From an optimization exercise on the open Yosys and OpenROAD flow, aimed at small area and a short achievable clock period; shortcuts taken in it are not production practice. Where RTL was checked, it was by simulation tests only, not by an equivalence proof against the original. The series may have gaps, and a smaller design here may also do less where the tests do not look. Function not checked in runs 2 and 3: the RTL went through the layout flow alone. Power and IR drop assume default switching activity.

**flow/config.mk**
```make
export PLATFORM = sky130hd
export DESIGN_NAME = SPI_Wrapper
export DESIGN_NICKNAME = SPI_Wrapper
export VERILOG_FILES = /design/flow/design.v
export SDC_FILE = /design/flow/constraint.sdc
export NUM_CORES = 4
export LEC_CHECK = 0
export CAP_MARGIN = 30
export CORE_MARGIN = 2
export CORE_UTILIZATION = 30
export SETUP_SLACK_MARGIN = 0.4
export SLEW_MARGIN = 30
```
**flow/constraint.sdc**
```tcl
create_clock -name core_clock -period 6.0 [get_ports {wclk}]
set_input_delay 1.2000 -clock core_clock [delete_from_list [all_inputs] [get_ports {wclk}]]
set_output_delay 1.2000 -clock core_clock [all_outputs]
set_load 0.01 [all_outputs]
```
**flow/design.v**
```verilog
module SPI_SLAVE (
    input            MOSI,
    input            SS_n,
    input            clk,
    input            rst_n,
    input      [7:0] rd_data,    
    output reg       MISO,
    output reg       act,        
    output reg [9:0] word
);
    localparam IC = 2'd0, WR = 2'd1, RA = 2'd2, RD = 2'd3;
    reg [1:0] mode;
    reg [4:0] k;
    reg       flag;              
    reg [7:0] dout;              
    always @(posedge clk)
        word <= {word[8:0], MOSI};
    always @(posedge clk or negedge rst_n) begin
        if (!rst_n) begin
            mode <= IC;
            k    <= 5'd3;
            flag <= 1'b0;
            act  <= 1'b0;
            MISO <= 1'b0;
            dout <= 8'd0;
        end else begin
            act  <= 1'b0;
            MISO <= 1'b0;
            if (act && word[9:8] == 2'b11)
                dout <= rd_data;
            if (SS_n) begin
                mode <= IC;
                k    <= 5'd3;
                if (mode == IC || mode == WR)
                    flag <= 1'b0;
            end else begin
                case (mode)
                    IC: begin
                        if (k == 5'd3) begin
                            k <= 5'd4;
                        end else begin
                            k    <= 5'd5;
                            mode <= MOSI ? (flag ? RD : RA) : WR;
                        end
                    end
                    WR, RA: begin
                        if (k != 5'd15)
                            k <= k + 5'd1;
                        if (mode == WR)
                            flag <= 1'b0;
                        if (k == 5'd14) begin
                            act <= 1'b1;
                            if (mode == RA)
                                flag <= 1'b1;
                        end
                    end
                    RD: begin
                        k <= (k == 5'd24) ? 5'd3 : k + 5'd1;
                        if (k == 5'd14) begin
                            act  <= 1'b1;
                            flag <= 1'b0;
                        end
                        if (k[4:3] == 2'b10)
                            MISO <= dout[k[2:0]];
                    end
                endcase
            end
        end
    end
endmodule
module RAM (
    input             clk,
    input             rst_n,
    input             act,
    input      [9:0]  din,
    output reg [7:0]  P
);
    localparam NR = 22;
    reg [1:0] c3, c4;
    reg [4:0] R;
    reg [1:0] H, lo;
    reg       z;             
    reg       pend;          
    reg [7:0] pdata;
    always @(posedge clk) begin
        c3 <= (c3[1]) ? 2'd0 : c3 + 2'd1;
        c4 <= c4 + 2'd1;
    end
    wire [5:0] x  = din[7:2];
    wire [11:0] x43 = x * 12'd43;
    wire [4:0] q  = x43[11:7];
    wire [1:0] hq = x - q * 2'd3;
    wire addr_op  = act && !din[8];
    wire write_op = act && din[9:8] == 2'b01;
    always @(posedge clk or negedge rst_n) begin
        if (!rst_n)
            z <= 1'b1;
        else if (act)
            z <= 1'b0;
    end
    always @(posedge clk) begin
        if (addr_op) begin
            R  <= q;
            H  <= hq;
            lo <= din[1:0];
        end else if (act && z) begin
            R  <= 5'd0;
            H  <= 2'd0;
            lo <= 2'd0;
        end
    end
    wire commit = pend && c4 == lo && (R == 5'd21 || c3 == H);
    always @(posedge clk) begin
        if (write_op)
            pdata <= din[7:0];
        if (write_op)
            pend <= 1'b1;
        else if (commit)
            pend <= 1'b0;
    end
    wire [8*NR-1:0] tap;
    genvar r;
    generate
        for (r = 0; r < NR; r = r + 1) begin : g_ring
            localparam L = (r == NR - 1) ? 4 : 12;
            reg [8*L-1:0] f;
            wire we = commit && R == r;
            always @(posedge clk)
                f <= {f[8*L-9:0], we ? pdata : f[8*L-1:8*L-8]};
            assign tap[8*r +: 8] = f[8*L-1:8*L-8];
        end
    endgenerate
    wire [4:0] eR  = z ? 5'd0 : R;
    wire [1:0] eH  = z ? 2'd0 : H;
    wire [1:0] elo = z ? 2'd0 : lo;
    wire cap = c4 == elo && (eR == 5'd21 || c3 == eH);
    wire hit = pend && (!z || (R == 5'd0 && H == 2'd0 && lo == 2'd0));
    wire [7:0] rd = tap[8*eR +: 8];
    always @(posedge clk) begin
        if (cap)
            P <= hit ? pdata : rd;
    end
endmodule
module SPI_Wrapper (
    input   MOSI,
    input   wclk,
    input   wrst_n,
    input   SS_n,
    output  MISO
);
    wire       act;
    wire [9:0] word;
    wire [7:0] rd_data;
    SPI_SLAVE SPI (
        .MOSI(MOSI),
        .SS_n(SS_n),
        .clk(wclk),
        .rst_n(wrst_n),
        .rd_data(rd_data),
        .MISO(MISO),
        .act(act),
        .word(word)
    );
    RAM Ram (
        .clk(wclk),
        .rst_n(wrst_n),
        .act(act),
        .din(word),
        .P(rd_data)
    );
endmodule
```
**flow/run.sh**
```bash
#!/bin/bash
# synth_recipe.tcl (not shown) runs the flow's synth.tcl, then flattens the netlist and writes it again
# the make line also repeats each setting of config.mk as NAME=value (left out here)
make -C /OpenROAD-flow-scripts/flow DESIGN_CONFIG=/design/flow/config.mk WORK_HOME=/design/flow/orfs CLKGATE_MAP_FILE= SYNTH_SCRIPT=/design/flow/synth_recipe.tcl finish
```
run_1/power_grid.png
Scale: 1 px per um. Pins as bars on the die edge.
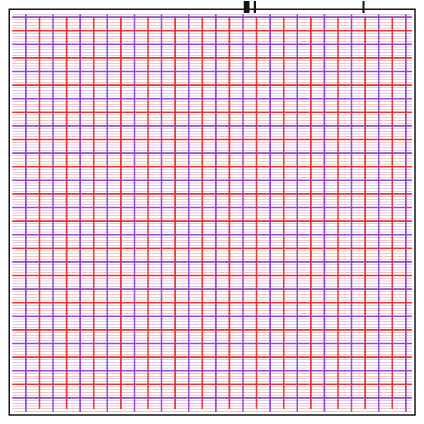
VSS: drawn in purple. VDD: drawn in red.
29 straps on met5. 29 straps on met4. 5 signal pins sit on the boundary. 147 met1 rails follow the rows.
total core area: 158700 um^2
Die X: 404.2 um
die height: 404.2 um

run_1/worst_path.png
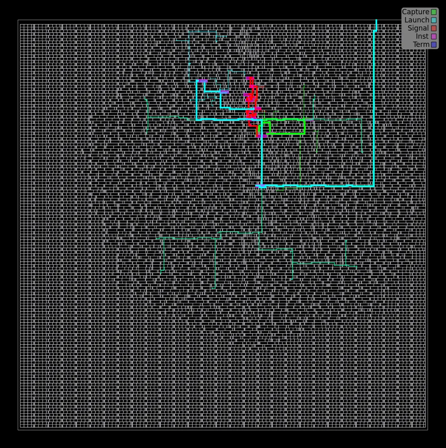
setup_tns: 0 ns
worst setup margin: 1.823 ns

==> qor.csv, run 1 <==
stage;metric;value;unit
status;outcome;complete, no violations;
layout;design_area;57040;um^2
routing;via_per_inst;3.703;
hold_path;worst_hold_path.endpoint;Ram.g_ring[19].f[10];
floorplan;row_count;146;
layout;layout.cells.non_filler;5142;
setup_path;r2r_cells;17;
layout;multi_input_area;5187;um^2
setup_path;cp_slowest_cell;dfxtp_1;
global_routing;antenna_found_initial;0;
sta;finalCritPeriodShare;69.61;%
global_routing;grt_use_met2;13.28;%
global_routing;grt_pass1_vias;19000;
routing;ant_nets;0;
clock_network;postCtsHoldBufs;0;
placed_design;dpl.cell_count;4804;
routing;routed-wl-met3;3.092;mm
clock_network;clk_path_buf_depth;3;
routing;wl_met1;36.72;mm
global_routing;grt-ovfl-total;0;
sta;setup_violations;0;
global_routing;grt_util_met3;2.091;%
yosys;yosysSeqAreaShare;88.51;%
setup_path;end_kind;register;
layout;final_cell_mix;dfxtp_1, mux2_2, clkbuf_16;
global_routing;gr-usage-met1;12.53;%
floorplan;io_pins;5;
placed_design;portBuffers;4;
sta;relSlewSlack;33.06;%
setup_path;r2r-start;SPI.word[3];
routing;routed.top_layer;met4;
clock_network;post-cts-setup-buffers;0;
setup_path;setup.worst_path.start;SPI.word[3];
sta;finalMaxSlewViolations;0;
pwr;power_density;463.3;nW/um^2
global_routing;grt_use_total;8.937;%
yosys;synth_edf_count;25;
clock_network;htree_levels;4;
yosys;synth_area;48050;um^2
clock_network;clk_pin_slew_worst_paths;0.07;ns
setup_path;path_buf_inv;4;
sta;rsz0062_at_grt;no;
yosys;syn_nets;2810;
setup_path;crit_fanout;9;
yosys;avgSynthCellArea;17.38;um^2
hold_path;hold_depth;0;
sta;hold_viol_final;0;
run_1/clk_routes.png
Scale: 1 px per um.
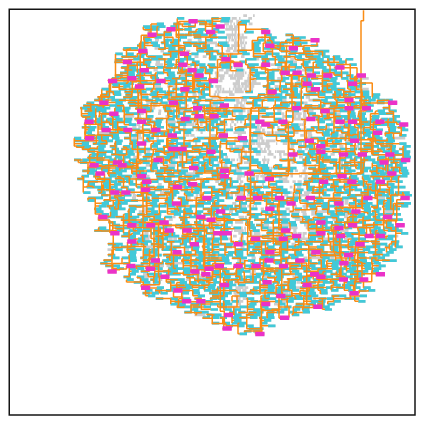
clock wires: drawn in orange, length 19600 um. flip-flops: drawn in cyan, count 2107. clock drivers: drawn in magenta, count 184.
There are 185 routed clock nets.
skew final: 0.03256 ns
Skew-Pair Late Insertion Delay: 0.77 ns
P_clk: 0.0121 W
Clock Power Share: 45.7%

run 1: layout make-up:
cell class                 instances  share of cell area, %
inverter                          26                 0.1711
multi-input combinational        579                  9.095
sequential                      2107                  74.57
tap                             2072                  4.545
clock inverter                    82                  2.084
clock buffer                     255                  9.249
antenna                            1               0.004387
timing repair buffer              20                 0.2852
run 1: metrics by stage:
step                      hold WS (ns)  power [W]
after CTS                       0.2948    0.02673
after detailed placement        0.3121    0.01465
after global routing            0.3073    0.02736
after floorplan                 0.3096    0.01459
after global placement          0.3095    0.01465
final                           0.3043    0.02643
run 1: worst reg2reg max path, delay by kind of cell (launching register included):
| kind | cells | cell delay, ns |
|---|---|---|
| compound gates | 1 | 0.30 |
| xor+xnor | 3 | 0.60 |
| fa+ha+maj | 6 | 1.90 |
| buf+inv | 4 | 0.28 |
| flops | 1 | 0.52 |
| simple gates | 3 | 0.43 |
run 1: where the power goes:
part           switching, W  internal (W)  total [W]
Sequential        0.0000284        0.0140     0.0141
Clock               0.00501       0.00708     0.0121
Combinational      0.000144      0.000130   0.000274
run 1: flip-flops by register name (all words and copies together) (netlist names), 5 cells and up:
signal and count:
SPI.dout 8, Ram.pdata 8, SPI.k 5, SPI.word 10, Ram.R 5, Ram.g_ring.f 2048
Ram.P 8
run 1: cell families (layout without fill, tap and decap cells):
kind of cell,count (synthesis),after routing,share of synthesized area [%]
simple gates,151,151,1.841
xor+xnor,9,9,0.1927
buf+inv,79,383,0.7161
other cells,0,1,0
fa+ha+maj,41,41,1.130
flops,2107,2107,88.51
mux,246,246,5.697
compound gates,132,132,1.914
run 1: Yosys cell counts, types with 6 or more instances:
cell type / instances / area, um^2
ha_1: 37 / 462.9
mux2i_1: 44 / 440.4
nand2b_1: 6 / 37.54
nand2_1: 26 / 97.59
nor2_1: 26 / 97.59
nand3_1: 12 / 60.06
a21oi_1: 10 / 50.05
dfxtp_1: 2063 / 41300
nor2b_1: 13 / 81.33
buf_2: 17 / 85.08
edfxtp_1: 25 / 750.7
inv_1: 26 / 97.59
dfrtp_1: 16 / 400.4
a221oi_1: 17 / 148.9
mux2_2: 200 / 2252
clkbuf_1: 31 / 116.4
a31oi_1: 19 / 118.9
nor2_2: 22 / 137.6
o21ai_0: 25 / 125.1
o32ai_1: 8 / 70.07
and3b_1: 8 / 70.07
a211oi_1: 16 / 120.1
a22oi_1: 18 / 135.1
run_1/placement_by_type.png
Scale: 1 px per um. Fill, decap, tap and diode cells in gray.
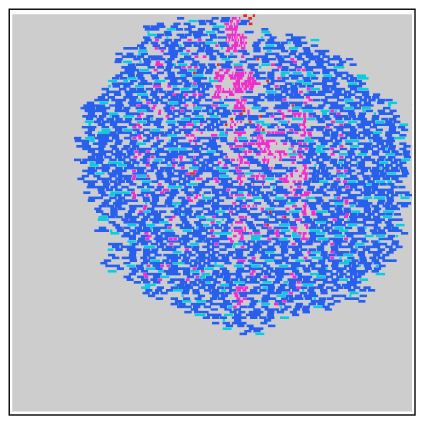

## Run 2: what changed since run 1
--- a/flow/design.v
+++ b/flow/design.v
@@ -89,5 +89,19 @@
     wire [5:0] x  = din[7:2];
-    wire [11:0] x43 = x * 12'd43;
-    wire [4:0] q  = x43[11:7];
-    wire [1:0] hq = x - q * 2'd3;
+    reg  [4:0] q;
+    reg  [1:0] hq;
+    always @(*) begin
+        if (x[1:0] != 2'd3) begin
+            q  = {1'b0, x[5:2]};
+            hq = x[1:0];
+        end else if (x[3:2] != 2'd3) begin
+            q  = {3'b100, x[5:4]};
+            hq = x[3:2];
+        end else if (x[5:4] != 2'd3) begin
+            q  = 5'd20;
+            hq = x[5:4];
+        end else begin
+            q  = 5'd21;
+            hq = 2'd0;
+        end
+    end
     wire addr_op  = act && !din[8];
@@ -132,8 +146,7 @@
     endgenerate
-    wire [4:0] eR  = z ? 5'd0 : R;
-    wire [1:0] eH  = z ? 2'd0 : H;
-    wire [1:0] elo = z ? 2'd0 : lo;
-    wire cap = c4 == elo && (eR == 5'd21 || c3 == eH);
-    wire hit = pend && (!z || (R == 5'd0 && H == 2'd0 && lo == 2'd0));
-    wire [7:0] rd = tap[8*eR +: 8];
+    wire cap_raw = c4 == lo && (R == 5'd21 || c3 == H);
+    wire cap0    = c4 == 2'd0 && c3 == 2'd0;
+    wire cap     = z ? cap0 : cap_raw;
+    wire hit     = pend && (!z || (R == 5'd0 && H == 2'd0 && lo == 2'd0));
+    wire [7:0] rd = z ? tap[7:0] : tap[8*R +: 8];
     always @(posedge clk) begin
--- a/flow/config.mk
+++ b/flow/config.mk
@@ -9,4 +9,7 @@
 export CORE_MARGIN = 2
-export CORE_UTILIZATION = 30
-export SETUP_SLACK_MARGIN = 0.4
+export CORE_UTILIZATION = 50
+export CTS_BUF_LIST = sky130_fd_sc_hd__clkbuf_16
+export CTS_CLUSTER_DIAMETER = 80
+export CTS_CLUSTER_SIZE = 30
+export SETUP_SLACK_MARGIN = 3.5
 export SLEW_MARGIN = 30
run_2/placement_by_type.png
Scale: 1.5 px per um. Fill, decap, tap and diode cells in gray.
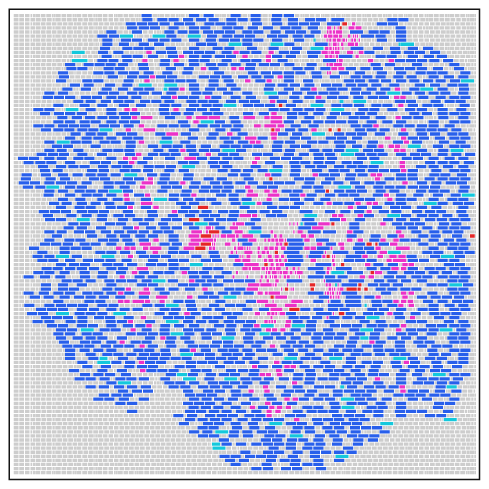
clock drivers and dummy loads: drawn in cyan, cells 99, share of their area 4.6%. combinational and other logic: drawn in magenta, cells 481, share of their area 9.9%. sequential cells: drawn in blue, cells 2107, share of their area 85%. remaining buffers and delay cells: drawn in red, cells 34, share of their area 0.73%.

run_2/wires.png
Scale: 1.5 px per um. Only two layers are drawn.
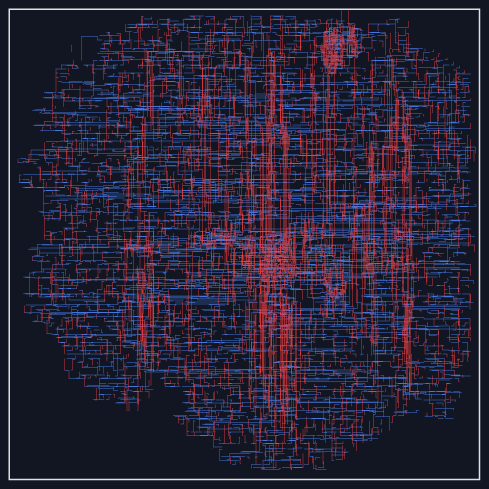
metal 2: drawn in red, wire length 29.8 mm. metal 1: drawn in blue, wire length 34.5 mm.

==> run 2 against run 1 <==
Effect of this change: global-route usage is 5.5 points higher; cell count is 22% lower; count of clock-buffer cells in the layout is 171 lower; routed wire length is 4.3% lower; non-clock buffer count is 14 higher; sequential cell count stayed put; synthesized area is 0.96% lower; first-iteration DRC count is 11% higher; sequential power hardly changed; maximum frequency is 71% higher.
==> qor.csv, run 2 <==
stage;metric;value;unit;change
clock_network;htree_levels;3;;-1
yosys;synth_common_cells;dfxtp_1, mux2_2, mux2_1, nand2_1, mux4_2;;
global_routing;grt-ovfl-total;0;;unchanged
global_routing;grt_use_total;14.43;%;+5.5 points
routing;via_per_inst;4.423;;+19%
status;outcome;complete, no violations;;
sta;finalCritPeriodShare;40.81;%;-29 points
floorplan;die_h;312.5;um;-23%
yosys;avgSynthCellArea;18.03;um^2;+3.8%
setup_path;setup.worst_path.start;Ram.R[0];;
layout;final_cell_mix;dfxtp_1, mux2_2, clkbuf_16;;
global_routing;grt_pass1_vias;17760;;-6.5%
pwr;power_density;400.2;nW/um^2;-14%
yosys;synth_most_common_cell;dfxtp_1;;
layout;design_area;51720;um^2;-9.3%
global_routing;antenna_found_initial;0;;unchanged
floorplan;core_area;94730;um^2;-40%
floorplan;io_pins;5;;unchanged
yosys;yosysTopAreaCellShare;86.78;%;+0.83 points
sta;tns;0;ns;unchanged
yosys;synth_area;47590;um^2;-0.96%
yosys;syn_nets;2653;;-5.6%
pwr;totalPowerFinal;0.02070;W;-22%
hold_path;hold_depth;0;;unchanged
sta;worst_hold_slack;0.3098;ns;+0.005574 ns
setup_path;r2r_cells;6;;-11
sta;finalMaxSlewViolations;0;;unchanged
sta;setup_violations;0;;unchanged
clock_network;clk_pin_slew_worst_paths;0.12;ns;+0.05 ns
setup_path;r2r-start;Ram.R[0];;
sta;relSlewSlack;36.24;%;+3.2 points
setup_path;required;6.45;ns;
sta;rsz0062_at_grt;no;;
layout;regMostFlops;Ram.g_ring.f;;
clock_network;postCtsHoldBufs;0;;unchanged
floorplan;die_x;312.5;um;-23%
yosys;yosysSeqAreaShare;89.37;%;+0.86 points
run_2/clk_routes.png
Scale: 1.5 px per um.
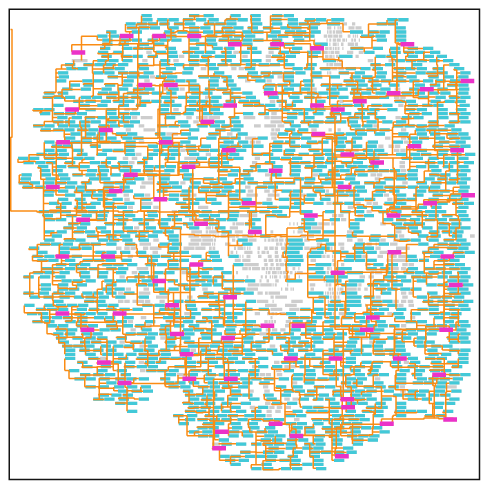
clock drivers: drawn in magenta, count 82. clock wires: drawn in orange, length 17000 um. flip-flops: drawn in cyan, count 2107.
Position of the flops: widely spread. There are 83 routed clock nets.
Clock Power Share: 31.4%
skew final: 0.04299 ns
Skew-Pair Late Insertion Delay: 0.69 ns
P_clk: 0.00650 W

[run 2: cell count changes in the layout (fill, tap and decap cells not counted), moves of 19 or more]
cell / change
nor2_2: -21
clkinv_2: -35
mux2_1: +46
bufinv_16: -20
mux4_2: +32
clkbuf_1: -34
ha_1: -27
mux2i_1: -39
clkbuf_16: -103
clkbuf_8: -34
o21ai_0: -19
mux2_2: -38
[run 2: layout make-up]
cell class	instances	area share, %
Timing Repair Buffer	34	0.7088
Multi-Input combinational cell	465	9.452
Clock buffer	84	4.064
Clock inverter	15	0.3556
Sequential cell	2107	82.23
Tap cell	1265	3.060
Antenna cell	2	0.009677
Inverter	16	0.1161
[run 2: final timing paths]
check,endpoint,slack (ns)
max,Ram.P[5],3.55
min,Ram.g_ring[14].f[65],0.31
max reg2reg,Ram.P[5],3.55
min reg2reg,Ram.g_ring[14].f[65],0.31
max in group asynchronous,SPI.k[1],5.13
min in group asynchronous,SPI.dout[4],0.47
[run 2: kinds of logic after synthesis]
kind of cell,synth area share (%)
flops,89.37
mux,6.699
simple gates,1.793
compound gates,1.104
buf+inv,0.6363
fa+ha+maj,0.2629
xor+xnor,0.1367
[run 2: repair_timing]
action | CTS | global route
gates resized for setup | 22 | 10
pin swaps | 6 | 0
hold endpoints to repair | 0 | 0
buffers inserted | 11 | 5
endpoints found under the setup margin | 193 | 111
[run 2: through the flow]
| step | std cells | worst slack, ns |
|---|---|---|
| 3_5_place_dp | 3871 | 2.623 |
| 5_1_grt | 3986 | 3.495 |
| 6_report | 3988 | 3.552 |
| 4_1_cts | 3981 | 3.490 |
| 2_1_floorplan | 2639 | 3.739 |
| 3_3_place_gp | 3870 | 2.263 |
[run 2: layer usage]
metal	vias up	share of wire, %	GRT usage, %
met2	288	43	22.00
li1	8639	-	-
met4	0	2.9	5.122
met1	8571	50	20.56
met5	-	0	0
met3	140	4.4	2.926
[run 2: power by group]
group / switching, W / internal [W] / leakage [nW] / total (W)
clock network: 0.00390 / 0.00260 / 1.13 / 0.00650
logic: 0.0000842 / 0.0000618 / 2.32 / 0.000146
registers: 0.0000325 / 0.0140 / 17.1 / 0.0141
total: 0.00402 / 0.0167 / 20.5 / 0.0207
[run 2: critical path, cell delays in order, from the launching register on]
cell      delay, ns
edfxtp_1       0.47
buf_4          0.17
buf_6          0.18
mux2_2         0.40
a221oi_2       0.49
o211ai_1       0.19
a221o_1        0.33
run_2/worst_path.png
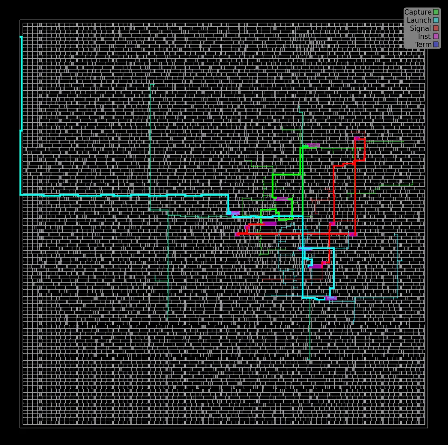

## Run 3: what changed since run 2
--- a/flow/config.mk
+++ b/flow/config.mk
@@ -13,3 +13,3 @@
 export CTS_CLUSTER_SIZE = 30
-export SETUP_SLACK_MARGIN = 3.5
+export SETUP_SLACK_MARGIN = 4.0
 export SLEW_MARGIN = 30
run_3/worst_path.png
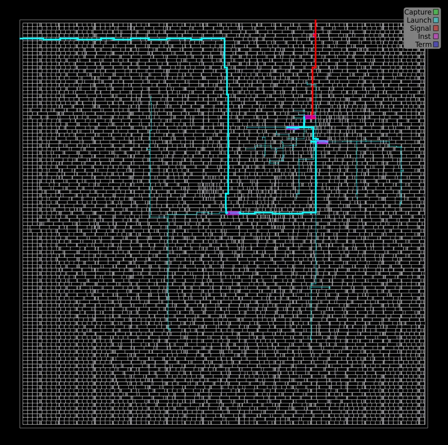
worst setup margin: 3.573 ns
Final min period: 2.427 ns
Final Core Density: 56.34%
final std cells w/o fill: 4047

run_3/clk_routes.png
Scale: 1.5 px per um.
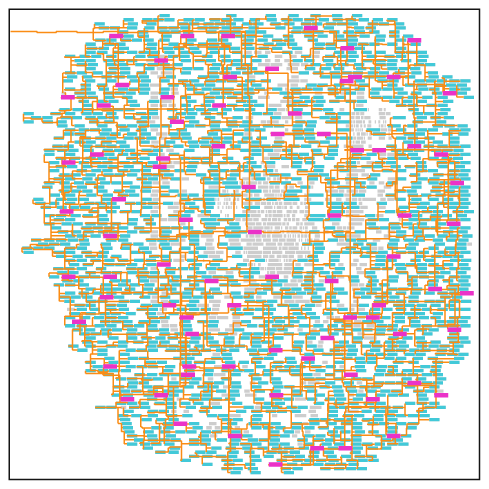
clock drivers: drawn in magenta, count 81. clock wires: drawn in orange, length 16900 um. flip-flops: drawn in cyan, count 2107.
There are 82 routed clock nets. Position of the flops: widely spread.

run_3/power_grid.png
Scale: 1.5 px per um. Pins as bars on the die edge.
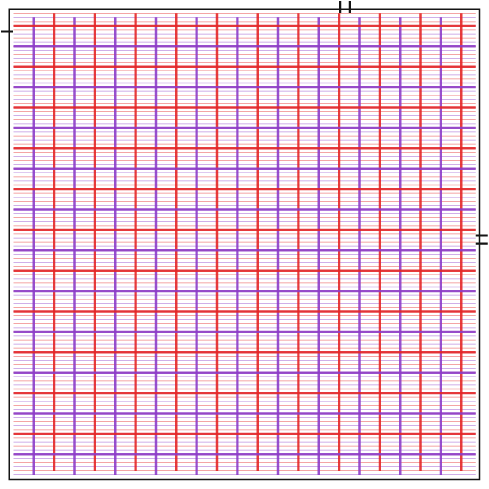
VDD: drawn in red. VSS: drawn in purple.
22 straps on met5. The core has 113 rows. 114 met1 rails follow the rows. 22 straps on met4.

==> run 3 against run 2 <==
Effect of this change: critical path depth fell by 5; hold slack improved by 0.0018 ns; register-to-register slack improved by 0.09 ns; design area rose by 3.2%; count of clock-buffer cells in the layout rose by 2; global-route usage rose by 0.22 points; clock power fell by 0.9%; die area did not move; non-clock buffer count rose by 59; maximum frequency rose by 0.87%; total power fell by 0.21%; critical endpoint is now MISO; largest cell class unchanged; largest power group unchanged; highest routed layer unchanged.
==> qor.csv, run 3 <==
stage;metric;value;unit;change
status;outcome;complete, no violations;;
setup_path;path_buf_inv;1;;-1
sta;rsz0062_at_grt;yes;;
setup_path;required;4.80;ns;-1.65 ns
pwr;totalPowerFinal;0.02065;W;-0.21%
sta;fin_skew;0.03178;ns;-0.01121 ns
routing;via_per_inst;4.467;;+1.0%
floorplan;io_pins;5;;unchanged
yosys;yosysTopAreaCellShare;86.78;%;unchanged
setup_path;crit_family;flip-flops;;
floorplan;die_x;312.5;um;unchanged
global_routing;grt_pass1_wl;107.7;mm;
clock_network;htree_levels;3;;unchanged
global_routing;grt-ovfl-total;0;;unchanged
clock_network;clkLatencyLatePin;0.68;ns;about the same
layout;final_cell_mix;dfxtp_1, mux2_4, clkbuf_16;;
setup_path;r2r_slack;3.64;ns;+0.09 ns
layout;regMostFlops;Ram.g_ring.f;;
yosys;yosysSeqAreaShare;89.37;%;unchanged
yosys;syn_nets;2653;;unchanged
pwr;power_density;387.0;nW/um^2;-3.3%
yosys;synth_most_common_cell;dfxtp_1;;
pwr;vdd_drop_max;0.2457;mV;
global_routing;antenna_found_initial;0;;unchanged
layout;nFillCells;7118;;
sta;tns;0;ns;unchanged
yosys;synth_common_cells;dfxtp_1, mux2_2, mux2_1, nand2_1, mux4_2;;
setup_path;crit_chain;buf_2;;
sta;max_freq;0.4120;GHz;
yosys;avgSynthCellArea;18.03;um^2;unchanged
routing;ant_nets;0;;
global_routing;grt_pass1_vias;17710;;-0.30%
floorplan;core_area;94730;um^2;unchanged
yosys;synth_area;47590;um^2;unchanged
setup_path;cp_slowest_cell;dfrtp_1;;
global_routing;grt_use_total;14.64;%;+0.22 points
clock_network;postCtsHoldBufs;0;;unchanged
setup_path;start_kind;register;;
sta;finalMaxSlewViolations;0;;unchanged
clock_network;clk_pin_slew_worst_paths;0.11;ns;about the same
sta;setup_violations;0;;unchanged
sta;relSlewSlack;42.55;%;+6.3 points
floorplan;row_count;113;;
layout;drive_above_1_share;18.02;%;
placed_design;pre_cts_ws;3.134;ns;+0.5116 ns
sta;finalCritPeriodShare;40.46;%;-0.35 points
clock_network;clk_path_buf_depth;3;;
floorplan;die_h;312.5;um;unchanged
setup_path;cpPeakStageDelay;0.42;ns;-0.07 ns
layout;design_area;53370;um^2;+3.2%
pwr;p_leak;21.23;nW;
[run 3: cell types whose count changed in the layout (fill, tap and decap cells not counted), sizes merged]
cell / previous run / this run
bufbuf: 0 / 1
clkinv: 4 / 2
clkbuf: 84 / 89
buf: 32 / 87
[run 3: through the flow]
step                hold WS [ns]  std cells
floorplan                 0.3096       2639
global placement          0.3096       3871
detailed placement        0.3121       3871
CTS                       0.3126       4020
global route              0.3231       4045
finish                    0.3116       4047
[run 3: where the power goes]
part / total [W] / switching [W] / internal, W
logic: 0.000170 / 0.0000976 / 0.0000726
registers: 0.0140 / 0.0000264 / 0.0140
clock network: 0.00644 / 0.00382 / 0.00261
[run 3: final timing paths]
path                                      start              endpoint  cells after the start
max                                    SPI.MISO                  MISO                      1
min                        Ram.g_ring[19].f[59]  Ram.g_ring[19].f[67]                      0
max reg2reg                            Ram.R[0]              Ram.P[6]                      6
min reg2reg                Ram.g_ring[19].f[59]  Ram.g_ring[19].f[67]                      0
max in group asynchronous                wrst_n              SPI.k[0]                      1
min in group asynchronous                wrst_n           SPI.dout[2]                      1
[run 3: logic make-up after synthesis]
logic type | after synthesis | synth area share (%)
DFF | 2107 | 89.37
muxes | 250 | 6.699
and+or+nand+nor | 133 | 1.793
AOI/OAI and AO/OA | 68 | 1.104
buffers and inverters | 67 | 0.6363
adders and majority gates | 10 | 0.2629
xor gates and xnor gates | 4 | 0.1367
[run 3: repair_timing]
item                       in CTS  in global routing
pin swaps                      35                 30
cloned                          7                  2
setup endpoints to repair     198                169
gates resized for setup       172                 92
setup buffers                  43                 22
[run 3: layout make-up]
| class | instances | area (um^2) | area share (%) |
|---|---|---|---|
| diodes | 2 | 5.005 | 0.009378 |
| repair buffers | 93 | 1246 | 2.335 |
| clock inverters | 13 | 97.59 | 0.1829 |
| inverters | 16 | 60.06 | 0.1125 |
| well taps | 1265 | 1583 | 2.966 |
| clock buffers | 86 | 2152 | 4.032 |
| flip-flops and latches | 2107 | 42530 | 79.69 |
| multi-input cells | 465 | 5697 | 10.67 |
[run 3: metal layers]
metal  part of all wire (%)  wire length, um  vias up  track usage (%)
met5                      0                0        -                0
met4                    2.8             2013        0            5.057
met3                    3.9             2815      146            2.044
met2                     42            30290      343            21.41
met1                     51            36940     8846            22.37
li1                       -                -     8743                -
run_3/wires.png
Scale: 1.5 px per um. Only two layers are drawn.
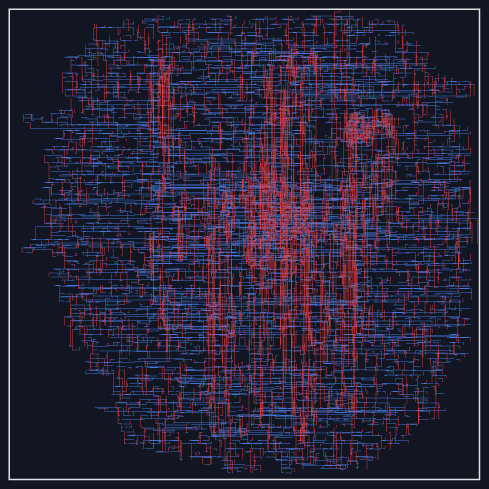

==> run 4: a larger rewrite; changed files in full <==
==> flow/design.v <==
module SPI_SLAVE (
    input            MOSI,
    input            SS_n,
    input            clk,
    input            rst_n,
    input      [7:0] rd_data,    
    output reg       MISO,
    output           pre,        
    output reg       act,        
    output reg [9:0] word
);
    localparam IC = 2'd0, WR = 2'd1, RA = 2'd2, RD = 2'd3;
    reg [1:0] mode;
    reg [4:0] k;
    reg       flag;              
    reg [7:0] dout;              
    assign pre = !SS_n && mode != IC && k == 5'd14;
    always @(posedge clk)
        word <= {word[8:0], MOSI};
    always @(posedge clk or negedge rst_n) begin
        if (!rst_n) begin
            mode <= IC;
            k    <= 5'd3;
            flag <= 1'b0;
            act  <= 1'b0;
            MISO <= 1'b0;
            dout <= 8'd0;
        end else begin
            act  <= pre;
            MISO <= 1'b0;
            if (act && word[9:8] == 2'b11)
                dout <= rd_data;
            if (SS_n) begin
                mode <= IC;
                k    <= 5'd3;
                if (mode == IC || mode == WR)
                    flag <= 1'b0;
            end else begin
                case (mode)
                    IC: begin
                        if (k == 5'd3) begin
                            k <= 5'd4;
                        end else begin
                            k    <= 5'd5;
                            mode <= MOSI ? (flag ? RD : RA) : WR;
                        end
                    end
                    WR, RA: begin
                        if (k != 5'd15)
                            k <= k + 5'd1;
                        if (mode == WR)
                            flag <= 1'b0;
                        else if (k == 5'd14)
                            flag <= 1'b1;
                    end
                    RD: begin
                        k <= (k == 5'd24) ? 5'd3 : k + 5'd1;
                        if (k == 5'd14)
                            flag <= 1'b0;
                        if (k[4:3] == 2'b10)
                            MISO <= dout[k[2:0]];
                    end
                endcase
            end
        end
    end
endmodule
module RAM (
    input             clk,
    input             rst_n,
    input             pre,       
    input             MOSI,
    input             act,       
    input      [9:0]  din,
    output reg [7:0]  P
);
    localparam NR = 22;
    reg [1:0] c3, c4;
    reg       rho;
    reg [4:0] R;
    reg [1:0] H, lo;
    reg       z;
    reg       pend;          
    reg       cmr;           
    reg       capr;          
    reg       cap0r;         
    reg [7:0] pdata;
    reg [7:0] T;             
    wire [1:0] n3 = c3[1] ? 2'd0 : c3 + 2'd1;
    wire [1:0] n4 = c4 + 2'd1;
    always @(posedge clk) begin
        c3  <= n3;
        c4  <= n4;
        rho <= rho ^ (n3 == 2'd0 && n4 == 2'd0);
    end
    wire [5:0] x = din[6:1];
    reg  [4:0] q;
    reg  [1:0] hq;
    always @(*) begin
        if (x[1:0] != 2'd3) begin
            q  = {1'b0, x[5:2]};
            hq = x[1:0];
        end else if (x[3:2] != 2'd3) begin
            q  = {3'b100, x[5:4]};
            hq = x[3:2];
        end else if (x[5:4] != 2'd3) begin
            q  = 5'd20;
            hq = x[5:4];
        end else begin
            q  = 5'd21;
            hq = 2'd0;
        end
    end
    always @(posedge clk) begin
        if (pre && !din[7]) begin
            R  <= q;
            H  <= hq;
            lo <= {din[0], MOSI};
        end else if (pre && z) begin
            R  <= 5'd0;
            H  <= 2'd0;
            lo <= 2'd0;
        end
    end
    always @(posedge clk or negedge rst_n) begin
        if (!rst_n)
            z <= 1'b1;
        else if (act)
            z <= 1'b0;
    end
    wire write_op = act && din[9:8] == 2'b01;
    wire pend_n   = write_op || (pend && !cmr);
    wire match_n  = n4 == lo && (R == 5'd21 || n3 == H);
    always @(posedge clk) begin
        if (write_op)
            pdata <= din[7:0];
        pend  <= pend_n;
        cmr   <= pend_n && match_n;
        capr  <= match_n;
        cap0r <= n3 == 2'd0 && n4 == 2'd0;
    end
    wire [8*NR-1:0] tap;
    wire [8*NR-1:0] tap1;
    wire [7:0] wd = pdata ^ {8{rho}};
    genvar r;
    generate
        for (r = 0; r < NR; r = r + 1) begin : g_ring
            localparam L = (r == NR - 1) ? 4 : 12;
            reg [8*L-1:0] f;
            wire we = cmr && R == r;
            wire [7:0] last = f[8*L-1:8*L-8];
            if (r == NR - 1) begin : g_plain
                always @(posedge clk)
                    f <= {f[8*L-9:0], we ? pdata : last};
            end else begin : g_inv
                always @(posedge clk)
                    f <= {f[8*L-9:0], ~(we ? wd : last)};
            end
            assign tap[8*r +: 8]  = last;
            assign tap1[8*r +: 8] = f[8*L-9:8*L-16];
        end
    endgenerate
    always @(posedge clk)
        T <= tap1[8*R +: 8];
    wire       rz  = R == 5'd0 && H == 2'd0 && lo == 2'd0;
    wire [7:0] tv  = T ^ {8{rho && R != 5'd21}};
    wire [7:0] t0v = tap[7:0] ^ {8{rho}};
    always @(posedge clk) begin
        if (z) begin
            if (cap0r)
                P <= (cmr && rz) ? pdata : t0v;
        end else begin
            if (capr)
                P <= cmr ? pdata : tv;
        end
    end
endmodule
module SPI_Wrapper (
    input   MOSI,
    input   wclk,
    input   wrst_n,
    input   SS_n,
    output  MISO
);
    wire       pre;
    wire       act;
    wire [9:0] word;
    wire [7:0] rd_data;
    SPI_SLAVE SPI (
        .MOSI(MOSI),
        .SS_n(SS_n),
        .clk(wclk),
        .rst_n(wrst_n),
        .rd_data(rd_data),
        .MISO(MISO),
        .pre(pre),
        .act(act),
        .word(word)
    );
    RAM Ram (
        .clk(wclk),
        .rst_n(wrst_n),
        .pre(pre),
        .MOSI(MOSI),
        .act(act),
        .din(word),
        .P(rd_data)
    );
endmodule
==> flow/config.mk <==
export PLATFORM = sky130hd
export DESIGN_NAME = SPI_Wrapper
export DESIGN_NICKNAME = SPI_Wrapper
export VERILOG_FILES = /design/flow/design.v
export SDC_FILE = /design/flow/constraint.sdc
export NUM_CORES = 4
export LEC_CHECK = 0
export CAP_MARGIN = 30
export CORE_MARGIN = 2
export CORE_UTILIZATION = 70
export CTS_BUF_LIST = sky130_fd_sc_hd__clkbuf_16
export CTS_CLUSTER_DIAMETER = 60
export CTS_CLUSTER_SIZE = 30
export SETUP_SLACK_MARGIN = 3.75
export SLEW_MARGIN = 30
run_4/wires.png
Scale: 2 px per um. Only two layers are drawn.
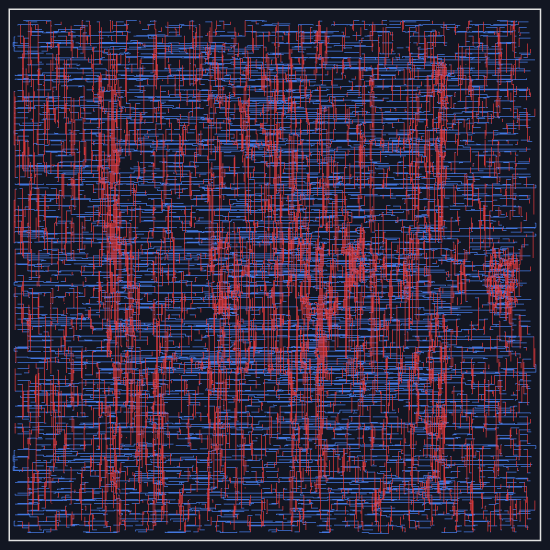
via count: 18870
post-DR wirelength/cell: 18.67 um

run_4/worst_path.png
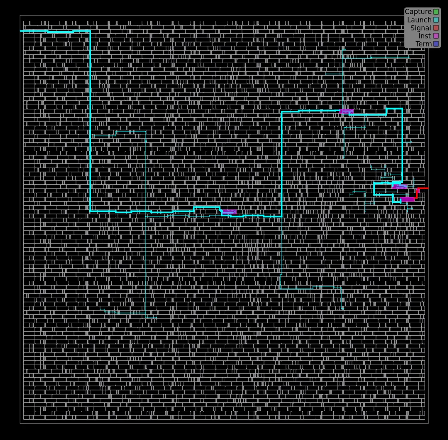
final std cells w/o fill: 3866
Final min period: 2.367 ns

run_4/placement_by_type.png
Scale: 2 px per um. Fill, decap, tap and diode cells in gray.
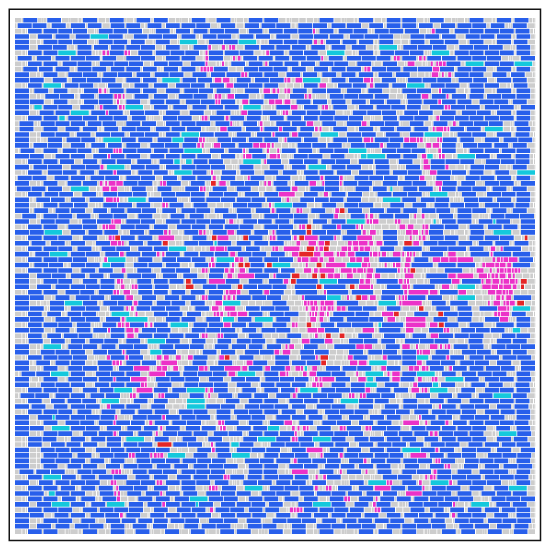
remaining buffers and delay cells: drawn in red, cells 44, share of their area 0.74%. combinational and other logic: drawn in magenta, cells 712, share of their area 9.5%. clock drivers and dummy loads: drawn in cyan, cells 117, share of their area 5.0%. sequential cells: drawn in blue, cells 2119, share of their area 85%.

==> run 4 against run 3 <==
Effect of this change: still clean on timing, DRC and antenna; utilization increased by 20 points; sequential share of layout area up 3.3 points; count of clock-buffer cells in the layout up 2; global-route usage rose by 6.5 points; cell count shrank 4.5%; total power rose by 2.2%; first-iteration DRC count decreased by 14%; hold slack better by 0.0084 ns; critical path depth unchanged; worst setup slack improved by 0.061 ns; design area is 3.5% lower; critical endpoint unchanged.
==> qor.csv, run 4 <==
stage;metric;value;unit;change
yosys;synth_common_cells;dfxtp_1, nor2_1, a21oi_1, nand2_1, o21ai_0;;
layout;design_area;51530;um^2;-3.5%
yosys;syn_nets;2915;;+9.9%
routing;wl_met2;31.41;mm;+3.7%
routing;wl_met1;35.88;mm;-2.9%
clock_network;clk_pin_slew_worst_paths;0.10;ns;about the same
floorplan;die_h;264.9;um;-15%
layout;regMostFlops;Ram.g_ring.f;;
sta;relSlewSlack;41.74;%;-0.81 points
routing;via_per_inst;4.880;;+9.3%
sta;max_freq;0.4226;GHz;+2.6%
setup_path;required;4.80;ns;about the same
yosys;avgSynthCellArea;16.41;um^2;-9.0%
floorplan;core_area;67280;um^2;-29%
clock_network;htree_levels;3;;unchanged
layout;nFillCells;3823;;-46%
clock_network;clkLatencyLatePin;0.67;ns;about the same
hold_path;hold_depth;0;;unchanged
setup_path;r2r_slack;3.81;ns;+0.17 ns
setup_path;r2r_cells;5;;-1
routing;ant_nets;0;;unchanged
sta;fin_ws;3.633;ns;+0.06081 ns
clock_network;clk_path_buf_depth;3;;unchanged
floorplan;row_count;95;;-16%
yosys;synth_most_common_cell;dfxtp_1;;
sta;fin_skew;0.02014;ns;-0.01164 ns
layout;multi_input_area;4720;um^2;-17%
sta;rsz0062_at_grt;yes;;
placed_design;pre_cts_ws;2.912;ns;-0.2220 ns
setup_path;cp_slowest_cell;dfrtp_1;;
floorplan;io_pins;5;;unchanged
pwr;power_density;409.8;nW/um^2;+5.9%
sta;finalCritPeriodShare;39.44;%;-1.0 points
status;outcome;complete, no violations;;
hold_path;min_from;Ram.g_ring[18].f[54];;
pwr;p_leak;20.47;nW;-3.6%
global_routing;grt_pass1_wl;111.6;mm;+3.6%
run 4: metrics by stage:
stage / total power (W) / util [%] / hold WS (ns)
after detailed placement: 0.01458 / 72.36 / 0.3121
final: 0.02111 / 76.59 / 0.3200
after global placement: 0.01457 / 72.31 / 0.3095
after CTS: 0.02123 / 76.45 / 0.3249
after global routing: 0.02173 / 76.58 / 0.3216
after floorplan: 0.01455 / - / 0.3096
run 4: area by class of cell:
| cell class | count | share of cell area, % |
|---|---|---|
| multi-input cells | 698 | 9.160 |
| well taps | 873 | 2.120 |
| flip-flops and latches | 2119 | 83.01 |
| diodes | 1 | 0.004857 |
| clock inverters | 29 | 0.6095 |
| inverters | 14 | 0.1020 |
| repair buffers | 44 | 0.7236 |
| clock buffers | 88 | 4.274 |
run 4: per-layer routing:
metal	track usage (%)	vias to the layer above
li1	-	9402
met1	31.41	9033
met2	32.05	287
met3	3.381	144
met4	7.222	2
met5	1.040	-
run 4: worst max path at each step:
stage | startpoint | to | slack, ns | cells after the start
2_1_floorplan | SS_n | Ram.H[1] | 3.77 | 4
3_3_place_gp | Ram.R[0] | Ram.g_ring[16].f[4] | 2.94 | 5
3_5_place_dp | Ram.R[0] | Ram.g_ring[6].f[0] | 2.91 | 5
4_1_cts | Ram.R[1] | Ram.P[7] | 3.55 | 5
5_1_grt | SPI.MISO | MISO | 3.57 | 1
6_report | SPI.MISO | MISO | 3.63 | 1
run 4: report_power, final:
group	total (W)	internal, W	switching (W)
registers	0.0141	0.0141	0.0000292
logic	0.000123	0.0000557	0.0000673
clock network	0.00685	0.00280	0.00405
total	0.0211	0.0170	0.00415
run 4: cell families (layout without fill, tap and decap cells):
| kind of cell | after synthesis | count (layout) | share of synthesized area (%) |
|---|---|---|---|
| AOI/OAI and AO/OA | 258 | 258 | 3.183 |
| xor gates and xnor gates | 27 | 27 | 0.4964 |
| adders and majority gates | 8 | 8 | 0.2101 |
| buffers and inverters | 86 | 175 | 0.8352 |
| DFF | 2119 | 2119 | 89.78 |
| muxes | 94 | 94 | 2.527 |
| other | 0 | 1 | 0 |
| and+or+nand+nor | 311 | 311 | 2.965 |
run 4: repair_timing:
item,CTS,global route
pin swaps,3,4
buffers inserted,15,5
resized for setup,29,13
hold buffers,0,0
endpoints found under the setup margin,197,60
run_4/power_grid.png
Scale: 2 px per um. Pins as bars on the die edge.
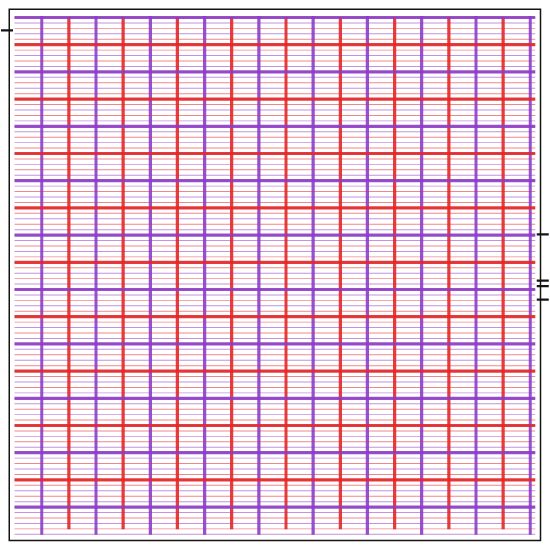

## Run 5: what changed since run 4
--- a/flow/config.mk
+++ b/flow/config.mk
@@ -9,7 +9,7 @@
 export CORE_MARGIN = 2
-export CORE_UTILIZATION = 70
+export CORE_UTILIZATION = 50
 export CTS_BUF_LIST = sky130_fd_sc_hd__clkbuf_16
-export CTS_CLUSTER_DIAMETER = 60
+export CTS_CLUSTER_DIAMETER = 80
 export CTS_CLUSTER_SIZE = 30
-export SETUP_SLACK_MARGIN = 3.75
+export SETUP_SLACK_MARGIN = 3.7
 export SLEW_MARGIN = 30
run_5/power_grid.png
Scale: 1.5 px per um. Pins as bars on the die edge.
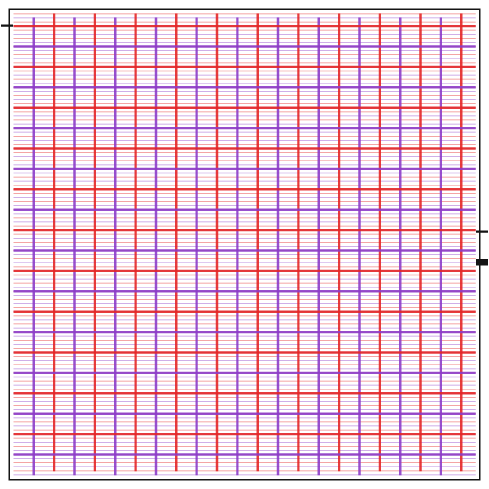
total core area: 94730 um^2
die height: 312.7 um
maximum VDD drop: 0.2672 mV
Die X: 312.7 um

run_5/placement_by_type.png
Scale: 1.5 px per um. Fill, decap, tap and diode cells in gray.
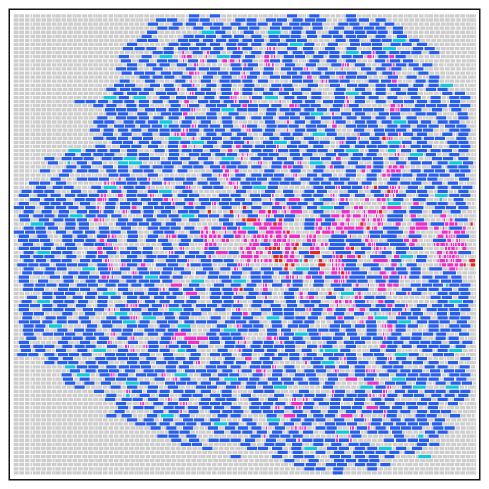
combinational and other logic: drawn in magenta, cells 712, share of their area 9.5%. remaining buffers and delay cells: drawn in red, cells 41, share of their area 0.69%. clock drivers and dummy loads: drawn in cyan, cells 100, share of their area 4.4%. sequential cells: drawn in blue, cells 2119, share of their area 85%.

run_5/wires.png
Scale: 1.5 px per um. Only two layers are drawn.
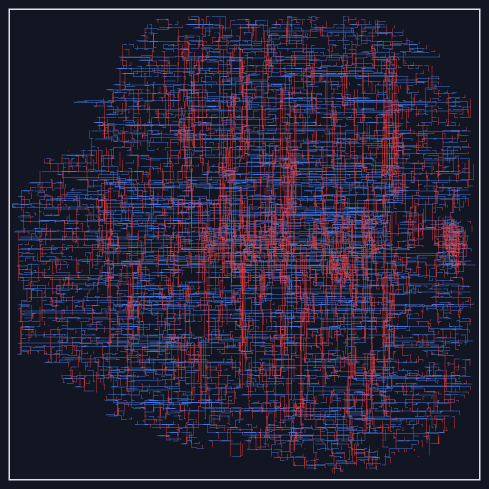
metal 2: drawn in red, wire length 29.5 mm. metal 1: drawn in blue, wire length 36.4 mm.

==> run 5 against run 4 <==
Effect of this change: largest cell class unchanged; worst setup slack better by 0.014 ns; clock power is 6.4% lower; critical endpoint unchanged; sequential cell count stayed put; register-to-register slack got worse by 0.13 ns; design area rose by 0.33%; count of clock-buffer cells in the layout fell by 5.
==> qor.csv, run 5 <==
stage;metric;value;unit;change
status;outcome;complete, no violations;;
clock_network;cts_root_buffer;clkbuf_16;;
clock_network;post-cts-setup-buffers;11;;-4
clock_network;cts-resized-gates;28;;-3.4%
routing;vias;18860;;-0.026%
sta;finalCritPeriodShare;39.22;%;-0.23 points
sta;setup_violations;0;;
pwr;power_density;399.8;nW/um^2;-2.4%
yosys;synth_compound_area_share;3.183;%;unchanged
yosys;synth_most_common_cell;dfxtp_1;;
yosys;synth_xor_area_share;0.4964;%;unchanged
setup_path;setup.worst_path.start;SPI.MISO;;
yosys;synth-simple-area-share;2.965;%;unchanged
layout;nNetsFinal;2967;;
yosys;avgSynthCellArea;16.41;um^2;unchanged
global_routing;grt_pass1_wl;108.0;mm;-3.3%
sta;hold_viol_final;0;;
floorplan;io_pins;5;;unchanged
routing;wl_per_cell;16.47;um;-12%
hold_path;hold_depth;0;;unchanged
layout;nFillCells;7506;;+96%
hold_path;hp-class;reg -> reg;;
sta;max_freq;0.4250;GHz;+0.57%
clock_network;clkLatencyLatePin;0.67;ns;about the same
routing;drt_wl_total;69.82;mm;
setup_path;cp_slowest_cell;dfrtp_1;;
layout;regMostFlops;Ram.g_ring.f;;
yosys;syn_nets;2915;;unchanged
pwr;p_leak;20.35;nW;-0.59%
yosys;synth_fa_ha_area_share;0.2101;%;unchanged
routing;ant_nets;0;;unchanged
yosys;synth_top_area_cell;dfxtp_1;;
setup_path;r2r_slack;3.68;ns;-0.13 ns
setup_path;cpPeakStageDelay;0.37;ns;
sta;period_minus_slack;2.353;ns;-0.01353 ns
hold_path;min_from;Ram.g_ring[8].f[69];;
layout;final_core_util;54.57;%;-22 points
setup_path;crit_chain;buf_2;;
clock_network;clk_pin_slew_worst_paths;0.10;ns;about the same
clock_network;clk_path_buf_depth;3;;unchanged
floorplan;row_count;113;;+19%
setup_path;required;4.80;ns;about the same
setup_path;start_kind;register;;
yosys;synth_top_family_by_area;compound AO/OA/AOI/OAI gates;;
sta;fin_skew;0.02528;ns;+0.005135 ns
yosys;synthMuxAreaShare;2.527;%;unchanged
yosys;synth_common_cells;dfxtp_1, nor2_1, a21oi_1, nand2_1, o21ai_0;;
sta;relSlewSlack;37.28;%;-4.5 points
setup_path;r2r_cells;4;;-1
clock_network;htree_levels;3;;unchanged
sta;rsz0062_at_grt;yes;;
routing;via_per_inst;4.451;;-8.8%
clock_network;postCtsHoldBufs;0;;unchanged
placed_design;dp_hpwl;43.26;mm;
-- run 5: cell count changes in the layout (fill, tap and decap cells not counted), moves of 4 or more --
cell,change
buf_6,-4
clkbuf_16,-5
inv_12,-4
inv_6,-4
xnor2_1,-4
xnor2_2,+7
-- run 5: worst max path at each step --
stage	slack [ns]	to	cells past startpoint
floorplan	3.72	Ram.H[1]	4
global placement	2.98	Ram.R[0]	3
detailed placement	2.86	Ram.H[1]	3
CTS	3.59	MISO	1
global route	3.58	MISO	1
finish	3.65	MISO	1
-- run 5: area by class of cell --
class | instances | area (um^2) | share of cell area, %
inverters | 14 | 52.55 | 0.1017
diodes | 1 | 2.502 | 0.004841
repair buffers | 41 | 346.6 | 0.6704
multi-input cells | 698 | 4720 | 9.129
flip-flops and latches | 2119 | 42770 | 82.73
clock inverters | 17 | 146.4 | 0.2832
clock buffers | 83 | 2077 | 4.018
well taps | 1265 | 1583 | 3.062
-- run 5: cell families after synthesis --
group,after synthesis
AOI/OAI and AO/OA,258
xor gates and xnor gates,27
adders and majority gates,8
buffers and inverters,86
DFF,2119
muxes,94
and+or+nand+nor,311
-- run 5: worst reg2reg max path, delay by kind of cell, from the launching register on --
kind | cells | cell delay (ns)
xor+xnor | 1 | 0.41
flops | 1 | 0.77
simple gates | 1 | 0.43
compound gates | 2 | 0.42
-- run 5: layer usage --
layer | GRT usage (%) | part of all wire, % | wire length [um] | vias to the layer above
li1 | - | - | - | 9364
met4 | 3.980 | 2.4 | 1654 | 0
met1 | 21.86 | 52 | 36360 | 9144
met5 | 0 | 0 | 0 | -
met3 | 2.534 | 3.3 | 2338 | 106
met2 | 21.18 | 42 | 29460 | 249
-- run 5: where the power goes --
| group | internal [W] | switching, W |
|---|---|---|
| combinational | 0.0000558 | 0.0000658 |
| sequential | 0.0141 | 0.0000284 |
| clock | 0.00255 | 0.00386 |
-- run 5: stage by stage --
step | hold slack (ns) | total power, W | cells | setup WS, ns | area [um^2]
after floorplan | 0.3096 | 0.01455 | 2903 | 3.722 | 47660
after global placement | 0.3096 | 0.01457 | 4119 | 2.979 | 49130
after detailed placement | 0.3121 | 0.01458 | 4120 | 2.861 | 49140
after CTS | 0.3160 | 0.02088 | 4231 | 3.593 | 51560
after global routing | 0.3202 | 0.02139 | 4237 | 3.579 | 51690
final | 0.3202 | 0.02067 | 4238 | 3.647 | 51700
run_5/worst_path.png
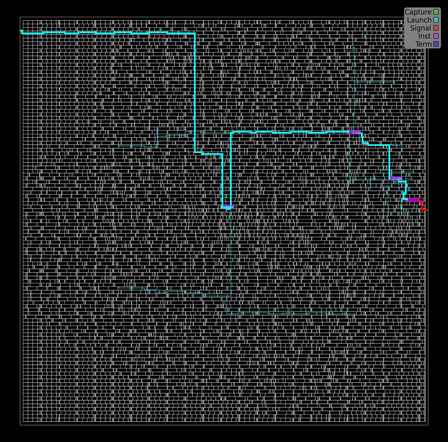

## Run 6: what changed since run 5
--- a/flow/config.mk
+++ b/flow/config.mk
@@ -9,7 +9,7 @@
 export CORE_MARGIN = 2
-export CORE_UTILIZATION = 50
-export CTS_BUF_LIST = sky130_fd_sc_hd__clkbuf_16
-export CTS_CLUSTER_DIAMETER = 80
-export CTS_CLUSTER_SIZE = 30
-export SETUP_SLACK_MARGIN = 3.7
+export CORE_UTILIZATION = 60
+export CTS_BUF_LIST = sky130_fd_sc_hd__clkbuf_8
+export CTS_CLUSTER_DIAMETER = 50
+export CTS_CLUSTER_SIZE = 18
+export SETUP_SLACK_MARGIN = 3.75
 export SLEW_MARGIN = 30
run_6/worst_path.png
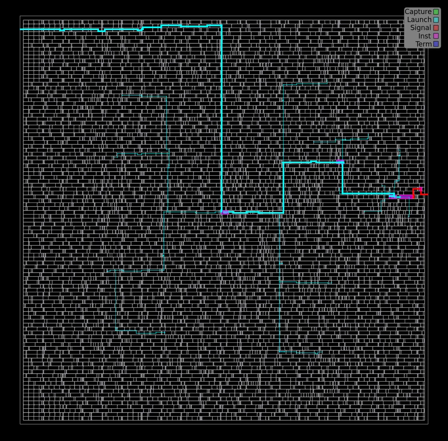
Final min period: 2.474 ns
worst setup margin: 3.526 ns
final std cells w/o fill: 4120
Final Core Density: 65.87%

run_6/placement_by_type.png
Scale: 1.5 px per um. Fill, decap, tap and diode cells in gray.
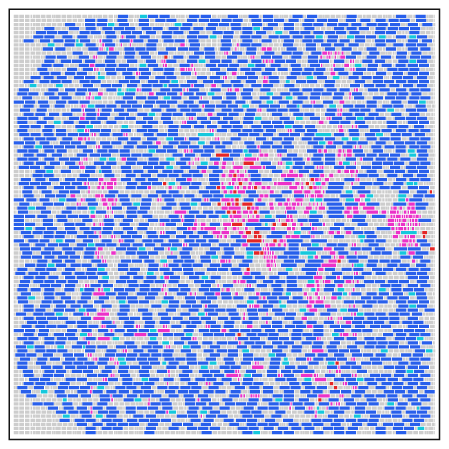
Layout Cell Area excl Fill: 51870 um^2
sequential share of cell area: 82.47%
total core area: 78740 um^2

run_6/clk_routes.png
Scale: 1.5 px per um.
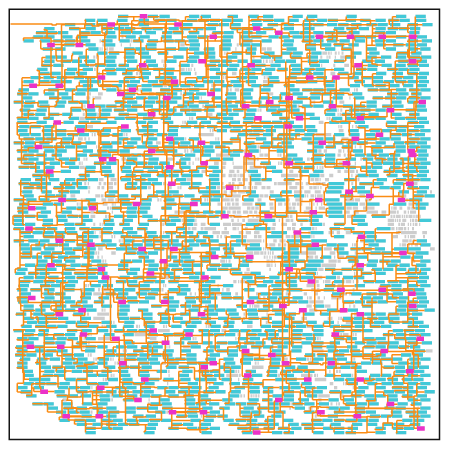
flip-flops: drawn in cyan, count 2119. clock drivers: drawn in magenta, count 144. clock wires: drawn in orange, length 17900 um.
There are 145 routed clock nets.

==> run 6 against run 5 <==
Effect of this change: synthesized cell count did not move; first-iteration DRC count fell by 11%; sequential cell count did not move; register-to-register slack improved by 0.06 ns; critical path type unchanged.
==> qor.csv, run 6 <==
stage;metric;value;unit;change
layout;nNetsFinal;3032;;+2.2%
global_routing;grt-busiest-layer;met2;;
yosys;synth_common_cells;dfxtp_1, nor2_1, a21oi_1, nand2_1, o21ai_0;;
pwr;vdd_drop_max;0.2775;mV;+3.9%
placed_design;dp_hpwl;42.60;mm;-1.5%
pwr;p_clk_share;31.9;%;+0.9 points
layout;nFillCells;5466;;-27%
floorplan;row_count;103;;-8.8%
setup_path;start_kind;register;;
pwr;p_int;0.01678;W;+0.40%
global_routing;grt_util_met3;4.147;%;+1.6 points
clock_network;post-cts-setup-buffers;10;;-1
sta;hold_viol_final;0;;unchanged
routing;drt_wl_total;70.91;mm;+1.6%
clock_network;postCtsHoldBufs;0;;unchanged
floorplan;io_pins;5;;unchanged
sta;rsz0062_at_grt;yes;;
sta;worst_hold_slack;0.2779;ns;-0.04231 ns
sta;max_freq;0.4042;GHz;-4.9%
floorplan;die_h;285.8;um;-8.6%
pwr;p_sw;0.004158;W;+5.1%
clock_network;cts_root_buffer;clkbuf_8;;
pwr;p_sw_share;19.86;%;+0.71 points
setup_path;required;4.80;ns;about the same
clock_network;clk_path_buf_depth;3;;unchanged
global_routing;grt_use_met2;26.16;%;+5.0 points
placed_design;placed_area;48870;um^2;-0.54%
floorplan;die_x;285.8;um;-8.6%
pwr;seq_power_share;67.5;%;-0.9 points
pwr;p_leak;20.60;nW;+1.2%
setup_path;crit_chain;buf_2;;
clock_network;htree_levels;4;;+1
yosys;synth_top_area_cell;dfxtp_1;;
yosys;avgSynthCellArea;16.41;um^2;unchanged
pwr;power_density;403.7;nW/um^2;+0.96%
global_routing;gr-usage-met1;26.03;%;+4.2 points
sta;setup_violations;0;;unchanged
routing;via_per_inst;4.631;;+4.0%
yosys;syn_nets;2915;;unchanged
sta;fin_skew;0.05438;ns;+0.02911 ns
global_routing;grt_pass1_wl;110.0;mm;+1.9%
status;outcome;complete, no violations;;
sta;finalCritPeriodShare;41.23;%;+2.0 points
layout;regMostFlops;Ram.g_ring.f;;
sta;relSlewSlack;39.66;%;+2.4 points
[run 6: cell types whose count changed in the layout (fill, tap and decap cells not counted), sizes merged]
cell / before / now
clkbuf: 83 / 155
inv: 29 / 36
clkinv: 2 / 8
clkinvlp: 0 / 6
bufinv: 0 / 5
buf: 39 / 40
clkdlybuf4s50: 1 / 2
dlymetal6s2s: 1 / 0
[run 6: final cells by class]
type,instances,area [um^2],area share (%)
Antenna cell,1,2.502,0.004825
Timing Repair Buffer,43,412.9,0.7960
Sequential cell,2119,42770,82.47
Multi-Input combinational cell,698,4756,9.169
Clock buffer,154,2120,4.086
Tap cell,1050,1314,2.533
Inverter,14,52.55,0.1013
Clock inverter,41,437.9,0.8443
[run 6: stage by stage]
step	power [W]	instances	util (%)
3_5_place_dp	0.01458	3903	62.07
3_3_place_gp	0.01457	3902	62.04
6_report	0.02094	4120	65.87
4_1_cts	0.02118	4108	65.52
2_1_floorplan	0.01455	2903	-
5_1_grt	0.02174	4120	65.87
[run 6: power by group through the flow]
| stage | logic, W | clock network (W) | registers (W) |
|---|---|---|---|
| final | 0.000123 | 0.00668 | 0.0141 |
| after global routing | 0.000136 | 0.00745 | 0.0141 |
| after CTS | 0.000121 | 0.00693 | 0.0141 |
| after detailed placement | 0.000119 | 0 | 0.0145 |
| after global placement | 0.000111 | 0 | 0.0145 |
| after floorplan | 0.000100 | 0 | 0.0144 |
[run 6: worst paths after layout]
path,startpoint,slack (ns),cells past startpoint,endpoint
max,SPI.MISO,3.53,1,MISO
min,Ram.g_ring[3].f[14],0.28,0,Ram.g_ring[3].f[22]
max reg2reg,Ram.R[0],3.74,7,Ram.T[4]
min reg2reg,Ram.g_ring[3].f[14],0.28,0,Ram.g_ring[3].f[22]
max in group asynchronous,wrst_n,5.30,1,SPI.k[1]
min in group asynchronous,wrst_n,0.35,1,SPI.mode[1]
[run 6: per-layer routing]
metal  routed length [um]  share of wire (%)  vias up
met5                    0                  0        -
met4                 1916                2.7        0
met3                 3141                4.4      134
met2                30440                 43      309
met1                35410                 50     9109
li1                     -                  -     9528
[run 6: logic make-up after synthesis]
group           Yosys count  synth area share [%]
fa+ha+maj                 8                0.2101
xor+xnor                 27                0.4964
flops                  2119                 89.78
mux                      94                 2.527
compound gates          258                 3.183
buf+inv                  86                0.8352
simple gates            311                 2.965
run_6/power_grid.png
Scale: 1.5 px per um. Pins as bars on the die edge.
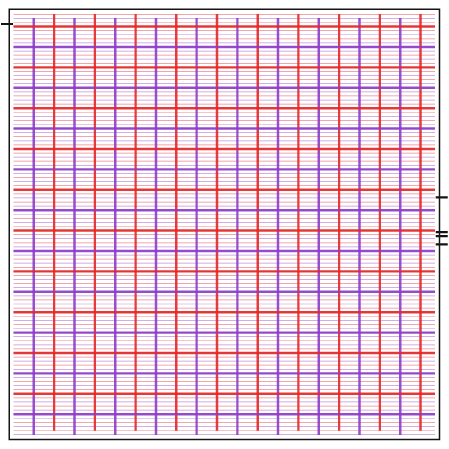

## Run 7: what changed since run 6
--- a/flow/design.v
+++ b/flow/design.v
@@ -79,3 +79,4 @@
     reg       rho;
-    reg [4:0] R;
+    reg [3:0] ra;
+    reg [5:0] rb;
     reg [1:0] H, lo;
@@ -88,2 +89,3 @@
     reg [7:0] T;             
+    reg       rhoT;          
     wire [1:0] n3 = c3[1] ? 2'd0 : c3 + 2'd1;
@@ -115,3 +117,4 @@
         if (pre && !din[7]) begin
-            R  <= q;
+            ra <= 4'b0001 << q[1:0];
+            rb <= 6'b000001 << q[4:2];
             H  <= hq;
@@ -119,3 +122,4 @@
         end else if (pre && z) begin
-            R  <= 5'd0;
+            ra <= 4'b0001;
+            rb <= 6'b000001;
             H  <= 2'd0;
@@ -124,2 +128,3 @@
     end
+    wire is21 = ra[1] && rb[5];
     always @(posedge clk or negedge rst_n) begin
@@ -132,3 +137,3 @@
     wire pend_n   = write_op || (pend && !cmr);
-    wire match_n  = n4 == lo && (R == 5'd21 || n3 == H);
+    wire match_n  = n4 == lo && (is21 || n3 == H);
     always @(posedge clk) begin
@@ -149,3 +154,3 @@
             reg [8*L-1:0] f;
-            wire we = cmr && R == r;
+            wire we = cmr && ra[r % 4] && rb[r / 4];
             wire [7:0] last = f[8*L-1:8*L-8];
@@ -162,6 +167,15 @@
     endgenerate
-    always @(posedge clk)
-        T <= tap1[8*R +: 8];
-    wire       rz  = R == 5'd0 && H == 2'd0 && lo == 2'd0;
-    wire [7:0] tv  = T ^ {8{rho && R != 5'd21}};
+    reg [7:0] tsel;
+    integer i;
+    always @(*) begin
+        tsel = 8'd0;
+        for (i = 0; i < NR; i = i + 1)
+            tsel = tsel | (tap1[8*i +: 8] & {8{ra[i % 4] && rb[i / 4]}});
+    end
+    always @(posedge clk) begin
+        T    <= tsel;
+        rhoT <= (rho ^ (n3 == 2'd0 && n4 == 2'd0)) && !is21;
+    end
+    wire       rz  = ra[0] && rb[0] && H == 2'd0 && lo == 2'd0;
+    wire [7:0] tv  = T ^ {8{rhoT}};
     wire [7:0] t0v = tap[7:0] ^ {8{rho}};
--- a/flow/config.mk
+++ b/flow/config.mk
@@ -9,7 +9,7 @@
 export CORE_MARGIN = 2
-export CORE_UTILIZATION = 60
-export CTS_BUF_LIST = sky130_fd_sc_hd__clkbuf_8
-export CTS_CLUSTER_DIAMETER = 50
-export CTS_CLUSTER_SIZE = 18
-export SETUP_SLACK_MARGIN = 3.75
+export CORE_UTILIZATION = 50
+export CTS_BUF_LIST = sky130_fd_sc_hd__clkbuf_16
+export CTS_CLUSTER_DIAMETER = 80
+export CTS_CLUSTER_SIZE = 30
+export SETUP_SLACK_MARGIN = 3.7
 export SLEW_MARGIN = 30
run_7/power_grid.png
Scale: 1.5 px per um. Pins as bars on the die edge.
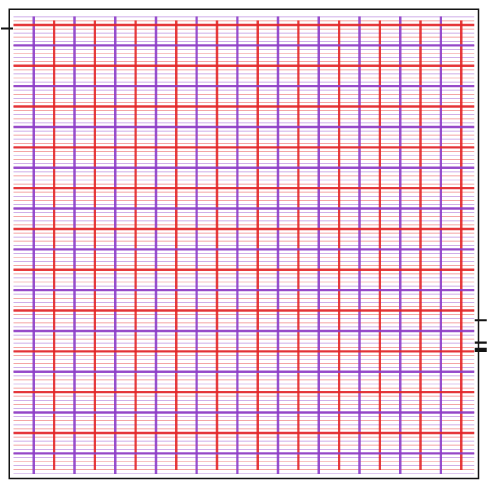
VSS: drawn in purple. VDD: drawn in red.
22 straps on met4. 113 met1 rails follow the rows. 5 signal pins sit on the boundary. The core has 112 rows.

run_7/clk_routes.png
Scale: 1.5 px per um.
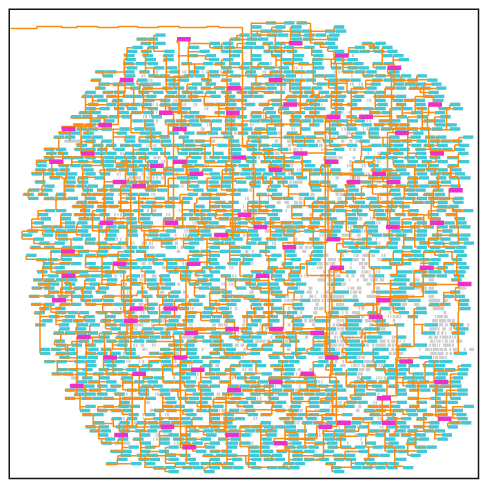
clock wires: drawn in orange, length 17300 um. flip-flops: drawn in cyan, count 2125. clock drivers: drawn in magenta, count 82.
There are 83 routed clock nets. Position of the flops: widely spread.

run_7/placement_by_type.png
Scale: 1.5 px per um. Fill, decap, tap and diode cells in gray.
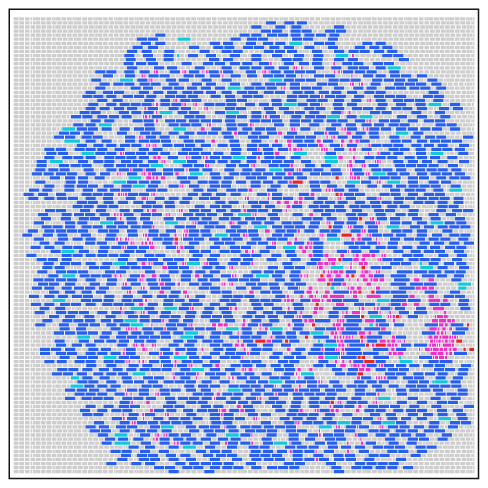
Final Core Density: 54.87%
total core area: 93610 um^2

==> run 7 against run 6 <==
Effect of this change: still clean on timing, DRC and antenna; first-iteration DRC count up 37%; synthesized area shrank 0.50%; routed wire length up 4.7%; worst setup slack improved by 0.13 ns; design area shrank 0.97%; clock power fell by 1%; critical path type unchanged; highest routed layer unchanged.
==> qor.csv, run 7 <==
stage;metric;value;unit;change
setup_path;rr_endpoint;Ram.T[2];;
global_routing;grt_pass1_wl;113.5;mm;+3.2%
routing;via_per_inst;4.520;;-2.4%
layout;regMostFlops;Ram.g_ring.f;;
floorplan;die_x;311.9;um;+9.1%
status;outcome;complete, no violations;;
sta;period_minus_slack;2.340;ns;-0.1334 ns
sta;fin_skew;0.02797;ns;-0.02641 ns
yosys;syn_nets;2919;;+0.14%
routing;ant_nets;0;;
clock_network;htree_levels;3;;-1
sta;finalCritPeriodShare;39.01;%;-2.2 points
setup_path;r2r_cells;4;;-3
layout;diodes;0;;-1
yosys;synth_most_common_cell;dfxtp_1;;
yosys;synth_top_area_cell;dfxtp_1;;
hold_path;min_from;Ram.g_ring[15].f[25];;
floorplan;row_count;112;;+8.7%
pwr;combPwrFrac;0.8;%;
layout;nNetsFinal;2959;;-2.4%
placed_design;placed_area;48930;um^2;+0.13%
routing;drt_wl_total;74.26;mm;+4.7%
clock_network;cts_tree;yes;;
clock_network;clk_path_buf_depth;3;;unchanged
floorplan;io_pins;5;;unchanged
pwr;p_sw_share;19.26;%;-0.60 points
hold_path;worst_hold_path.endpoint;Ram.g_ring[15].f[33];;
placed_design;dp_hpwl;44.84;mm;+5.2%
pwr;p_leak;20.58;nW;about the same
setup_path;r2r_slack;3.79;ns;+0.05 ns
setup_path;r2r-start;Ram.rb[0];;
sta;setup_violations;0;;unchanged
pwr;p_clk_share;31.3;%;-0.6 points
floorplan;die_h;311.9;um;+9.1%
pwr;p_sw;0.004054;W;-2.5%
sta;worst_hold_slack;0.2978;ns;+0.01997 ns
hold_path;hold_depth;0;;unchanged
setup_path;setup.worst_path.start;SPI.MISO;;
setup_path;start_kind;register;;
yosys;avgSynthCellArea;16.30;um^2;-0.64%
pwr;vdd_drop_max;0.2013;mV;-27%
sta;worst_pin_slew;0.9107;ns;
sta;rsz0062_at_grt;yes;;
sta;hold_viol_final;0;;unchanged
layout;design_area;51370;um^2;-0.97%
sta;relSlewSlack;39.12;%;-0.54 points
setup_path;required;4.80;ns;about the same
pwr;power_density;409.9;nW/um^2;+1.5%
pwr;p_int;0.01700;W;+1.3%
layout;layout.cells.non_filler;4216;;+2.3%
pwr;totalPowerFinal;0.02105;W;+0.55%
placed_design;dpl.cell_count;4110;;+5.3%
setup_path;crit_chain;buf_2;;
run 7: how the worst max path moves through the flow:
stage	cells past startpoint	to	slack, ns
2_1_floorplan	2	Ram.H[0]	3.74
3_3_place_gp	3	Ram.rb[1]	2.81
3_5_place_dp	3	Ram.ra[1]	2.74
4_1_cts	1	MISO	3.61
5_1_grt	1	MISO	3.60
6_report	1	MISO	3.66
run 7: logic make-up (layout without fill, tap and decap cells):
| group | count (synthesis) | after routing | synth area share, % |
|---|---|---|---|
| xor gates and xnor gates | 27 | 27 | 0.4989 |
| DFF | 2125 | 2125 | 90.60 |
| adders and majority gates | 9 | 9 | 0.2323 |
| muxes | 38 | 38 | 0.9028 |
| buffers and inverters | 93 | 148 | 0.8606 |
| AOI/OAI and AO/OA | 319 | 319 | 4.150 |
| and+or+nand+nor | 296 | 296 | 2.759 |
run 7: what timing repair did:
item                       in CTS  in global routing
setup buffers                   6                  1
gates cloned                    0                  0
resized for setup               6                  8
setup endpoints to repair      17                 52
pin swaps                       1                  1
hold buffers                    0                  0
run 7: final cells by class:
type / count / area [um^2]
multi-input combinational: 689 / 4172
inverter: 16 / 60.06
tap: 1254 / 1569
fill: 7426 / 42240
sequential: 2125 / 42940
clock inverter: 12 / 132.6
clock buffer: 87 / 2177
timing repair buffer: 33 / 316.6
run 7: power by group through the flow:
stage               Sequential (W)  Clock, W  Combinational, W
floorplan                   0.0146         0          0.000132
global placement            0.0146         0          0.000158
finish                      0.0143   0.00659          0.000176
CTS                         0.0143   0.00676          0.000169
global route                0.0143   0.00725          0.000191
detailed placement          0.0146         0          0.000168
run 7: metrics by stage:
step | util, % | worst slack, ns
3_3_place_gp | 52.25 | 2.809
2_1_floorplan | - | 3.745
4_1_cts | 54.84 | 3.610
5_1_grt | 54.87 | 3.599
3_5_place_dp | 52.27 | 2.737
6_report | 54.87 | 3.660
run 7: per-layer routing:
layer	up-vias	global-route usage (%)	share of wire (%)
met5	-	0	0
met2	319	23.37	43
li1	9400	-	-
met3	116	2.349	3.8
met4	0	4.720	2.4
met1	9223	22.62	51

-- separate check: timing with driven ports --
No port has a modelled driver above. Below, the same layouts with a new extraction and two added sets of constraints. Step 1 sets driving cells, clkbuf_16 on the clock port and buf_2 on the other inputs (assumed; they add their load-dependent delay and slew). Step 2 times the ports against the registers' clock, not the clock port: input delays grow and output delays shrink by t, the midpoint of the rising clock arrivals with the driver on. Three values: ideal, step 1, step 2; two values: the first two.
run	t, ns	setup slack, ns	worst hold slack (ns)	worst register clock-pin slew, ns
run 1	0.817	1.823 / 1.823 / 1.823	0.304 / 0.304 / 0.304	0.07 / 0.07
run 2	0.727	3.552 / 3.552 / 3.374	0.310 / 0.310 / 0.310	0.12 / 0.12
run 3	0.728	3.573 / 3.505 / 3.335	0.312 / 0.312 / 0.312	0.11 / 0.11
run 4	0.728	3.633 / 3.565 / 3.309	0.320 / 0.320 / 0.320	0.11 / 0.11
run 5	0.726	3.647 / 3.580 / 3.372	0.320 / 0.320 / 0.320	0.11 / 0.11
run 6	0.846	3.526 / 3.462 / 3.007	0.278 / 0.278 / 0.278	0.11 / 0.11
run 7	0.715	3.660 / 3.594 / 3.371	0.298 / 0.298 / 0.298	0.11 / 0.11
After both steps every run listed still meets setup and hold. The setup slack of run 6, which loses most, moves by -0.064 ns with the drivers and by -0.519 ns with both steps.
